Context: an optimization exercise on an open-source flow, tuned for a short achievable clock period and few clock cycles. The choices shown serve that exercise and are no tape-out recipe. Where RTL was checked, it was by simulation tests only, not by an equivalence proof against the original. Some runs may be left out. An edit can pass the tests and still lose a function that they never use. For run 2, only the layout was checked, not whether the RTL still works. Power figures rest on the tool's default switching activity, not on a simulated workload.

==> design.v <==
`timescale 1ns / 1ps
`timescale 1ns / 1ps
 `timescale 1ns / 1ps
module ControlUnit (
    input  logic        clk,
    input  logic        reset,
    input  logic [31:0] instrCode,
    output logic        PCEn,
    output logic        regFileWe,
    output logic        aluSrcMuxSel,
    output logic [ 3:0] aluControl,
    output logic [ 2:0] RFWDSrcMuxSel,
    output logic        branch,
    output logic        jal,
    output logic        jalr,
    output logic        busWe,
    output logic        transfer,
    input  logic        ready
);
    wire  [ 6:0] opcode = instrCode[6:0];
    wire  [ 3:0] operator = {instrCode[30], instrCode[14:12]};
    logic [10:0] signals;
    assign {PCEn, regFileWe, aluSrcMuxSel, busWe, RFWDSrcMuxSel, branch, jal, jalr, transfer} = signals;
    typedef enum {
        FETCH,
        DECODE,
        R_EXE,
        I_EXE,
        B_EXE,
        LU_EXE,
        AU_EXE,
        J_EXE,
        JL_EXE,
        S_EXE,
        S_MEM,
        L_EXE,
        L_MEM,
        L_WB
    } state_t;
    state_t state, state_next;
    always_ff @(posedge clk, posedge reset) begin
        if (reset) begin
            state <= FETCH;
        end else begin
            state <= state_next;
        end
    end
    always_comb begin
        state_next = state;
        case (state)
            FETCH:  state_next = DECODE;
            DECODE: begin
                state_next = R_EXE;
                case (opcode)
                    7'b0110011:  state_next = R_EXE;
                    7'b0010011:  state_next = I_EXE;
                    7'b1100011:  state_next = B_EXE;
                    7'b0110111: state_next = LU_EXE;
                    7'b0010111: state_next = AU_EXE;
                    7'b1101111:  state_next = J_EXE;
                    7'b1100111: state_next = JL_EXE;
                    7'b0100011:  state_next = S_EXE;
                    7'b0000011:  state_next = L_EXE;
                    default:     state_next = R_EXE;
                endcase
            end
            R_EXE:  state_next = FETCH;
            I_EXE:  state_next = FETCH;
            B_EXE:  state_next = FETCH;
            LU_EXE: state_next = FETCH;
            AU_EXE: state_next = FETCH;
            J_EXE:  state_next = FETCH;
            JL_EXE: state_next = FETCH;
            S_EXE:   state_next = S_MEM;
            S_MEM:   if(ready) state_next = FETCH;
            L_EXE:   state_next = L_MEM;
            L_MEM:   if(ready) state_next = L_WB;
            L_WB:    state_next = FETCH;
            default: state_next = FETCH;
        endcase
    end
    always_comb begin
        signals = 0;
        aluControl = 4'b0000;
        case (state)
            FETCH:  signals = 11'b1_0_0_0_000_0_0_0_0;
            DECODE: signals = 11'b0_0_0_0_000_0_0_0_0;
            R_EXE: begin
                signals = 11'b0_1_0_0_000_0_0_0_0;
                aluControl = operator;
            end
            I_EXE: begin
                signals = 11'b0_1_1_0_000_0_0_0_0;
                if (operator == 4'b1101) aluControl = operator;
                else aluControl = {1'b0, operator[2:0]};
            end
            B_EXE: begin
                signals = 11'b0_0_0_0_000_1_0_0_0;
                aluControl = operator;
            end
            LU_EXE: signals = 11'b0_1_0_0_010_0_0_0_0;
            AU_EXE: signals = 11'b0_1_0_0_011_0_0_0_0;
            J_EXE:  signals = 11'b0_1_0_0_100_0_1_0_0;
            JL_EXE: signals = 11'b0_1_0_0_100_0_1_1_0;
            S_EXE:  signals = 11'b0_0_1_0_000_0_0_0_0;
            S_MEM:  signals = 11'b0_0_1_1_000_0_0_0_1;
            L_EXE:  signals = 11'b0_0_1_0_001_0_0_0_0;
            L_MEM:  signals = 11'b0_0_1_0_001_0_0_0_1;
            L_WB:   signals = 11'b0_1_1_0_001_0_0_0_0;
            default: begin
                signals = 0;
                aluControl = 4'b0000;
            end
        endcase
    end
endmodule
`timescale 1ns / 1ps
 `timescale 1ns / 1ps
module DataPath (
    input  logic        clk,
    input  logic        reset,
    input  logic [31:0] instrCode,
    input  logic        PCEn,
    input  logic        regFileWe,
    input  logic        aluSrcMuxSel,
    input  logic [ 3:0] aluControl,
    output logic [31:0] instrMemAddr,
    output logic [31:0] busAddr,
    output logic [31:0] busWData,
    input  logic [31:0] busRData,
    input  logic [ 2:0] RFWDSrcMuxSel,
    input  logic        branch,
    input  logic        jal,
    input  logic        jalr
);
    logic [31:0] RFReadData1, RFReadData2, RFWriteData;
    logic [31:0] PC_4_AdderResult;
    logic [31:0] immExt;
    logic [31:0] aluSrcMuxOut, PC_Out;
    logic [31:0] aluResult, RFWDSrcMuxOut;
    logic [31:0] PC_Imm_AdderResult, PCSrcMuxOut;
    logic [31:0] PC_Imm_AdderSrcMuxOut;
    logic PCSrcMuxSel, btaken;
    logic [31:0] ExeReg_aluResult, ExeReg_RFRData2;
    logic [31:0] ExeReg_PCSrcMuxOut;
    logic [31:0] DecReg_immExt;
    logic [31:0] DecReg_RFRData1, DecReg_RFRData2;
    logic [31:0] WBReg_busRData;
    assign RFWriteData  = aluResult;
    assign busAddr      = ExeReg_aluResult;
    assign busWData     = ExeReg_RFRData2;
    assign instrMemAddr = PC_Out;
    assign PCSrcMuxSel  = jal | (btaken & branch);
    register U_ExeReg_ALU (
        .clk  (clk),
        .reset(reset),
        .en   (1'b1),
        .d    (aluResult),
        .q    (ExeReg_aluResult)
    );
    register U_ExeReg_RFRD2 (
        .clk  (clk),
        .reset(reset),
        .en   (1'b1),
        .d    (DecReg_RFRData2),
        .q    (ExeReg_RFRData2)
    );
    RegisterFile U_RegFile (
        .clk(clk),
        .we (regFileWe),
        .RA1(instrCode[19:15]),
        .RA2(instrCode[24:20]),
        .WA (instrCode[11:7]),
        .WD (RFWDSrcMuxOut),
        .RD1(RFReadData1),
        .RD2(RFReadData2)
    );
    register U_DecReg_RFRD1 (
        .clk  (clk),
        .reset(reset),
        .en   (1'b1),
        .d    (RFReadData1),
        .q    (DecReg_RFRData1)
    );
    register U_DecReg_RFRD2 (
        .clk  (clk),
        .reset(reset),
        .en   (1'b1),
        .d    (RFReadData2),
        .q    (DecReg_RFRData2)
    );
    mux_2x1 U_AluSrcMux (
        .sel(aluSrcMuxSel),
        .x0 (DecReg_RFRData2),
        .x1 (DecReg_immExt),
        .y  (aluSrcMuxOut)
    );
    alu U_ALU (
        .aluControl(aluControl),
        .a         (DecReg_RFRData1),
        .b         (aluSrcMuxOut),
        .result    (aluResult),
        .btaken    (btaken)
    );
    register U_WBReg_busRData (
        .clk  (clk),
        .reset(reset),
        .en   (1'b1),
        .d    (busRData),
        .q    (WBReg_busRData)
    );
    mux_5x1 U_RFWDSrcMux (
        .sel(RFWDSrcMuxSel),
        .x0 (aluResult),
        .x1 (WBReg_busRData),
        .x2 (DecReg_immExt),
        .x3 (PC_Imm_AdderResult),
        .x4 (PC_4_AdderResult),
        .y  (RFWDSrcMuxOut)
    );
    immExtend U_ImmExtend (
        .instrCode(instrCode),
        .immExt(immExt)
    );
    register U_DecReg_immExt (
        .clk  (clk),
        .reset(reset),
        .en   (1'b1),
        .d    (immExt),
        .q    (DecReg_immExt)
    );
    adder U_4Adder (
        .a(32'd4),
        .b(PC_Out),
        .y(PC_4_AdderResult)
    );
    mux_2x1 U_PC_Imm_AdderSrcMux (
        .sel(jalr),
        .x0 (PC_Out),
        .x1 (DecReg_RFRData1),
        .y  (PC_Imm_AdderSrcMuxOut)
    );
    adder U_PC_Imm_Adder (
        .a(DecReg_immExt),
        .b(PC_Imm_AdderSrcMuxOut),
        .y(PC_Imm_AdderResult)
    );
    mux_2x1 U_PCSrcMux (
        .sel(PCSrcMuxSel),
        .x0 (PC_4_AdderResult),
        .x1 (PC_Imm_AdderResult),
        .y  (PCSrcMuxOut)
    );
    register U_ExeReg_PCSrcMux (
        .clk  (clk),
        .reset(reset),
        .en   (1'b1),
        .d    (PCSrcMuxOut),
        .q    (ExeReg_PCSrcMuxOut)
    );
    register U_PC (
        .clk  (clk),
        .reset(reset),
        .en   (PCEn),
        .d    (ExeReg_PCSrcMuxOut),
        .q    (PC_Out)
    );
endmodule
module alu (
    input logic [3:0] aluControl,
    input logic [31:0] a,
    input logic [31:0] b,
    output logic [31:0] result,
    output logic btaken
);
    always_comb begin
        result = 0;
        case (aluControl)
            4'b0000: result = a + b;
            4'b1000: result = a - b;
            4'b0001: result = a << b[4:0];
            4'b0101: result = a >> b[4:0];
            4'b1101: result = $signed(a) >>> b[4:0];
            4'b0010: result = ($signed(a) < $signed(b)) ? 1 : 0;
            4'b0011: result = a < b ? 1 : 0;
            4'b0100: result = a ^ b;
            4'b0110: result = a | b;
            4'b0111: result = a & b;
            default: result = 0;
        endcase
    end
    always_comb begin
        btaken = 1'b0;
        case (aluControl[2:0])
            3'b000: btaken = (a == b);
            3'b001: btaken = (a != b);
            3'b100: btaken = ($signed(a) < $signed(b));
            3'b101: btaken = ($signed(a) >= $signed(b));
            3'b110: btaken = (a < b);
            3'b111: btaken = (a >= b);
            default: btaken = 1'b0;
        endcase
    end
endmodule
module RegisterFile (
    input  logic        clk,
    input  logic        we,
    input  logic [ 4:0] RA1,
    input  logic [ 4:0] RA2,
    input  logic [ 4:0] WA,
    input  logic [31:0] WD,
    output logic [31:0] RD1,
    output logic [31:0] RD2
);
    logic [31:0] mem[0:2**5-1];
    always_ff @(posedge clk) begin
        if (we) mem[WA] <= WD;
    end
    assign RD1 = (RA1 != 0) ? mem[RA1] : 32'b0;
    assign RD2 = (RA2 != 0) ? mem[RA2] : 32'b0;
endmodule
module register (
    input  logic        clk,
    input  logic        reset,
    input  logic        en,
    input  logic [31:0] d,
    output logic [31:0] q
);
    always_ff @(posedge clk, posedge reset) begin
        if (reset) begin
            q <= 0;
        end else begin
            if (en) q <= d;
        end
    end
endmodule
module adder (
    input  logic [31:0] a,
    input  logic [31:0] b,
    output logic [31:0] y
);
    assign y = a + b;
endmodule
module mux_2x1 (
    input  logic        sel,
    input  logic [31:0] x0,
    input  logic [31:0] x1,
    output logic [31:0] y
);
    always_comb begin
        y = 32'b0;
        case (sel)
            1'b0: y = x0;
            1'b1: y = x1;
            default: y = 32'b0;
        endcase
    end
endmodule
module immExtend (
    input  logic [31:0] instrCode,
    output logic [31:0] immExt
);
    wire [6:0] opcode = instrCode[6:0];
    always_comb begin
        immExt = 32'b0;
        case (opcode)
            7'b0010011: immExt = {{20{instrCode[31]}}, instrCode[31:20]};
            7'b0000011: immExt = {{20{instrCode[31]}}, instrCode[31:20]};
            7'b0100011:
            immExt = {{20{instrCode[31]}}, instrCode[31:25], instrCode[11:7]};
            7'b1100011:
            immExt = {
                {20{instrCode[31]}},
                instrCode[7],
                instrCode[30:25],
                instrCode[11:8],
                1'b0
            };
            7'b0110111: immExt = {instrCode[31:12], 12'b0};
            7'b0010111: immExt = {instrCode[31:12], 12'b0};
            7'b1101111:
            immExt = {
                {12{instrCode[31]}},
                instrCode[19:12],
                instrCode[20],
                instrCode[30:21],
                1'b0
            };
            7'b1100111: immExt = {{20{instrCode[31]}}, instrCode[31:20]};
            default immExt = 32'b0;
        endcase
    end
endmodule
module mux_5x1 (
    input  logic [ 2:0] sel,
    input  logic [31:0] x0,
    input  logic [31:0] x1,
    input  logic [31:0] x2,
    input  logic [31:0] x3,
    input  logic [31:0] x4,
    output logic [31:0] y
);
    always_comb begin
        y = 0;
        case (sel)
            3'd0: y = x0;
            3'd1: y = x1;
            3'd2: y = x2;
            3'd3: y = x3;
            3'd4: y = x4;
            default: y = 0;
        endcase
    end
endmodule
`timescale 1ns / 1ps
module CPU_RV32I (
    input  logic        clk,
    input  logic        reset,
    input  logic [31:0] instrCode,
    output logic [31:0] instrMemAddr,
    output logic        busWe,
    output logic [31:0] busAddr,
    output logic [31:0] busWData,
    input  logic [31:0] busRData,
    output logic        transfer,
    input  logic        ready
);
    logic       PCEn;
    logic       regFileWe;
    logic       aluSrcMuxSel;
    logic [3:0] aluControl;
    logic [2:0] RFWDSrcMuxSel;
    logic       branch;
    logic       jal;
    logic       jalr;
    ControlUnit U_ControlUnit (.*);
    DataPath U_DataPath (.*);
endmodule
==> run.sh <==
#!/bin/bash
# synth_recipe.tcl (not shown) runs the flow's synth.tcl, then flattens the netlist and writes it again
# the make line also repeats each setting of config.mk as NAME=value (left out here)
make -C /OpenROAD-flow-scripts/flow DESIGN_CONFIG=/design/flow/config.mk WORK_HOME=/design/flow/orfs CLKGATE_MAP_FILE= SYNTH_SCRIPT=/design/flow/synth_recipe.tcl finish
==> config.mk <==
export PLATFORM = sky130hd
export DESIGN_NAME = CPU_RV32I
export DESIGN_NICKNAME = CPU_RV32I
export VERILOG_FILES = /design/flow/design.v
export SDC_FILE = /design/flow/constraint.sdc
export NUM_CORES = 4
export LEC_CHECK = 0
export CAP_MARGIN = 20
export CORE_MARGIN = 2
export CORE_UTILIZATION = 40
export SLEW_MARGIN = 20
==> constraint.sdc <==
create_clock -name core_clock -period 8.0 [get_ports {clk}]
set_input_delay 1.6000 -clock core_clock [delete_from_list [all_inputs] [get_ports {clk}]]
set_output_delay 1.6000 -clock core_clock [all_outputs]
set_load 0.01 [all_outputs]
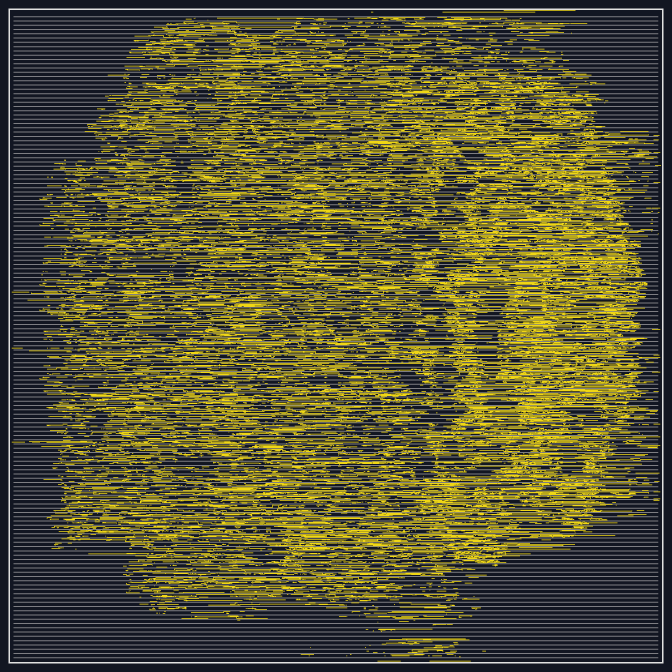
Figure 1: run 1, the metal 1 layer.
Supply wires on this layer in grey.
The longest straight run is 143 um. The layer carries 91.4 mm of wire.
final WL: 240 mm
vias: 44600

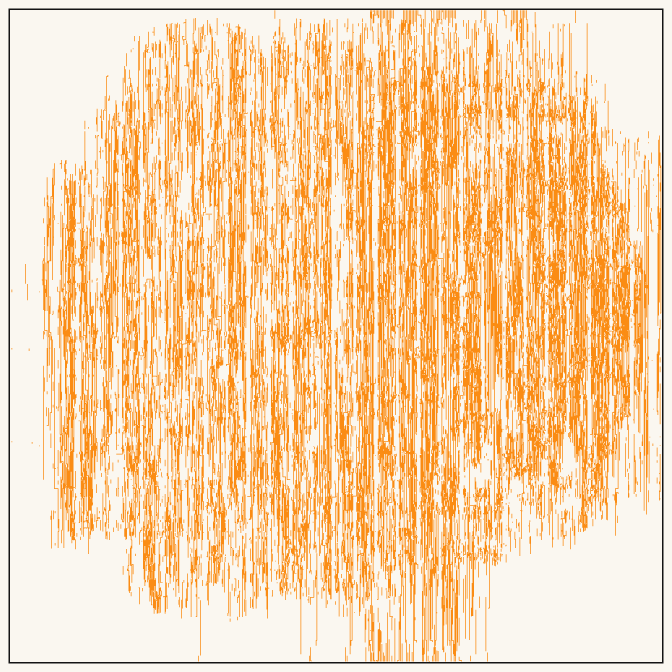
Figure 2: run 1, metal 2.
The layer carries 116 mm of wire. The wires run mostly vertical.
met2 Use GR: 45.1%

==> results_dict.tcl, run 1 <==
set metrics [dict create \
    status "no timing/DRC/antenna violations" \
    min_period_ns 7.08 \
    synth_edf_count 1024 \
    drive_gt1_share_pct 25.0 \
    critPathKind "reg -> reg" \
    avgSynthCellArea_um2 15.4 \
    io_pins 165 \
    cp_top_family "compound AO/OA/AOI/OAI gates" \
    place_hpwl_mm 157 \
    placed_area_mm2 0.0722 \
    slowest_stage "o22ai_4" \
    startpoint_type "register" \
    multi_input_area_share_pct 37.6 \
    ys_types 93 \
    fin_hold_ws_ns 0.448 \
    gp_congestion 1.01 \
    drc 0 \
    final_area_mm2 0.0771 \
    crit_path_end_kind "register" \
    nMultiInputCombCells 2676 \
    maxCapViolations 0 \
    cp_num_buf_inv 3 \
    hold_viol_final 0 \
    r2r_slack_ns 0.92 \
    fillCellCount 14500 \
    grt_max_degree 163 \
    chipHeight_um 415 \
    drtPass1Iterations 7 \
    crit_fanout 32 \
    rows 150 \
    cts-htree-levels 4 \
    ys_ff_latch 1284 \
    signal_buffers 291 \
    post_cts_buffers 0 \
    rsz0062_at_grt "false" \
    nNonClkInverters 125 \
    worst_r2r_endpoint "U_DataPath.U_RegFile.mem[22][31]$_DFFE_PP_" \
    multi_input_area_mm2 0.0290 \
    postCtsResizedCells 0 \
    final_max_slew_viol_count 0 \
    cts_buffers 143 \
    syn_to_final_growth_pct 14.2 \
    seq_share_pct 48.3 \
    grt_pass1_vias 44400 \
    cts.sinks 1284 \
    worstPathRequired_ns 8.48 \
    clk_share_pct 6.33 \
    switchingPower_w 0.00896 \
    swShare_pct 35.9 \
    syn_area_mm2 0.0676 \
    worst_slew_pin_slew_ns 1.21 \
    netlist_instances 4391 \
    hold_end "U_DataPath.U_ExeReg_RFRD2.q[13]$_DFF_PP0_" \
    die_x_um 415 \
    antenna_left 0 \
    setup_viol 0 \
    ys_warn_count 7 \
    largest_cell_class "registers" \
    clockBufferDepth 3 \
    grt_pass1_wl_mm 338 \
    fin_worst_skew_ns 0.0444 \
    final.clkbuf_count 188 \
    synth_ff_type "edfxtp_1" \
    clock-root-buffer "clkbuf_16" \
    path_clk_slew_ns 0.06 \
    worstPathArrival_ns 7.56 \
    core_mm2 0.167 \
    initial_core_util_pct 40.4 \
    ir_drop_mv 0.208 \
    synth_area_leaders "edfxtp_1 46%, mux4_2 22%, dfrtp_1 9.6%" \
    ys_async_sr_fraction_pct 20.2 \
    p_per_area_mw_per_mm2 323 \
    pwr-share-comb_pct 33.0 \
    clockPowerShare_pct 27.5 \
    hold_start "U_DataPath.U_DecReg_RFRD2.q[13]$_DFF_PP0_" \
    whs_path_depth 0 \
    die_area_mm2 0.172 \
    num_antenna_cells 9 \
    p_leak_nw 27.4 \
    fin_nets 4714 \
    grt_antenna_before_repair 10 \
    hp-class "reg -> reg" \
    fin_util_pct 46.1 \
    port_buffers 164 \
    timing.final.crit_share_pct 88.5 \
    grt_overflow 0 \
    fmax_ghz 0.141 \
    relSlewSlack_pct 19.7 \
    internal-power_w 0.0160 \
    cts_hold_buf 0 \
    clk_latency_ns 0.79 \
    wl_per_cell_um 35.0 \
    nWellTaps 2204 \
    seq_area_mm2 0.0373 \
    cts_tree "yes" \
    r2r-start "U_ControlUnit.state[1]$_DFFE_PP0P_" \
    yosysTopAreaCellShare_pct 45.5 \
    seq_cell_count 1284 \
    drtIter0Drc 5569 \
    rr_worst_depth 19 \
    via_per_inst 6.51 \
    seqPwrFrac_pct 39.5 \
    signal_buffer_area_fraction_pct 3.52 \
    setup_tns_ns 0 \
    crit_chain "and2b_1 > o22ai_4 > buf_4 > nand2_1 > nand2_1 > inv_1 > ha_1 > and3_1 > and2_1 > nand3_1 > o21bai_1 > a211oi_1 > o41a_1 > a221o_1 > nor3_1 > nor3_1 > o21ai_0 > a211o_1 > buf_4" \
    cpPeakStageDelay_ns 0.84 \
    yosys.area.top_type "edfxtp_1" \
    grt_usage_pct 27.6 \
    yosysSeqAreaShare_pct 55.1 \
]
Testbench counts for the RTL of run 1, summed over its fixed seeds: cycles 215,014.
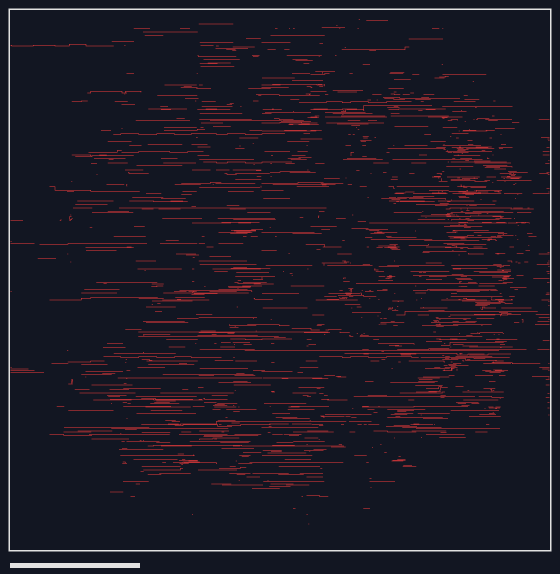
Figure 3: run 1, the metal 3 layer.
Scale bar: 100 um.
The wires run mostly horizontal. The longest straight run is 195 um. 616 nets have wire on it. The layer holds 8.0% of the routed length. The layer carries 19100 um of wire.
GR Layer Usage met3: 4.64%

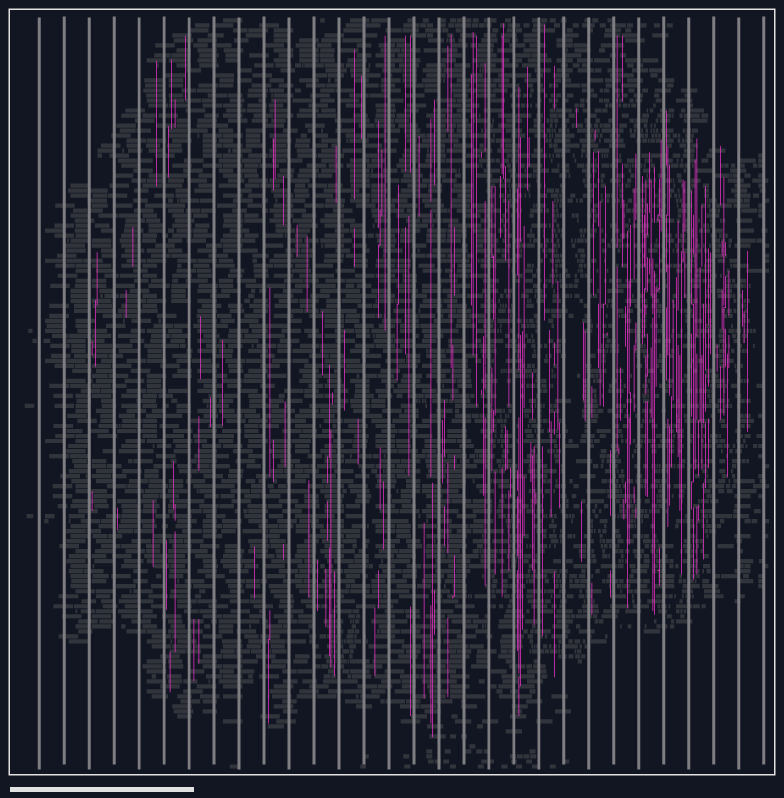
Figure 4: run 1, signal wires on met4.
Scale bar: 100 um. Supply wires on this layer in grey. Cells faint in the background.
The layer carries 13000 um of wire. 161 nets have wire on it. The wires run mostly vertical.

[run 1: layer usage]
metal	track usage [%]	wire length [um]
met4	13.4	13000
met2	45.1	116000
met1	35.7	91400
met3	4.64	19100
met5	0	13
[run 1: synthesized netlist by cell type, drive strengths merged (8+ instances only)]
master,count
nor3,40
o21a,18
o211ai,34
buf,99
nor4,12
o31ai,12
ha,124
mux4,650
o221ai,28
xnor2,45
nand2b,29
a32oi,10
a21oi,154
o32ai,8
dfrtp,260
nor2b,18
inv,124
or2,11
and2,27
a211o,19
a31oi,28
o2111ai,8
a22oi,31
nand4,15
o311ai,9
xor2,35
and3,26
a21o,70
clkbuf,207
mux2i,216
edfxtp,1024
o21bai,23
or3,14
mux2,73
o21ai,130
a211oi,44
nand3,50
a221o,14
nand2,238
o22ai,20
nor2,282
a221oi,17
[run 1: through the flow]
step,setup WS [ns],instances,power [W]
6_report,0.920,6853,0.0249
5_1_grt,0.823,6847,0.0258
4_1_cts,1.23,6842,0.0248
3_5_place_dp,1.26,6578,0.0180
3_3_place_gp,1.34,6578,0.0179
2_1_floorplan,1.78,4391,0.0145
[run 1: sequential cells by signal, summed over array words and instances, names as in the netlist]
register                        count
U_DataPath.U_RegFile.mem         1024
U_DataPath.U_PC.q                  32
U_DataPath.U_DecReg_immExt.q       32
U_DataPath.U_ExeReg_ALU.q          32
U_DataPath.U_ExeReg_RFRD2.q        32
U_DataPath.U_ExeReg_PCSrcMux.q     32
U_DataPath.U_DecReg_RFRD2.q        32
U_DataPath.U_WBReg_busRData.q      32
U_DataPath.U_DecReg_RFRD1.q        32
U_ControlUnit.state                 4
[run 1: how the worst max path moves through the flow]
stage,start,to,slack [ns],cells past startpoint
floorplan,U_ControlUnit.state[1]$_DFFE_PP0P_,U_DataPath.U_RegFile.mem[0][24]$_DFFE_PP_,1.78,22
global placement,U_ControlUnit.state[1]$_DFFE_PP0P_,U_DataPath.U_RegFile.mem[28][31]$_DFFE_PP_,1.34,19
detailed placement,U_ControlUnit.state[1]$_DFFE_PP0P_,U_DataPath.U_RegFile.mem[28][31]$_DFFE_PP_,1.26,19
CTS,U_ControlUnit.state[1]$_DFFE_PP0P_,U_DataPath.U_RegFile.mem[30][31]$_DFFE_PP_,1.23,19
global route,U_ControlUnit.state[1]$_DFFE_PP0P_,U_DataPath.U_RegFile.mem[18][31]$_DFFE_PP_,0.82,19
finish,U_ControlUnit.state[1]$_DFFE_PP0P_,U_DataPath.U_RegFile.mem[22][31]$_DFFE_PP_,0.92,19
[run 1: placed cells by master, fill, tap and decap left out, types with 26 or more instances in the layout]
| master | Yosys | routed |
|---|---|---|
| a211oi_1 | 44 | 44 |
| a21o_1 | 70 | 65 |
| a21oi_1 | 153 | 152 |
| a22oi_1 | 31 | 30 |
| a31oi_1 | 27 | 27 |
| and2_1 | 26 | 26 |
| and3_1 | 26 | 26 |
| buf_4 | 2 | 121 |
| clkbuf_1 | 207 | 36 |
| clkbuf_16 | 0 | 145 |
| clkdlybuf4s50_1 | 0 | 153 |
| dfrtp_1 | 260 | 260 |
| edfxtp_1 | 1024 | 1024 |
| ha_1 | 124 | 124 |
| inv_1 | 121 | 120 |
| mux2_2 | 70 | 70 |
| mux2i_1 | 216 | 216 |
| mux4_2 | 650 | 650 |
| nand2_1 | 238 | 237 |
| nand2b_1 | 28 | 28 |
| nand3_1 | 50 | 50 |
| nor2_1 | 282 | 245 |
| nor2_4 | 0 | 36 |
| nor3_1 | 40 | 38 |
| o211ai_1 | 33 | 33 |
| o21ai_0 | 129 | 127 |
| xnor2_1 | 45 | 45 |
| xor2_1 | 35 | 35 |
[run 1: cells by family after synthesis]
| family | count (synthesis) | share of synthesized area [%] |
|---|---|---|
| and+or+nand+nor | 787 | 5.28 |
| DFF | 1284 | 55.1 |
| xor gates and xnor gates | 80 | 1.04 |
| buffers and inverters | 431 | 2.46 |
| muxes | 939 | 26.1 |
| adders and majority gates | 126 | 2.36 |
| AOI/OAI and AO/OA | 744 | 7.64 |
[run 1: power groups by stage]
stage               sequential (W)  combinational, W  clock, W
floorplan                  0.00981           0.00470         0
global placement           0.00996           0.00795         0
detailed placement         0.00998           0.00799         0
CTS                        0.00984           0.00802   0.00696
global route               0.00987           0.00871   0.00720
finish                     0.00984           0.00823   0.00687
--- run 2 (changed files replaced; the others as in run 1) ---
==> design.v <==
`timescale 1ns / 1ps
module ControlUnit (
    input  logic [31:0] instrCode,
    output logic        isR,
    output logic        isI,
    output logic        isLd,
    output logic        isSt,
    output logic        isBr,
    output logic        isLui,
    output logic        isAui,
    output logic        isJal,
    output logic        isJalr,
    output logic        usesRs1,
    output logic        usesRs2,
    output logic        writesRd,
    output logic [31:0] imm
);
    wire [4:0] opc = instrCode[6:2];
    assign isR    = (opc == 5'b01100);
    assign isI    = (opc == 5'b00100);
    assign isLd   = (opc == 5'b00000);
    assign isSt   = (opc == 5'b01000);
    assign isBr   = (opc == 5'b11000);
    assign isLui  = (opc == 5'b01101);
    assign isAui  = (opc == 5'b00101);
    assign isJal  = (opc == 5'b11011);
    assign isJalr = (opc == 5'b11001);
    assign usesRs1  = isR | isI | isLd | isSt | isBr | isJalr;
    assign usesRs2  = isR | isSt | isBr;
    assign writesRd = (isR | isI | isLd | isLui | isAui | isJal | isJalr) & (instrCode[11:7] != 5'd0);
    always_comb begin
        if (isSt)
            imm = {{20{instrCode[31]}}, instrCode[31:25], instrCode[11:7]};
        else if (isBr)
            imm = {{20{instrCode[31]}}, instrCode[7], instrCode[30:25], instrCode[11:8], 1'b0};
        else if (isLui | isAui)
            imm = {instrCode[31:12], 12'b0};
        else if (isJal)
            imm = {{12{instrCode[31]}}, instrCode[19:12], instrCode[20], instrCode[30:21], 1'b0};
        else
            imm = {{20{instrCode[31]}}, instrCode[31:20]};
    end
endmodule
`timescale 1ns / 1ps
module RegisterFile (
    input  logic        clk,
    input  logic        weA,
    input  logic [ 4:0] waA,
    input  logic [31:0] wdA,
    input  logic        weB,
    input  logic [ 4:0] waB,
    input  logic [31:0] wdB,
    input  logic [ 4:0] ra1,
    input  logic [ 4:0] ra2,
    output logic [31:0] rd1,
    output logic [31:0] rd2
);
    logic [31:0][31:0] regs;
    assign regs[0] = 32'd0;
    genvar i;
    generate
        for (i = 1; i < 32; i++) begin : g_reg
            always_ff @(posedge clk) begin
                if (weA && waA == i) regs[i] <= wdA;
                else if (weB && waB == i) regs[i] <= wdB;
            end
        end
    endgenerate
    assign rd1 = regs[ra1];
    assign rd2 = regs[ra2];
endmodule
module add32 (
    input  logic [31:0] a,
    input  logic [31:0] b,
    input  logic        cin,
    output logic [31:0] s,
    output logic        cout
);
    logic [31:0] g [0:5];
    logic [31:0] p [0:5];
    logic [31:0] x;
    assign x    = a ^ b;
    assign g[0] = (a & b) | {31'b0, x[0] & cin};
    assign p[0] = {x[31:1], 1'b0};
    genvar l, i;
    generate
        for (l = 0; l < 5; l++) begin : g_lvl
            for (i = 0; i < 32; i++) begin : g_bit
                if (i >= (1 << l)) begin : g_op
                    assign g[l+1][i] = g[l][i] | (p[l][i] & g[l][i-(1<<l)]);
                    assign p[l+1][i] = p[l][i] & p[l][i-(1<<l)];
                end else begin : g_pass
                    assign g[l+1][i] = g[l][i];
                    assign p[l+1][i] = p[l][i];
                end
            end
        end
    endgenerate
    assign s    = x ^ {g[5][30:0], cin};
    assign cout = g[5][31];
endmodule
module alu (
    input  logic [31:0] a,
    input  logic [31:0] b,
    input  logic [31:0] bx,
    input  logic        sub,
    input  logic        sra,
    input  logic [ 7:0] sel,       
    output logic [31:0] sum,
    output logic [31:0] result,
    output logic        eq,
    output logic        lt,
    output logic        ltu
);
    logic cout;
    add32 U_ADD (.a(a), .b(bx), .cin(sub), .s(sum), .cout(cout));
    wire [31:0] axb = a ^ b;
    assign eq  = ~|axb;
    assign ltu = ~cout;
    assign lt  = (a[31] ^ b[31]) ? a[31] : sum[31];
    logic [31:0] sll, srx;
    assign sll = a << b[4:0];
    assign srx = $signed({sra & a[31], a}) >>> b[4:0];
    assign result = ({32{sel[0]}} & sum)
                  | ({32{sel[1]}} & sll)
                  | ({32{sel[2]}} & {31'b0, lt})
                  | ({32{sel[3]}} & {31'b0, ltu})
                  | ({32{sel[4]}} & axb)
                  | ({32{sel[5]}} & srx)
                  | ({32{sel[6]}} & (a | b))
                  | ({32{sel[7]}} & (a & b));
endmodule
`timescale 1ns / 1ps
module CPU_RV32I (
    input  logic        clk,
    input  logic        reset,
    input  logic [31:0] instrCode,
    output logic [31:0] instrMemAddr,
    output logic        busWe,
    output logic [31:0] busAddr,
    output logic [31:0] busWData,
    input  logic [31:0] busRData,
    output logic        transfer,
    input  logic        ready
);
    localparam int QB = 4;   
    localparam int QW = $clog2(QB);
    logic [31:0] pc;
    logic        d_valid;
    logic [31:0] d_ir, d_pc;
    logic        e_valid;
    logic [31:0] e_a, e_b, e_bx, e_s, e_alt, e_link;
    logic        e_fwdA, e_fwdB, e_fwdS;
    logic        e_sub, e_sra;
    logic [ 7:0] e_sel;
    logic        e_linksel;
    logic        e_isLd, e_isSt, e_isBr, e_isJalr, e_pred;
    logic [ 2:0] e_bf3;
    logic        e_wr;
    logic [ 4:0] e_rd;
    logic        w_we;
    logic [ 4:0] w_rd;
    logic [31:0] w_res;
    logic        q0_v, q0_we;
    logic [31:0] q0_addr, q0_data;
    logic [ 4:0] q0_rd;         
    logic          b_we  [QB];
    logic [31:0]   b_addr[QB];
    logic [31:0]   b_data[QB];
    logic [ 4:0]   b_rd  [QB];  
    logic [QW-1:0] b_rp, b_wp;
    logic [QW:0]   b_cnt;
    logic        l_v;
    logic [ 4:0] l_rd;
    logic [31:0] l_data;
    assign instrMemAddr = pc;
    assign transfer     = q0_v;
    assign busWe        = q0_we;
    assign busAddr      = q0_addr;
    assign busWData     = q0_data;
    logic isR, isI, isLd, isSt, isBr, isLui, isAui, isJal, isJalr;
    logic usesRs1, usesRs2, writesRd;
    logic [31:0] imm;
    ControlUnit U_ControlUnit (
        .instrCode(d_ir),
        .isR(isR), .isI(isI), .isLd(isLd), .isSt(isSt), .isBr(isBr),
        .isLui(isLui), .isAui(isAui), .isJal(isJal), .isJalr(isJalr),
        .usesRs1(usesRs1), .usesRs2(usesRs2), .writesRd(writesRd),
        .imm(imm)
    );
    wire [4:0] rd  = d_ir[11:7];
    wire [4:0] rs1 = d_ir[19:15];
    wire [4:0] rs2 = d_ir[24:20];
    wire [2:0] f3  = d_ir[14:12];
    logic [31:0] rf1, rf2;
    RegisterFile U_RegFile (
        .clk(clk),
        .weA(w_we), .waA(w_rd), .wdA(w_res),
        .weB(l_v), .waB(l_rd), .wdB(l_data),
        .ra1(rs1), .ra2(rs2),
        .rd1(rf1), .rd2(rf2)
    );
    wire [31:0] v1 = (w_we && w_rd == rs1) ? w_res : ((l_v && l_rd == rs1) ? l_data : rf1);
    wire [31:0] v2 = (w_we && w_rd == rs2) ? w_res : ((l_v && l_rd == rs2) ? l_data : rf2);
    wire [4:0] e_ldrd = (e_valid & e_isLd) ? e_rd : 5'd0;
    logic pend1, pend2;
    always_comb begin
        pend1 = (e_ldrd == rs1) | (q0_rd == rs1);
        pend2 = (e_ldrd == rs2) | (q0_rd == rs2);
        for (int k = 0; k < QB; k++) begin
            pend1 = pend1 | (b_rd[k] == rs1);
            pend2 = pend2 | (b_rd[k] == rs2);
        end
        pend1 = pend1 & (rs1 != 5'd0);
        pend2 = pend2 & (rs2 != 5'd0);
    end
    wire e_mem = e_valid & (e_isLd | e_isSt);
    wire haz_ld  = (usesRs1 & pend1) | (usesRs2 & pend2);
    wire haz_mem = (isLd | isSt) & ((b_cnt + q0_v + e_mem) >= QB + 1);
    wire d_stall = d_valid & (haz_ld | haz_mem);
    wire e_fw = e_valid & e_wr;
    wire fwdA = usesRs1 & e_fw & (e_rd == rs1);
    wire fwdB = (isR | isBr) & e_fw & (e_rd == rs2);
    wire fwdS = isSt & e_fw & (e_rd == rs2);
    logic [31:0] d_tgt, d_pc4;
    logic        co0, co1;
    add32 U_TGT (.a(d_pc), .b(imm), .cin(1'b0), .s(d_tgt), .cout(co0));
    add32 U_PC4 (.a(d_pc), .b(32'd4), .cin(1'b0), .s(d_pc4), .cout(co1));
    wire d_pred = isJal | (isBr & d_ir[31]);
    logic ex_redirect;
    wire  d_go       = d_valid & ~d_stall & ~ex_redirect;
    wire  d_redirect = d_valid & ~d_stall & d_pred;
    wire d_sub = (isR & d_ir[30] & (f3 == 3'b000)) | ((isR | isI) & (f3[2:1] == 2'b01)) | isBr;
    wire [31:0] d_b = (isR | isBr) ? v2 : imm;
    wire [31:0] A  = e_fwdA ? w_res : e_a;
    wire [31:0] B  = e_fwdB ? w_res : e_b;
    wire [31:0] Bx = e_fwdB ? (w_res ^ {32{e_sub}}) : e_bx;
    wire [31:0] S  = e_fwdS ? w_res : e_s;
    logic [31:0] sum, alu_res;
    logic        eq, lt, ltu;
    alu U_ALU (
        .a(A), .b(B), .bx(Bx), .sub(e_sub), .sra(e_sra), .sel(e_sel),
        .sum(sum), .result(alu_res), .eq(eq), .lt(lt), .ltu(ltu)
    );
    wire [31:0] e_result = e_linksel ? e_link : alu_res;
    logic taken;
    always_comb begin
        case (e_bf3)
            3'b000:  taken = eq;
            3'b001:  taken = ~eq;
            3'b100:  taken = lt;
            3'b101:  taken = ~lt;
            3'b110:  taken = ltu;
            default: taken = ~ltu;
        endcase
    end
    assign ex_redirect = e_valid & (e_isJalr | (e_isBr & (taken ^ e_pred)));
    wire [31:0] ex_target = e_isJalr ? {sum[31:1], 1'b0} : e_alt;
    wire deq     = q0_v & ready;
    wire q0_free = ~q0_v | deq;
    wire b_empty = (b_cnt == '0);
    wire b_deq   = q0_free & ~b_empty;                  
    wire e_to_q0 = q0_free & b_empty & e_mem;           
    wire b_enq   = e_mem & ~(q0_free & b_empty);        
    wire       cancel = e_valid & (e_wr | e_isLd);
    wire [4:0] e_nrd  = e_isLd ? e_rd : 5'd0;
    function automatic logic [4:0] kept(input logic [4:0] r);
        kept = (cancel && r == e_rd) ? 5'd0 : r;
    endfunction
    always_ff @(posedge clk, posedge reset) begin
        if (reset) begin
            pc      <= 32'd0;
            d_valid <= 1'b0;
            e_valid <= 1'b0;
            w_we    <= 1'b0;
            q0_v    <= 1'b0;
            q0_rd   <= 5'd0;
            b_rp    <= '0;
            b_wp    <= '0;
            b_cnt   <= '0;
            l_v     <= 1'b0;
            for (int k = 0; k < QB; k++) b_rd[k] <= 5'd0;
        end else begin
            if (ex_redirect) pc <= ex_target;
            else if (d_redirect) pc <= d_tgt;
            else if (!d_stall) pc <= pc + 32'd4;
            if (ex_redirect || d_redirect) d_valid <= 1'b0;
            else if (!d_stall) d_valid <= 1'b1;
            e_valid <= d_go;
            w_we    <= e_valid & e_wr;
            l_v     <= deq & ~q0_we & (kept(q0_rd) != 5'd0);
            if (q0_free) begin
                if (!b_empty) begin
                    q0_v  <= 1'b1;
                    q0_rd <= kept(b_rd[b_rp]);
                end else if (e_mem) begin
                    q0_v  <= 1'b1;
                    q0_rd <= e_nrd;
                end else begin
                    q0_v  <= 1'b0;
                    q0_rd <= 5'd0;
                end
            end else begin
                q0_rd <= kept(q0_rd);
            end
            for (int k = 0; k < QB; k++) begin
                if (b_enq && b_wp == k) b_rd[k] <= e_nrd;
                else if (b_deq && b_rp == k) b_rd[k] <= 5'd0;
                else b_rd[k] <= kept(b_rd[k]);
            end
            if (b_enq) b_wp <= b_wp + 1'b1;
            if (b_deq) b_rp <= b_rp + 1'b1;
            b_cnt <= b_cnt + b_enq - b_deq;
        end
    end
    always_ff @(posedge clk) begin
        if (!d_stall) begin
            d_ir <= instrCode;
            d_pc <= pc;
        end
        e_a       <= isLui ? 32'd0 : (isAui ? d_pc : v1);
        e_b       <= d_b;
        e_bx      <= d_sub ? ~d_b : d_b;
        e_s       <= v2;
        e_alt     <= d_pred ? d_pc4 : d_tgt;
        e_link    <= d_pc4;
        e_fwdA    <= fwdA;
        e_fwdB    <= fwdB;
        e_fwdS    <= fwdS;
        e_sub     <= d_sub;
        e_sra     <= d_ir[30];
        e_sel[0]  <= ~(isR | isI) | (f3 == 3'b000);
        e_sel[1]  <= (isR | isI) & (f3 == 3'b001);
        e_sel[2]  <= (isR | isI) & (f3 == 3'b010);
        e_sel[3]  <= (isR | isI) & (f3 == 3'b011);
        e_sel[4]  <= (isR | isI) & (f3 == 3'b100);
        e_sel[5]  <= (isR | isI) & (f3 == 3'b101);
        e_sel[6]  <= (isR | isI) & (f3 == 3'b110);
        e_sel[7]  <= (isR | isI) & (f3 == 3'b111);
        e_linksel <= isJal | isJalr;
        e_isLd    <= isLd;
        e_isSt    <= isSt;
        e_isBr    <= isBr;
        e_isJalr  <= isJalr;
        e_pred    <= d_pred;
        e_bf3     <= f3;
        e_wr      <= writesRd & ~isLd;
        e_rd      <= rd;
        w_rd      <= e_rd;
        w_res     <= e_result;
        l_rd      <= q0_rd;
        l_data    <= busRData;
        if (q0_free) begin
            if (!b_empty) begin
                q0_we   <= b_we[b_rp];
                q0_addr <= b_addr[b_rp];
                q0_data <= b_data[b_rp];
            end else begin
                q0_we   <= e_isSt;
                q0_addr <= sum;
                q0_data <= S;
            end
        end
        for (int k = 0; k < QB; k++) begin
            if (e_mem && b_wp == k) begin
                b_we[k]   <= e_isSt;
                b_addr[k] <= sum;
                b_data[k] <= S;
            end
        end
    end
endmodule
==> config.mk <==
export PLATFORM = sky130hd
export DESIGN_NAME = CPU_RV32I
export DESIGN_NICKNAME = CPU_RV32I
export VERILOG_FILES = /design/flow/design.v
export SDC_FILE = /design/flow/constraint.sdc
export NUM_CORES = 4
export LEC_CHECK = 0
export ABC_CLOCK_PERIOD_IN_PS = 2800
export CAP_MARGIN = 20
export CORE_MARGIN = 2
export CORE_UTILIZATION = 40
export SETUP_SLACK_MARGIN = 4.8
export SLEW_MARGIN = 20
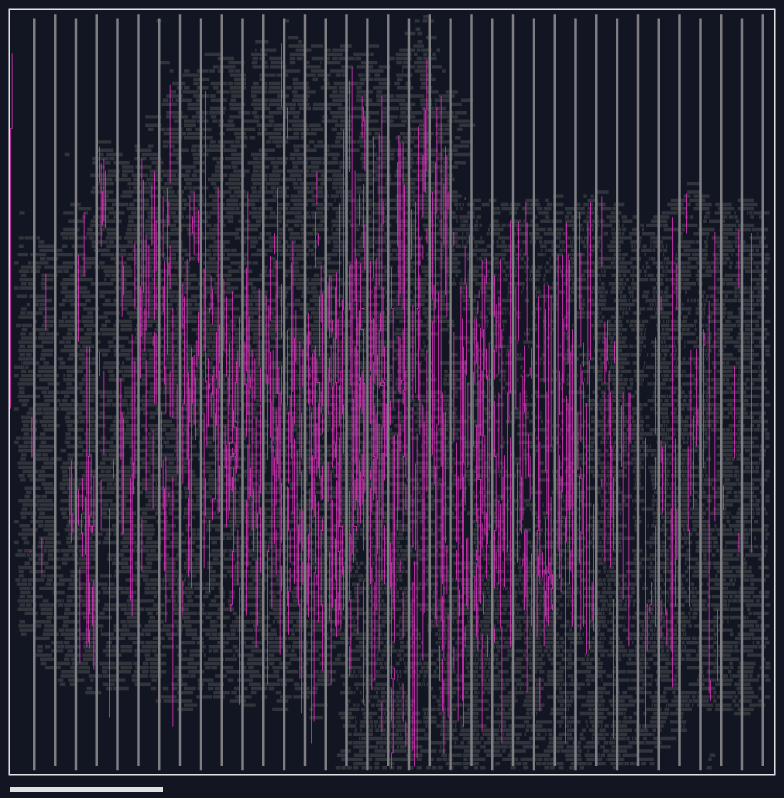
Figure 5: run 2, signal wires on met4.
Scale bar: 100 um. Supply wires on this layer in grey. Cells faint in the background.
The layer carries 35.7 mm of wire. 351 nets have wire on it. The wires run mostly vertical. The longest straight run is 306 um.
vias: 73000
final WL: 414 mm

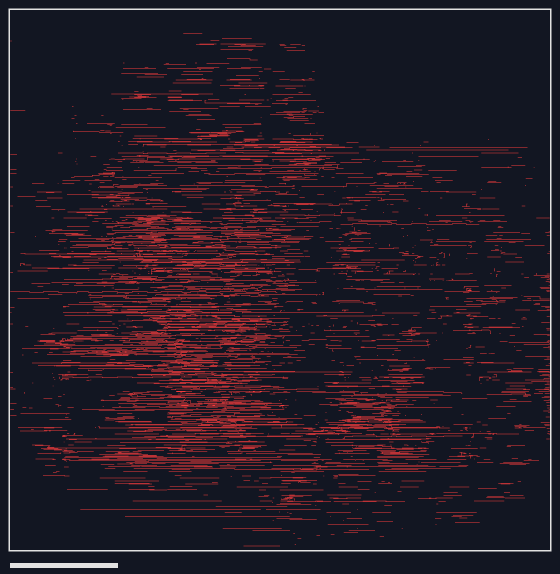
Figure 6: run 2, the metal 3 layer.
Scale bar: 100 um.
The layer holds 11% of the routed length. The layer carries 44.0 mm of wire. The longest straight run is 199 um. The wires run mostly horizontal.
GR Layer Usage met3: 7.43%

==> run 2 against run 1 <==
Cell count up 62%. Die area increased by 44%. Clock power grew 35%. Sequential cell count is 458 higher. Worst hold slack worse by 0.012 ns. Synthesized cell count is 65% higher. Critical path depth is 2 higher. First-iteration DRC count is 75% higher. Sequential share of layout area is 8.5 points lower.
==> results_dict.tcl, run 2 <==
set metrics [dict create \
    grt_pass1_wl_mm 558 \
    cts_tree "yes" \
    synth.most_common_cell "edfxtp_1" \
    final_cell_mix "1379 x edfxtp_1, 1099 x mux2_2, 578 x mux4_2" \
    syn_to_final_growth_pct 26.4 \
    fin_hold_ws_ns 0.437 \
    rsz0062_at_grt "true" \
    largest_register "U_RegFile.regs" \
    fin_nets 7967 \
    port_buffers 162 \
    crit_path_end_kind "register" \
    grt_overflow 0 \
    critPathKind "reg -> reg" \
    wl_per_cell_um 37.2 \
    fillCellCount 20300 \
    ys_warn_count 10 \
    power.total_w 0.0449 \
    startpoint_type "register" \
    yosysTopAreaCellShare_pct 42.4 \
    cp_top_family "compound AO/OA/AOI/OAI gates" \
    p_per_area_mw_per_mm2 364 \
    maxCapViolations 0 \
    path_clk_slew_ns 0.06 \
    largest_reg_flops 992 \
    synthXorXnorAreaFrac_pct 2.37 \
    internal-power_w 0.0268 \
    grt_antenna_before_repair 11 \
    synth_edf_count 1379 \
    worst_slack_ns 3.80 \
    clockBufferDepth 3 \
    status "no timing/DRC/antenna violations" \
    ys_types 84 \
    pre_cts_ws_ns 2.18 \
    synth_ff_type "edfxtp_1" \
    synth-simple-area-share_pct 5.05 \
    relSlewSlack_pct 17.2 \
    avgSynthCellArea_um2 13.5 \
    grt_pass1_vias 70300 \
    grt_max_degree 77 \
    gp_congestion 0.977 \
    final_common_cell "edfxtp_1" \
    clockPowerShare_pct 20.6 \
    synth-compound-area-share_pct 7.44 \
    final_area_mm2 0.123 \
    final_max_slew_viol_count 0 \
    synth_top_family_by_area "multiplexers" \
    switchingPower_w 0.0182 \
    cp_num_buf_inv 4 \
    syn_area_mm2 0.0976 \
    worst_slew_pin_slew_ns 1.23 \
    cpPeakStageDelay_ns 0.43 \
    seqPwrFrac_pct 28.5 \
    pwr-share-comb_pct 50.9 \
    ys_async_sr_fraction_pct 3.96 \
    crit_chain "buf_12 > nor2b_4 > nand3_2 > inv_2 > and2_4 > nand2b_4 > o21ai_4 > ha_4 > inv_2 > fa_2 > nor2b_2 > o211ai_1 > a21oi_2 > o21ai_2 > and2_4 > o211ai_1 > a41oi_1 > xnor2_1 > buf_4 > nor2_2 > nor2_1" \
    netlist_instances 7237 \
    grt_usage_pct 31.9 \
    die_x_um 498 \
    placed_area_mm2 0.103 \
    drc 0 \
    largestRegisters "U_RegFile.regs (992), b_addr (128), b_data (128)" \
    hp-class "reg -> reg" \
    ir_drop_mv 0.243 \
    rows 181 \
    min_period_ns 4.20 \
    worstPathRequired_ns 8.80 \
    drtIter0Drc 9719 \
    setup_tns_ns 0 \
    clk_latency_ns 0.90 \
    synth.area.mux_share_pct 29.4 \
    ys_ff_latch 1742 \
    yosysSeqAreaShare_pct 50.2 \
    p_leak_nw 43.5 \
    worstPathArrival_ns 4.99 \
    synthTopCellsByCount "1379 x edfxtp_1, 1161 x mux2_2, 578 x mux4_2" \
    fmax_ghz 0.238 \
    via_per_inst 6.56 \
    synth_area_leaders "edfxtp_1 42%, mux2_2 13%, mux4_2 13%" \
    chipHeight_um 498 \
    cts.sinks 1742 \
    core_mm2 0.243 \
    crit_fanout 3 \
    io_pins 165 \
    fin_worst_skew_ns 0.0720 \
    clock-root-buffer "clkbuf_16" \
    die_area_mm2 0.248 \
    setup_viol 0 \
    cts_buffers 195 \
    cts-htree-levels 4 \
    initial_core_util_pct 40.2 \
    slowest_stage "edfxtp_1" \
    synthAdderAreaFrac_pct 1.92 \
    swShare_pct 40.4 \
    antenna_left 0 \
    drive_gt1_share_pct 46.0 \
    hold_viol_final 0 \
    drtPass1Iterations 7 \
    place_hpwl_mm 225 \
    timing.final.crit_share_pct 52.5 \
    yosys.area.top_type "edfxtp_1" \
]
-- run 2: cell types whose count changed after synthesis, sizes merged, moves of 128 or more --
cell    previous run  this run
a21oi            154       282
clkbuf           207       560
dfrtp            260        69
dfxtp              0       294
edfxtp          1024      1379
mux2              73      1161
nand2            238       386
xnor2             45       176
-- run 2: layer usage --
metal  track usage (%)  up-vias  wire length [um]
met5                 0        -                41
met4              20.8        6             35700
met3              7.43     1397             44000
met2              49.9     4966            186000
met1              39.8    37400            149000
li1                  -    29200                 -
-- run 2: final timing paths --
check	depth (start not counted)	startpoint	slack, ns	end
setup reg to reg	21	d_ir[5]$_DFFE_PN_	3.80	e_alt[28]$_DFF_P_
max in group asynchronous	3	reset	6.01	pc[21]$_DFFE_PP0P_
hold / removal	2	e_link[2]$_DFF_P_	0.44	w_res[2]$_DFF_P_
setup / recovery	21	d_ir[5]$_DFFE_PN_	3.80	e_alt[28]$_DFF_P_
min in group asynchronous	3	reset	1.29	b_cnt[1]$_DFF_PP0_
hold reg to reg	2	e_link[2]$_DFF_P_	0.44	w_res[2]$_DFF_P_
-- run 2: worst reg2reg max path, stage by stage (launching register included) --
cell and delay [ns]:
edfxtp_1 0.43, buf_12 0.16, nor2b_4 0.12, nand3_2 0.09, inv_2 0.05, and2_4 0.13
nand2b_4 0.16, o21ai_4 0.32, ha_4 0.21, inv_2 0.04, fa_2 0.34, nor2b_2 0.14
o211ai_1 0.17, a21oi_2 0.31, o21ai_2 0.13, and2_4 0.21, o211ai_1 0.34, a41oi_1 0.20
xnor2_1 0.26, buf_4 0.16, nor2_2 0.03, nor2_1 0.09
-- run 2: what timing repair did --
action                                  in CTS  in global routing
pin swaps                                  189                189
hold buffers                                 0                  0
setup buffers                              407                158
resized for setup                         1117                392
endpoints found under the hold margin        0                  0
endpoints found under the setup margin     976                455
cloned                                      88                 39
-- run 2: cell families (layout without fill, tap and decap cells) --
family                   count (synthesis)  in the layout
XOR/XNOR                               263            263
AO/OA/AOI/OAI                         1096           1099
other                                    0              9
AND/OR/NAND/NOR                       1097           1103
adder cells (fa/ha/maj)                147            147
buffers and inverters                  889           1565
multiplexers                          2003           2003
flip-flops                            1742           1742
-- run 2: layout make-up --
type,instances,area (um^2),share of cell area [%]
timing repair buffer,1065,12900,10.5
inverter,129,542,0.439
clock buffer,261,5330,4.32
tap,3202,4010,3.25
sequential,1742,49100,39.8
timing repair inverter,5,37.5,0.0304
antenna,9,22.5,0.0183
multi-input combinational,4615,50200,40.7
clock inverter,105,1170,0.952
-- run 2: stage by stage --
step / instances / util (%)
after CTS: 10900 / 49.2
after global placement: 10100 / 42.4
after detailed placement: 10100 / 42.4
after floorplan: 7237 / -
after global routing: 11100 / 50.8
final: 11100 / 50.8
-- run 2: power by group through the flow --
stage / registers [W] / logic, W / clock network, W
after floorplan: 0.0124 / 0.00988 / 0
after global routing: 0.0129 / 0.0236 / 0.00967
after detailed placement: 0.0129 / 0.0157 / 0
final: 0.0128 / 0.0228 / 0.00925
after CTS: 0.0128 / 0.0203 / 0.00932
after global placement: 0.0129 / 0.0156 / 0
==> inputs of run 3 (changes only) <==
--- a/design.v
+++ b/design.v
@@ -144,7 +144,7 @@
     input  logic        ready
 );
     localparam int QB = 4;   
-    localparam int QW = $clog2(QB);
+    localparam int QW = 2;      
     logic [31:0] pc;
     logic        d_valid;
     logic [31:0] d_ir, d_pc;
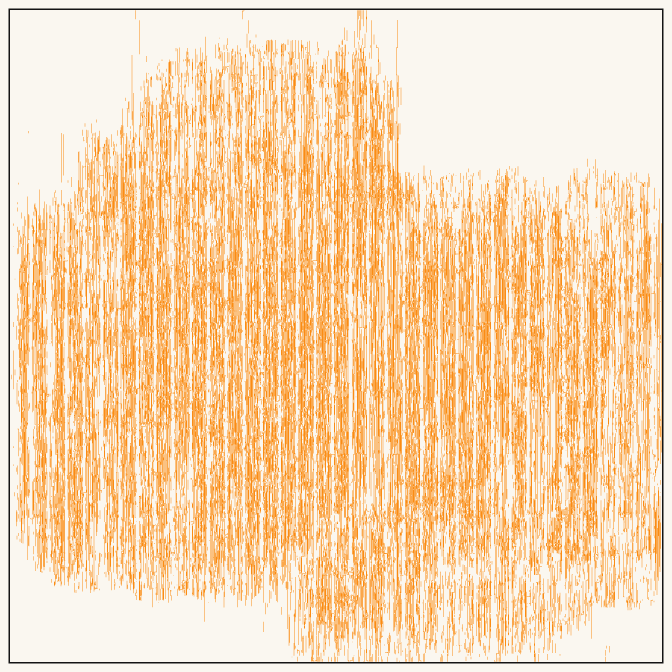
Figure 7: run 3, metal 2.
The wires run mostly vertical. The layer holds 45% of the routed length. The longest straight run is 224 um. 7177 nets have wire on it.
met2 Use GR: 49.9%

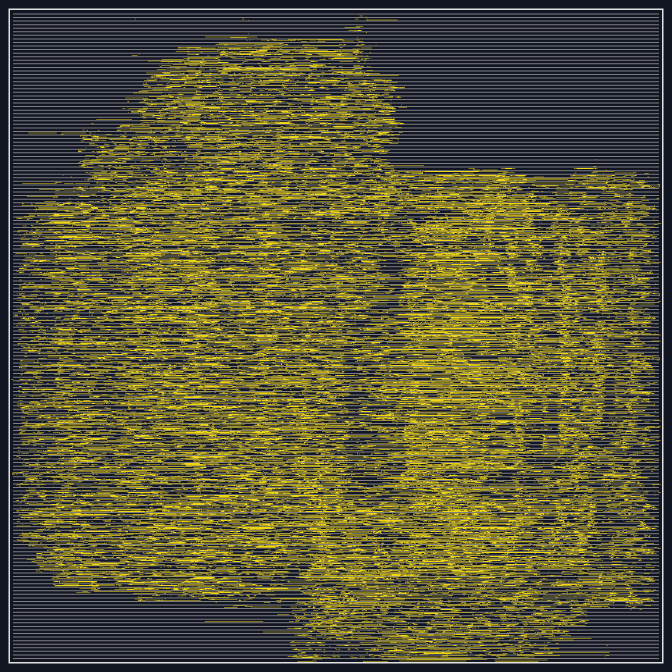
Figure 8: run 3, the metal 1 layer.
Supply wires on this layer in grey.
7637 nets have wire on it. The layer holds 36% of the routed length.
Global Route met1 Usage: 39.8%

==> run 3 against run 2 <==
Still clean. Via count unchanged. Clock power is essentially flat. Die area unchanged. Clock-buffer cell count did not move. Sequential power barely moved. Final area unchanged. Setup slack stayed put. Synthesized cell count unchanged. Synthesized area unchanged. Critical path depth unchanged. Non-clock buffer count stayed put. Power is the same. Critical path type unchanged. Highest routed layer unchanged.
==> results_dict.tcl, run 3 <==
set metrics [dict create \
    critPathKind "reg -> reg" \
    rsz0062_at_grt "true" \
    gp_congestion 0.977 \
    die_area_mm2 0.248 \
    drc 0 \
    cts_buffers 195 \
    fin_worst_skew_ns 0.0720 \
    die_x_um 498 \
    grt_pass1_vias 70300 \
    syn_to_final_growth_pct 26.4 \
    p_leak_nw 43.5 \
    clk_latency_ns 0.90 \
    min_period_ns 4.20 \
    rows 181 \
    startpoint_type "register" \
    antenna_left 0 \
    synthTopCellsByCount "1379 x edfxtp_1, 1161 x mux2_2, 578 x mux4_2" \
    cts-htree-levels 4 \
    clock-root-buffer "clkbuf_16" \
    ys_warn_count 10 \
    p_per_area_mw_per_mm2 364 \
    cts_hold_buf 0 \
    grt_pass1_wl_mm 558 \
    drtPass1Iterations 7 \
    cts.sinks 1742 \
    grt_overflow 0 \
    via_per_inst 6.56 \
    relSlewSlack_pct 17.2 \
    drive_gt1_share_pct 46.0 \
    largestRegisters "U_RegFile.regs (992), b_addr (128), b_data (128)" \
    io_pins 165 \
    synth.most_common_cell "edfxtp_1" \
    largest_reg_flops 992 \
    place_hpwl_mm 225 \
    setup_viol 0 \
    place_inst 10100 \
    core_mm2 0.243 \
    timing.final.crit_share_pct 52.5 \
    ys_ff_latch 1742 \
    final_cells 11100 \
    drtIter0Drc 9719 \
    port_buffers 162 \
    vias 73000 \
    final_max_slew_viol_count 0 \
    maxCapViolations 0 \
    fmax_ghz 0.238 \
    yosysTopAreaCellShare_pct 42.4 \
    hold_viol_final 0 \
    ir_drop_mv 0.243 \
    crit_fanout 3 \
    power.total_w 0.0449 \
    status "no timing/DRC/antenna violations" \
    worstPathRequired_ns 8.80 \
    crit_path_end_kind "register" \
    setup_tns_ns 0 \
    path_clk_slew_ns 0.06 \
    wl_per_cell_um 37.2 \
    worstPathArrival_ns 4.99 \
    netlist_instances 7237 \
    yosysSeqAreaShare_pct 50.2 \
    hp-class "reg -> reg" \
    chipHeight_um 498 \
    ys_types 84 \
    grt_antenna_before_repair 11 \
    fin_nets 7967 \
    synth_edf_count 1379 \
    yosys.area.top_type "edfxtp_1" \
    largest_register "U_RegFile.regs" \
    clockBufferDepth 3 \
    avgSynthCellArea_um2 13.5 \
    grt_max_degree 77 \
    wl_mm 414 \
    synth_ff_type "edfxtp_1" \
    grt_usage_pct 31.9 \
    initial_core_util_pct 40.2 \
    worst_slew_pin_slew_ns 1.23 \
    syn_area_mm2 0.0976 \
    final_common_cell "edfxtp_1" \
    cts_tree "yes" \
    synth_area_leaders "edfxtp_1 42%, mux2_2 13%, mux4_2 13%" \
    ys_async_sr_fraction_pct 3.96 \
    final_cell_mix "1379 x edfxtp_1, 1099 x mux2_2, 578 x mux4_2" \
]
Testbench counts for the RTL of run 3, summed over its fixed seeds: cycles 76,895.
run 3: per-stage QoR:
| step | hold WS [ns] | utilization [%] | area [um^2] | setup slack [ns] |
|---|---|---|---|---|
| 2_1_floorplan | 0.345 | - | 98000 | 4.28 |
| 3_3_place_gp | 0.421 | 42.4 | 103000 | 2.17 |
| 3_5_place_dp | 0.425 | 42.4 | 103000 | 2.18 |
| 4_1_cts | 0.434 | 49.2 | 119000 | 3.94 |
| 5_1_grt | 0.467 | 50.8 | 123000 | 3.68 |
| 6_report | 0.437 | 50.8 | 123000 | 3.80 |
run 3: path summary, 6_finish.rpt:
check | cells after the start | slack [ns] | endpoint | start
hold reg to reg | 2 | 0.44 | w_res[2]$_DFF_P_ | e_link[2]$_DFF_P_
setup reg to reg | 21 | 3.80 | e_alt[28]$_DFF_P_ | d_ir[5]$_DFFE_PN_
max in group asynchronous | 3 | 6.01 | pc[21]$_DFFE_PP0P_ | reset
hold / removal | 2 | 0.44 | w_res[2]$_DFF_P_ | e_link[2]$_DFF_P_
min in group asynchronous | 3 | 1.29 | b_cnt[1]$_DFF_PP0_ | reset
setup / recovery | 21 | 3.80 | e_alt[28]$_DFF_P_ | d_ir[5]$_DFFE_PN_
run 3: metal layers:
layer | part of all wire, % | vias to the layer above | GRT usage (%)
li1 | - | 29200 | -
met1 | 36 | 37400 | 39.8
met2 | 45 | 4966 | 49.9
met5 | 0.0099 | - | 0
met4 | 8.6 | 6 | 20.8
met3 | 11 | 1397 | 7.43
run 3: critical path, stage by stage, from the launching register on:
cell	delay, ns
edfxtp_1	0.43
buf_12	0.16
nor2b_4	0.12
nand3_2	0.09
inv_2	0.05
and2_4	0.13
nand2b_4	0.16
o21ai_4	0.32
ha_4	0.20
inv_2	0.04
fa_2	0.34
nor2b_2	0.14
o211ai_1	0.17
a21oi_2	0.31
o21ai_2	0.13
and2_4	0.21
o211ai_1	0.34
a41oi_1	0.20
xnor2_1	0.26
buf_4	0.16
nor2_2	0.03
nor2_1	0.09
run 3: what timing repair did:
item,CTS,global route
endpoints found under the setup margin,976,455
pin swaps,189,189
resized for setup,1117,392
buffers inserted,407,158
gates cloned,88,39
run 3: where the power goes:
group	leakage, nW	internal [W]	switching (W)
logic	24.5	0.00978	0.0131
registers	15.9	0.0117	0.00109
clock network	3.14	0.00526	0.00400
run 3: kinds of logic (layout without fill, tap and decap cells):
group	count (synthesis)	count (layout)	share of synthesized area (%)
DFF	1742	1742	50.2
xor gates and xnor gates	263	263	2.37
and+or+nand+nor	1097	1103	5.05
other	0	9	0
adders and majority gates	147	147	1.92
buffers and inverters	889	1565	3.58
muxes	2003	2003	29.4
AOI/OAI and AO/OA	1096	1099	7.44
run 3: cell type report:
| cell class | instances | area [um^2] |
|---|---|---|
| Timing Repair Buffer | 1065 | 12900 |
| Sequential cell | 1742 | 49100 |
| Fill cell | 20300 | 120000 |
| Clock inverter | 105 | 1170 |
| Inverter | 129 | 542 |
| Tap cell | 3202 | 4010 |
| Clock buffer | 261 | 5330 |
| Timing Repair inverter | 5 | 37.5 |
| Multi-Input combinational cell | 4615 | 50200 |
| Antenna cell | 9 | 22.5 |
--- run 4 (changed files replaced; the others as in run 3) ---
==> design.v <==
`timescale 1ns / 1ps
module ControlUnit (
    input  logic [31:0] instrCode,
    output logic        isR,
    output logic        isI,
    output logic        isLd,
    output logic        isSt,
    output logic        isBr,
    output logic        isLui,
    output logic        isAui,
    output logic        isJal,
    output logic        isJalr,
    output logic        usesRs1,
    output logic        usesRs2,
    output logic        writesRd,
    output logic [31:0] imm
);
    wire [4:0] opc = instrCode[6:2];
    assign isR    = (opc == 5'b01100);
    assign isI    = (opc == 5'b00100);
    assign isLd   = (opc == 5'b00000);
    assign isSt   = (opc == 5'b01000);
    assign isBr   = (opc == 5'b11000);
    assign isLui  = (opc == 5'b01101);
    assign isAui  = (opc == 5'b00101);
    assign isJal  = (opc == 5'b11011);
    assign isJalr = (opc == 5'b11001);
    assign usesRs1  = isR | isI | isLd | isSt | isBr | isJalr;
    assign usesRs2  = isR | isSt | isBr;
    assign writesRd = (isR | isI | isLd | isLui | isAui | isJal | isJalr) & (instrCode[11:7] != 5'd0);
    always_comb begin
        if (isSt)
            imm = {{20{instrCode[31]}}, instrCode[31:25], instrCode[11:7]};
        else if (isBr)
            imm = {{20{instrCode[31]}}, instrCode[7], instrCode[30:25], instrCode[11:8], 1'b0};
        else if (isLui | isAui)
            imm = {instrCode[31:12], 12'b0};
        else if (isJal)
            imm = {{12{instrCode[31]}}, instrCode[19:12], instrCode[20], instrCode[30:21], 1'b0};
        else
            imm = {{20{instrCode[31]}}, instrCode[31:20]};
    end
endmodule
`timescale 1ns / 1ps
module RegRead (
    input  logic [31:1][31:0] q,
    input  logic [31:1]       sel,
    input  logic              hit0,
    input  logic [31:0]       wd0,
    input  logic              hit1,
    input  logic [31:0]       wd1,
    input  logic              hit2,
    input  logic [31:0]       wd2,
    output logic [31:0]       rd
);
    logic [31:0] rq;
    always_comb begin
        rq = 32'd0;
        for (int i = 1; i < 32; i++)
            rq = rq | ({32{sel[i]}} & q[i]);
        if (hit0) rd = wd0;
        else if (hit1) rd = wd1;
        else if (hit2) rd = wd2;
        else rd = rq;
    end
endmodule
module ksadd #(
    parameter int W = 32,
    parameter int L = 5        
) (
    input  logic [W-1:0] a,
    input  logic [W-1:0] b,
    input  logic         cin,
    output logic [W-1:0] s,
    output logic         cout
);
    logic [W-1:0] g [0:L];
    logic [W-1:0] p [0:L];
    logic [W-1:0] x;
    assign x    = a ^ b;
    assign g[0] = (a & b) | {{(W-1){1'b0}}, x[0] & cin};
    assign p[0] = {x[W-1:1], 1'b0};
    genvar l, i;
    generate
        for (l = 0; l < L; l++) begin : g_lvl
            for (i = 0; i < W; i++) begin : g_bit
                if (i >= (1 << l)) begin : g_op
                    assign g[l+1][i] = g[l][i] | (p[l][i] & g[l][i-(1<<l)]);
                    assign p[l+1][i] = p[l][i] & p[l][i-(1<<l)];
                end else begin : g_pass
                    assign g[l+1][i] = g[l][i];
                    assign p[l+1][i] = p[l][i];
                end
            end
        end
    endgenerate
    assign s    = x ^ {g[L][W-2:0], cin};
    assign cout = g[L][W-1];
endmodule
`timescale 1ns / 1ps
module CPU_RV32I (
    input  logic        clk,
    input  logic        reset,
    input  logic [31:0] instrCode,
    output logic [31:0] instrMemAddr,
    output logic        busWe,
    output logic [31:0] busAddr,
    output logic [31:0] busWData,
    input  logic [31:0] busRData,
    output logic        transfer,
    input  logic        ready
);
    localparam int QN = 4;      
    localparam int QW = 2;      
    localparam int CI = 5;      
    localparam int CT = 10 - CI;
    logic [31:0] pc;
    logic        d_valid;
    logic [31:0] d_ir, d_pc, d_pc4, d_btgt, d_imm;
    logic        d_isR, d_isI, d_isLd, d_isSt, d_isBr, d_isLui, d_isAui, d_isJal, d_isJalr;
    logic        d_usesRs1, d_usesRs2, d_writesRd, d_pred;
    logic [31:0] d_rv1, d_rv2;    
    logic        e_valid;
    logic [31:0] e_a, e_b, e_bx, e_x, e_s, e_alt, e_link;
    logic [ 4:0] e_shamt;
    logic        e_sub, e_sra;
    logic [ 7:0] e_sel;
    logic        e_linksel;
    logic        e_isLd, e_isSt, e_isBr, e_isJal, e_isJalr, e_pred;
    logic [ 2:0] e_bf3;
    logic        e_wr;
    logic [ 4:0] e_rd;
    logic        l_red;
    logic [31:0] l_tgt;
    logic        w_we;
    logic [31:1] w_oh, l_oh, h_oh;    
    logic [ 4:0] w_rd;
    logic [31:0] w_res;
    logic          m_v, m_we;
    logic [31:0]   m_addr, m_data;
    logic [ 4:0]   m_rd;
    logic [2**CI-1:0] m_oh;     
    logic          h_v;
    logic [ 4:0]   h_rd;
    logic [31:0]   h_data;
    logic          c_v   [2**CI];
    logic [CT-1:0] c_tag [2**CI];
    logic [31:0]   c_data[2**CI];
    logic          b_we  [QN];
    logic [31:0]   b_addr[QN];
    logic [31:0]   b_data[QN];
    logic [ 4:0]   b_rd  [QN];  
    logic          b_sv  [QN];  
    logic [QW-1:0] b_rp, b_wp;  
    logic [QN-1:0] q_occ;       
    logic        q0_v, q0_we;
    logic [31:0] q0_addr, q0_data;
    logic          l_v;
    logic [ 4:0]   l_rd;
    logic [31:0]   l_data;
    logic          l_fill;
    logic [CI-1:0] l_idx;
    logic [CT-1:0] l_tag;
    assign instrMemAddr = pc;
    assign transfer     = q0_v;
    assign busWe        = q0_we;
    assign busAddr      = q0_addr;
    assign busWData     = q0_data;
    logic isR, isI, isLd, isSt, isBr, isLui, isAui, isJal, isJalr;
    logic usesRs1, usesRs2, writesRd;
    logic [31:0] imm;
    ControlUnit U_ControlUnit (
        .instrCode(instrCode),
        .isR(isR), .isI(isI), .isLd(isLd), .isSt(isSt), .isBr(isBr),
        .isLui(isLui), .isAui(isAui), .isJal(isJal), .isJalr(isJalr),
        .usesRs1(usesRs1), .usesRs2(usesRs2), .writesRd(writesRd),
        .imm(imm)
    );
    wire f_pred = isBr & (instrCode[31] | instrCode[12]);
    logic [31:0] f_pc4;
    logic [18:0] bhi_p1, bhi_m1;
    logic        co0, co1, co2;
    ksadd #(32, 5) U_FPC4 (.a(pc), .b(32'd4), .cin(1'b0), .s(f_pc4), .cout(co0));
    ksadd #(19, 5) U_BHP1 (.a(pc[31:13]), .b(19'd1), .cin(1'b0), .s(bhi_p1), .cout(co1));
    ksadd #(19, 5) U_BHM1 (.a(pc[31:13]), .b(19'h7ffff), .cin(1'b0), .s(bhi_m1), .cout(co2));
    wire [12:0] immB = {instrCode[31], instrCode[7], instrCode[30:25], instrCode[11:8], 1'b0};
    logic [12:0] blo;
    logic        bc;
    ksadd #(13, 4) U_BLO (.a(pc[12:0]), .b(immB), .cin(1'b0), .s(blo), .cout(bc));
    logic [18:0] bhi;
    always_comb begin
        case ({instrCode[31], bc})
            2'b01:   bhi = bhi_p1;
            2'b10:   bhi = bhi_m1;
            default: bhi = pc[31:13];
        endcase
    end
    wire [31:0] f_btgt = {bhi, blo};
    wire [31:0] f_next = f_pred ? f_btgt : f_pc4;
    logic [31:1] f_oh1, f_oh2;
    always_comb begin
        for (int i = 1; i < 32; i++) begin
            f_oh1[i] = (instrCode[19:15] == i);
            f_oh2[i] = (instrCode[24:20] == i);
        end
    end
    logic [31:1][31:0] regs;
    logic [31:0]       f_rv1, f_rv2;
    RegRead U_RD1 (
        .q(regs), .sel(f_oh1),
        .hit0(w_we & (w_rd == instrCode[19:15])), .wd0(w_res),
        .hit1(l_v & (l_rd == instrCode[19:15])), .wd1(l_data),
        .hit2(h_v & (h_rd == instrCode[19:15])), .wd2(h_data),
        .rd(f_rv1)
    );
    RegRead U_RD2 (
        .q(regs), .sel(f_oh2),
        .hit0(w_we & (w_rd == instrCode[24:20])), .wd0(w_res),
        .hit1(l_v & (l_rd == instrCode[24:20])), .wd1(l_data),
        .hit2(h_v & (h_rd == instrCode[24:20])), .wd2(h_data),
        .rd(f_rv2)
    );
    wire [4:0] rd  = d_ir[11:7];
    wire [4:0] rs1 = d_ir[19:15];
    wire [4:0] rs2 = d_ir[24:20];
    wire [2:0] f3  = d_ir[14:12];
    always_ff @(posedge clk) begin
        for (int i = 1; i < 32; i++) begin
            if (w_oh[i]) regs[i] <= w_res;
            else if (l_oh[i]) regs[i] <= l_data;
            else if (h_oh[i]) regs[i] <= h_data;
        end
    end
    logic [31:0] v1, v2;
    always_comb begin
        if (w_we && w_rd == rs1) v1 = w_res;
        else if (l_v && l_rd == rs1) v1 = l_data;
        else if (h_v && h_rd == rs1) v1 = h_data;
        else v1 = d_rv1;
        if (w_we && w_rd == rs2) v2 = w_res;
        else if (l_v && l_rd == rs2) v2 = l_data;
        else if (h_v && h_rd == rs2) v2 = h_data;
        else v2 = d_rv2;
    end
    wire [4:0] e_ldrd = (e_valid & e_isLd) ? e_rd : 5'd0;
    wire [4:0] m_ldrd = (m_v & ~m_we) ? m_rd : 5'd0;
    logic pend1, pend2;
    always_comb begin
        pend1 = (e_ldrd == rs1) | (m_ldrd == rs1);
        pend2 = (e_ldrd == rs2) | (m_ldrd == rs2);
        for (int k = 0; k < QN; k++) begin
            pend1 = pend1 | (b_rd[k] == rs1);
            pend2 = pend2 | (b_rd[k] == rs2);
        end
        pend1 = pend1 & (rs1 != 5'd0);
        pend2 = pend2 & (rs2 != 5'd0);
    end
    wire e_mem = e_valid & (e_isLd | e_isSt);
    wire haz_ld  = (d_usesRs1 & pend1) | (d_usesRs2 & pend2);
    wire q_full  = q_occ[QN-1] | (q_occ[QN-2] & (e_mem | m_v)) | (q_occ[QN-3] & e_mem & m_v);
    wire haz_mem = (d_isLd | d_isSt) & q_full;
    wire d_stall = d_valid & (haz_ld | haz_mem);
    wire e_fw = e_valid & e_wr;
    wire fwdA = d_usesRs1 & e_fw & (e_rd == rs1);
    wire fwdB = (d_isR | d_isBr) & e_fw & (e_rd == rs2);
    wire fwdS = d_isSt & e_fw & (e_rd == rs2);
    logic [31:0] e_result;
    logic ex_redirect;
    wire  d_go  = d_valid & ~d_stall & ~ex_redirect & ~l_red;
    wire        f_go   = ~l_red & ~ex_redirect & ~d_stall;
    wire [31:0] pc_alt = l_red ? l_tgt : (ex_redirect ? e_alt : pc);
    logic [31:0] d_jtgt;
    logic        co3;
    ksadd #(32, 5) U_JTGT (.a(d_pc), .b(d_imm), .cin(1'b0), .s(d_jtgt), .cout(co3));
    wire d_alu = d_isR | d_isI;
    wire d_sub = (d_isR & d_ir[30] & (f3 == 3'b000)) | (d_alu & (f3[2:1] == 2'b01)) | d_isBr;
    wire [31:0] d_a0 = d_isLui ? 32'd0 : (d_isAui ? d_pc : v1);
    wire [31:0] d_b0 = (d_isR | d_isBr) ? v2 : d_imm;
    wire [31:0] d_a  = fwdA ? e_result : d_a0;
    wire [31:0] d_b  = fwdB ? e_result : d_b0;
    wire [31:0] d_bx = d_b ^ {32{d_sub}};
    wire [31:0] d_x  = d_a ^ d_bx;
    wire e_ok = e_valid & ~l_red;
    wire [31:0] A  = e_a;
    wire [31:0] Bx = e_bx;
    wire [31:0] S  = e_s;
    logic [31:0] ag [0:5];
    logic [31:0] ap [0:5];
    assign ag[0] = (A & Bx) | {31'b0, e_x[0] & e_sub};
    assign ap[0] = {e_x[31:1], 1'b0};
    for (genvar l = 0; l < 5; l++) begin : g_alvl
        for (genvar i = 0; i < 32; i++) begin : g_abit
            if (i >= (1 << l)) begin : g_op
                assign ag[l+1][i] = ag[l][i] | (ap[l][i] & ag[l][i-(1<<l)]);
                assign ap[l+1][i] = ap[l][i] & ap[l][i-(1<<l)];
            end else begin : g_pass
                assign ag[l+1][i] = ag[l][i];
                assign ap[l+1][i] = ap[l][i];
            end
        end
    end
    wire [31:0] sum  = e_x ^ {ag[5][30:0], e_sub};
    wire        cout = ag[5][31];
    wire [31:0] lx  = e_x ^ {32{e_sub}};
    wire        eq  = &e_x;
    wire        ltu = ~cout;
    wire        lt  = (A[31] ^ e_b[31]) ? A[31] : sum[31];
    wire [31:0] sll = A << e_shamt;
    wire [31:0] srx = $signed({e_sra & A[31], A}) >>> e_shamt;
    wire [31:0] e_rest = ({32{e_sel[1]}} & sll)
                    | ({32{e_sel[2]}} & {31'b0, lt})
                    | ({32{e_sel[3]}} & {31'b0, ltu})
                    | ({32{e_sel[4]}} & lx)
                    | ({32{e_sel[5]}} & srx)
                    | ({32{e_sel[6]}} & (A | e_b))
                    | ({32{e_sel[7]}} & (A & e_b))
                    | ({32{e_linksel}} & e_link);
    assign e_result = ({32{e_sel[0]}} & sum) | e_rest;
    wire eq_type  = ~e_bf3[2];
    wire eq_taken = eq ^ e_bf3[0];
    wire lt_taken = (e_bf3[1] ? ltu : lt) ^ e_bf3[0];
    assign ex_redirect = e_ok & (e_isJal | (e_isBr & eq_type & (eq_taken ^ e_pred)));
    wire   late_red    = e_ok & (e_isJalr | (e_isBr & ~eq_type & (lt_taken ^ e_pred)));
    wire [CI-1:0] m_idx = m_addr[CI+1:2];
    wire [CT-1:0] m_tag = m_addr[11:CI+2];
    logic         m_hit;
    always_comb begin
        m_hit = 1'b0;
        for (int j = 0; j < 2**CI; j++)
            m_hit = m_hit | (m_oh[j] & c_v[j] & (c_tag[j] == m_tag));
    end
    wire          m_enq = m_v & (m_we | ~m_hit);
    wire          m_st  = m_v & m_we;
    wire deq = q0_v & ready;
    wire [QW-1:0] rp_n   = deq ? b_rp + 1'b1 : b_rp;
    wire          m_head = m_enq & (b_wp == rp_n);
    wire       cancel = e_ok & (e_wr | e_isLd);
    function automatic logic [4:0] kept(input logic [4:0] r);
        kept = (cancel && r == e_rd) ? 5'd0 : r;
    endfunction
    wire [4:0] m_nrd = m_we ? 5'd0 : kept(m_rd);
    wire [4:0] q0_rd = b_rd[b_rp];
    wire [CI-1:0] q0_idx = q0_addr[CI+1:2];
    logic         fill_skip;
    always_comb begin
        fill_skip = m_st & (m_idx == q0_idx);
        for (int k = 0; k < QN; k++)
            fill_skip = fill_skip | (b_sv[k] & (b_addr[k][CI+1:2] == q0_idx));
    end
    always_ff @(posedge clk, posedge reset) begin
        if (reset) begin
            pc      <= 32'd0;
            d_valid <= 1'b0;
            e_valid <= 1'b0;
            l_red   <= 1'b0;
            w_we    <= 1'b0;
            h_v     <= 1'b0;
            w_oh    <= '0;
            l_oh    <= '0;
            h_oh    <= '0;
            q0_v    <= 1'b0;
            b_rp    <= '0;
            b_wp    <= '0;
            q_occ   <= '0;
            l_v     <= 1'b0;
            l_fill  <= 1'b0;
            m_v     <= 1'b0;
            for (int k = 0; k < QN; k++) begin
                b_rd[k] <= 5'd0;
                b_sv[k] <= 1'b0;
            end
            for (int j = 0; j < 2**CI; j++) c_v[j] <= 1'b0;
        end else begin
            if (f_go) pc <= f_next;
            else pc <= pc_alt;
            if (l_red || ex_redirect) d_valid <= 1'b0;
            else if (!d_stall) d_valid <= 1'b1;
            e_valid <= d_go;
            l_red   <= late_red;
            w_we    <= e_ok & e_wr;
            h_v     <= m_v & ~m_we & m_hit & (m_rd != 5'd0);
            l_v     <= deq & ~q0_we & (kept(q0_rd) != 5'd0);
            for (int i = 1; i < 32; i++) begin
                w_oh[i] <= e_ok & e_wr & (e_rd == i);
                l_oh[i] <= deq & ~q0_we & (kept(q0_rd) == i);
                h_oh[i] <= m_v & ~m_we & m_hit & (m_rd == i);
            end
            l_fill  <= deq & ~q0_we & ~fill_skip;
            m_v     <= e_ok & (e_isLd | e_isSt);
            for (int j = 0; j < 2**CI; j++) begin
                if ((m_st && m_idx == j) || (l_fill && l_idx == j)) c_v[j] <= 1'b1;
            end
            q0_v <= q_occ[1] | (q_occ[0] & ~deq) | m_enq;
            for (int k = 0; k < QN; k++) begin
                if (m_enq && b_wp == k) begin
                    b_rd[k] <= m_nrd;
                    b_sv[k] <= m_we;
                end else if (deq && b_rp == k) begin
                    b_rd[k] <= 5'd0;
                    b_sv[k] <= 1'b0;
                end else begin
                    b_rd[k] <= kept(b_rd[k]);
                end
            end
            if (m_enq) b_wp <= b_wp + 1'b1;
            b_rp <= rp_n;
            case ({m_enq, deq})
                2'b10:   q_occ <= {q_occ[QN-2:0], 1'b1};
                2'b01:   q_occ <= {1'b0, q_occ[QN-1:1]};
                default: q_occ <= q_occ;
            endcase
        end
    end
    always_ff @(posedge clk) begin
        if (!d_stall) begin
            d_ir       <= instrCode;
            d_pc       <= pc;
            d_pc4      <= f_pc4;
            d_btgt     <= f_btgt;
            d_imm      <= imm;
            d_isR      <= isR;
            d_isI      <= isI;
            d_isLd     <= isLd;
            d_isSt     <= isSt;
            d_isBr     <= isBr;
            d_isLui    <= isLui;
            d_isAui    <= isAui;
            d_isJal    <= isJal;
            d_isJalr   <= isJalr;
            d_usesRs1  <= usesRs1;
            d_usesRs2  <= usesRs2;
            d_writesRd <= writesRd;
            d_pred     <= f_pred;
            d_rv1      <= f_rv1;
            d_rv2      <= f_rv2;
        end else begin
            d_rv1      <= v1;
            d_rv2      <= v2;
        end
        e_a       <= d_a;
        e_b       <= d_b;
        e_bx      <= d_bx;
        e_x       <= d_x;
        e_shamt   <= d_b[4:0];
        e_s       <= fwdS ? e_result : v2;
        e_alt     <= d_isJal ? d_jtgt : (d_pred ? d_pc4 : d_btgt);
        e_link    <= d_pc4;
        e_sub     <= d_sub;
        e_sra     <= d_ir[30];
        e_sel[0]  <= (~d_alu & ~d_isJal & ~d_isJalr) | (d_alu & (f3 == 3'b000));
        e_sel[1]  <= d_alu & (f3 == 3'b001);
        e_sel[2]  <= d_alu & (f3 == 3'b010);
        e_sel[3]  <= d_alu & (f3 == 3'b011);
        e_sel[4]  <= d_alu & (f3 == 3'b100);
        e_sel[5]  <= d_alu & (f3 == 3'b101);
        e_sel[6]  <= d_alu & (f3 == 3'b110);
        e_sel[7]  <= d_alu & (f3 == 3'b111);
        e_linksel <= d_isJal | d_isJalr;
        e_isLd    <= d_isLd;
        e_isSt    <= d_isSt;
        e_isBr    <= d_isBr;
        e_isJal   <= d_isJal;
        e_isJalr  <= d_isJalr;
        e_pred    <= d_pred;
        e_bf3     <= f3;
        e_wr      <= d_writesRd & ~d_isLd;
        e_rd      <= rd;
        l_tgt     <= e_isJalr ? {sum[31:1], 1'b0} : e_alt;
        w_rd      <= e_rd;
        w_res     <= e_result;
        h_rd      <= m_rd;
        h_data    <= c_data[m_idx];
        l_rd      <= q0_rd;
        l_data    <= busRData;
        l_idx     <= q0_addr[CI+1:2];
        l_tag     <= q0_addr[11:CI+2];
        m_we      <= e_isSt;
        m_addr    <= sum;
        m_data    <= S;
        m_rd      <= e_isLd ? e_rd : 5'd0;
        for (int j = 0; j < 2**CI; j++) m_oh[j] <= (sum[CI+1:2] == j);
        for (int j = 0; j < 2**CI; j++) begin
            if (m_st && m_idx == j) begin
                c_tag[j]  <= m_tag;
                c_data[j] <= m_data;
            end else if (l_fill && l_idx == j) begin
                c_tag[j]  <= l_tag;
                c_data[j] <= l_data;
            end
        end
        if (m_head) begin
            q0_we   <= m_we;
            q0_addr <= m_addr;
            q0_data <= m_data;
        end else begin
            q0_we   <= b_we[rp_n];
            q0_addr <= b_addr[rp_n];
            q0_data <= b_data[rp_n];
        end
        for (int k = 0; k < QN; k++) begin
            if (m_enq && b_wp == k) begin
                b_we[k]   <= m_we;
                b_addr[k] <= m_addr;
                b_data[k] <= m_data;
            end
        end
    end
endmodule
==> config.mk <==
export PLATFORM = sky130hd
export DESIGN_NAME = CPU_RV32I
export DESIGN_NICKNAME = CPU_RV32I
export VERILOG_FILES = /design/flow/design.v
export SDC_FILE = /design/flow/constraint.sdc
export NUM_CORES = 4
export LEC_CHECK = 0
export ABC_CLOCK_PERIOD_IN_PS = 2800
export CAP_MARGIN = 20
export CELL_PAD_IN_SITES_DETAIL_PLACEMENT = 1
export CELL_PAD_IN_SITES_GLOBAL_PLACEMENT = 2
export CORE_MARGIN = 2
export CORE_UTILIZATION = 35
export PLACE_DENSITY = 0.45
export SETUP_SLACK_MARGIN = 4.8
export SLEW_MARGIN = 20
export SYNTH_HIERARCHICAL = 1
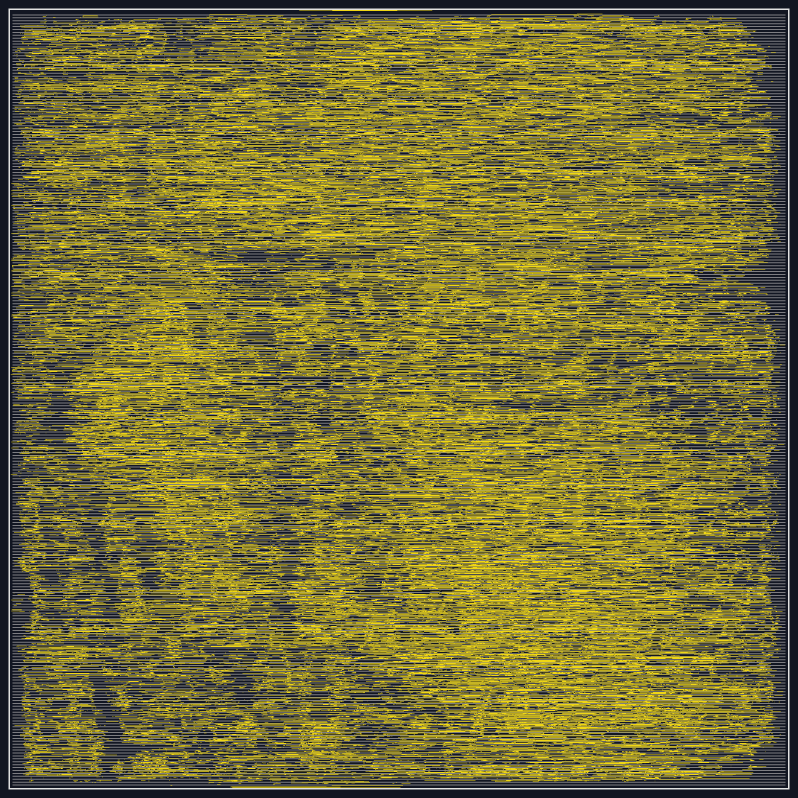
Figure 9: run 4, the metal 1 layer.
Supply wires on this layer in grey.
15740 nets have wire on it. The layer holds 39% of the routed length.
vias: 160000
final WL: 1120 mm
Global Route met1 Usage: 52.5%

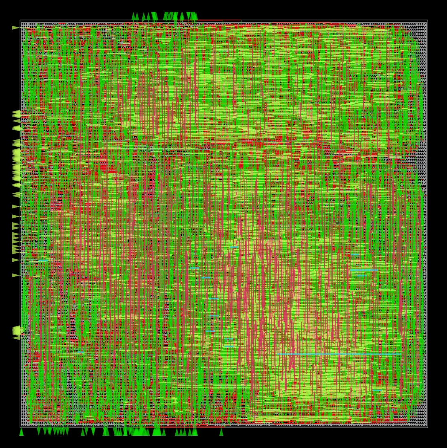
Figure 10: run 4, wires after detailed routing.
DR WL met2: 483 mm
uppermost routed layer: met5
met3 wire len: 118 mm

==> run 4 against run 3 <==
Sequential share of layout area is 2.7 points higher. Sequential power is 110% higher. Via count is 120% higher. First-iteration DRC count grew to 2.5 times the previous value. Synthesized area is 87% higher. Final area is 84% higher. Non-clock buffer count is 717 higher. Critical path depth is 7 lower. Register-to-register slack better by 0.69 ns. Clock skew is 0.014 ns higher. Maximum frequency is 18% higher.
==> results_dict.tcl, run 4 <==
set metrics [dict create \
    grt_pass1_wl_mm 1450 \
    fin_util_pct 43.8 \
    relSlewSlack_pct 14.0 \
    power.total_w 0.0853 \
    drtIter0Drc 24400 \
    wl_per_cell_um 47.2 \
    ir_drop_mv 0.339 \
    drc 0 \
    cts_buffers 415 \
    io_pins 165 \
    grt_overflow 0 \
    multi_input_area_mm2 0.0872 \
    drive_gt1_share_pct 31.7 \
    final_cells 23700 \
    final_common_cell "edfxtp_1" \
    cp_top_family "simple AND/OR/NAND/NOR gates" \
    worstPathArrival_ns 4.47 \
    initial_core_util_pct 35.2 \
    cts-htree-levels 5 \
    grt_max_degree 128 \
    cp_num_buf_inv 6 \
    rsz0062_at_grt "true" \
    final_max_slew_viol_count 0 \
    fmax_ghz 0.281 \
    place_hpwl_mm 660 \
    clk_latency_ns 1.06 \
    hold_viol_final 0 \
    core_mm2 0.518 \
    syn_to_final_growth_pct 24.5 \
    status "no timing/DRC/antenna violations" \
    netlist_instances 15800 \
    grt_usage_pct 40.5 \
    setup_viol 0 \
    gp_congestion 0.951 \
    rows 264 \
    crit_fanout 5 \
    cts_tree "yes" \
    startpoint_type "input pin" \
    crit_chain "buf_16 > buf_12 > nand2b_4 > nor3_4 > buf_12 > buf_6 > buf_6 > a22o_1 > a221oi_2 > nand4_1 > nor3_2 > buf_4 > o31ai_4 > mux2_4" \
    critPathKind "in -> reg" \
    final_cell_mix "2596 x edfxtp_1, 1455 x nand2_1, 1241 x mux2_2" \
    largestRegisters "c_data (1024), regs (992), c_tag (160)" \
    crit_path_end_kind "register" \
    p_leak_nw 76.0 \
    die_x_um 725 \
    min_period_ns 3.56 \
    cpPeakStageDelay_ns 0.47 \
    fin_hold_ws_ns 0.320 \
    syn_area_mm2 0.182 \
    via_per_inst 6.75 \
    largest_reg_flops 1024 \
    ys_warn_count 28 \
    antenna_left 0 \
    die_area_mm2 0.526 \
    port_buffers 162 \
    timing.final.crit_share_pct 44.5 \
    clock-root-buffer "clkbuf_16" \
    fillCellCount 53100 \
    cts.sinks 3428 \
    grt_pass1_vias 155000 \
    path_clk_slew_ns 0.06 \
    seq_area_mm2 0.0962 \
    fin_worst_skew_ns 0.0861 \
    fin_nets 16400 \
    place_inst 21800 \
    worst_slew_pin_slew_ns 1.29 \
    clockBufferDepth 4 \
    largest_register "c_data" \
    worstPathRequired_ns 8.91 \
    hp-class "reg -> reg" \
    r2r_slack_ns 4.49 \
    maxCapViolations 0 \
    drtPass1Iterations 7 \
    p_per_area_mw_per_mm2 376 \
    slowest_stage "nand4_1" \
    avgSynthCellArea_um2 11.6 \
    setup_tns_ns 0 \
    chipHeight_um 725 \
]
Testbench counts for the RTL of run 4, summed over its fixed seeds: cycles 69,834.
run 4: cell types whose count changed in the layout (fill, tap and decap cells not counted), moves of 196 or more:
cell	before	now
a221oi_1	3	354
a22o_1	66	565
a22oi_1	13	499
buf_4	500	965
clkbuf_16	231	456
dfxtp_1	279	475
edfxtp_1	1379	2596
mux2i_1	197	1105
mux4_2	578	147
nand2_1	347	1455
nand4_1	25	266
o21ai_0	117	1204
run 4: timing repair:
| action | in CTS | in global routing |
|---|---|---|
| endpoints found under the setup margin | 3077 | 898 |
| gates cloned | 77 | 25 |
| hold buffers | 0 | 0 |
| pin swaps | 324 | 341 |
| setup buffers | 608 | 250 |
| gates resized for setup | 1944 | 703 |
run 4: metal layers:
layer	global-route usage, %	routed length, um	vias to the layer above
met4	25.3	83800	30
met1	52.5	432000	84300
li1	-	-	61300
met2	60.7	483000	11100
met3	9.79	118000	3005
met5	0.272	434	-
run 4: final cells by class:
type	count	share of cell area [%]
Timing Repair Buffer	1782	9.00
Antenna cell	148	0.163
Inverter	131	0.230
Clock buffer	579	5.17
Multi-Input combinational cell	10500	38.4
Clock inverter	192	0.741
Sequential cell	3428	42.4
Tap cell	6916	3.82
run 4: worst paths after layout:
kind                                       endpoint                from  cells after the start
worst max-delay path               d_rv1[9]$_DFF_P_       instrCode[19]                     14
worst max register to register      e_x[12]$_DFF_P_  e_shamt[0]$_DFF_P_                     10
worst min register to register    m_data[2]$_DFF_P_      e_s[2]$_DFF_P_                      0
min in group asynchronous        w_oh[21]$_DFF_PP0_               reset                      2
max in group asynchronous       c_v[22]$_DFFE_PP0P_               reset                      3
worst min-delay path              m_data[2]$_DFF_P_      e_s[2]$_DFF_P_                      0
run 4: stage by stage:
| step | cell area, um^2 | setup WS [ns] |
|---|---|---|
| after detailed placement | 193000 | 1.94 |
| final | 227000 | 4.44 |
| after floorplan | 184000 | 3.83 |
| after global routing | 227000 | 4.38 |
| after CTS | 220000 | 4.44 |
| after global placement | 193000 | 1.79 |
run 4: power breakdown:
group	internal (W)	switching (W)	total, W
registers	0.0233	0.00344	0.0268
clock network	0.0108	0.00843	0.0192
logic	0.0146	0.0247	0.0393
run 4: worst register-to-register path: stages, from the launching register on:
cell       delay [ns]
dfxtp_4          0.40
buf_12           0.16
buf_16           0.15
mux4_2           0.55
mux4_2           0.52
o211ai_4         0.32
o2111ai_4        0.20
or4b_4           0.53
a22o_4           0.26
xnor2_4          0.13
xor2_1           0.19

==> layout pictures side by side <==
Wires after detailed routing.
panel A
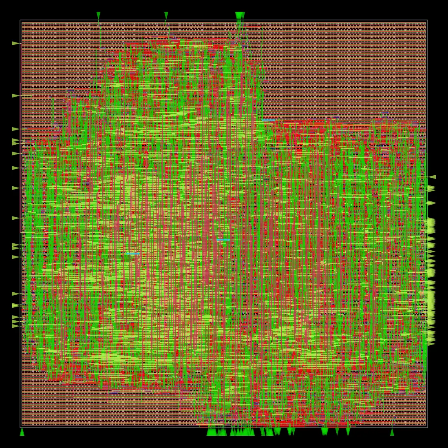
panel B
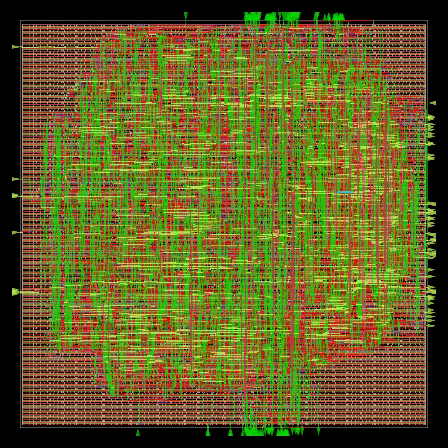
- highest track usage: panel A
- most wire: panel A
Panel A comes from run 2.
Panel B comes from run 1.

## re-timing with driven ports
No port has a modelled driver above. Below, the same layouts with a new extraction and two added sets of constraints.
Step 1, drivers: a clkbuf_16 drives clk and a buf_2 each remaining input, both assumed.
Step 2, shift: input delay + t, output delay - t, t = (earliest + latest rising clock arrival at the registers) / 2. This alone moves slack from input paths to output paths.
a / b / c = ideal / step 1 / step 2; a / b = the first two.
| run | shift t [ns] | slack for setup (ns) | worst setup path at the end |
|---|---|---|---|
| run 1 | 0.849 | 0.920 / 0.920 / 0.920 | register to register |
| run 2 | 0.955 | 3.803 / 3.803 / 3.803 | register to register |
| run 3 | 0.955 | 3.803 / 3.803 / 3.803 | register to register |
| run 4 | 1.170 | 4.440 / 4.368 / 3.325 | input to register |
After both steps setup and hold are still met in every run listed. The setup slack of run 4, which loses most, moves by -0.072 ns with the drivers and by -1.115 ns with both steps.
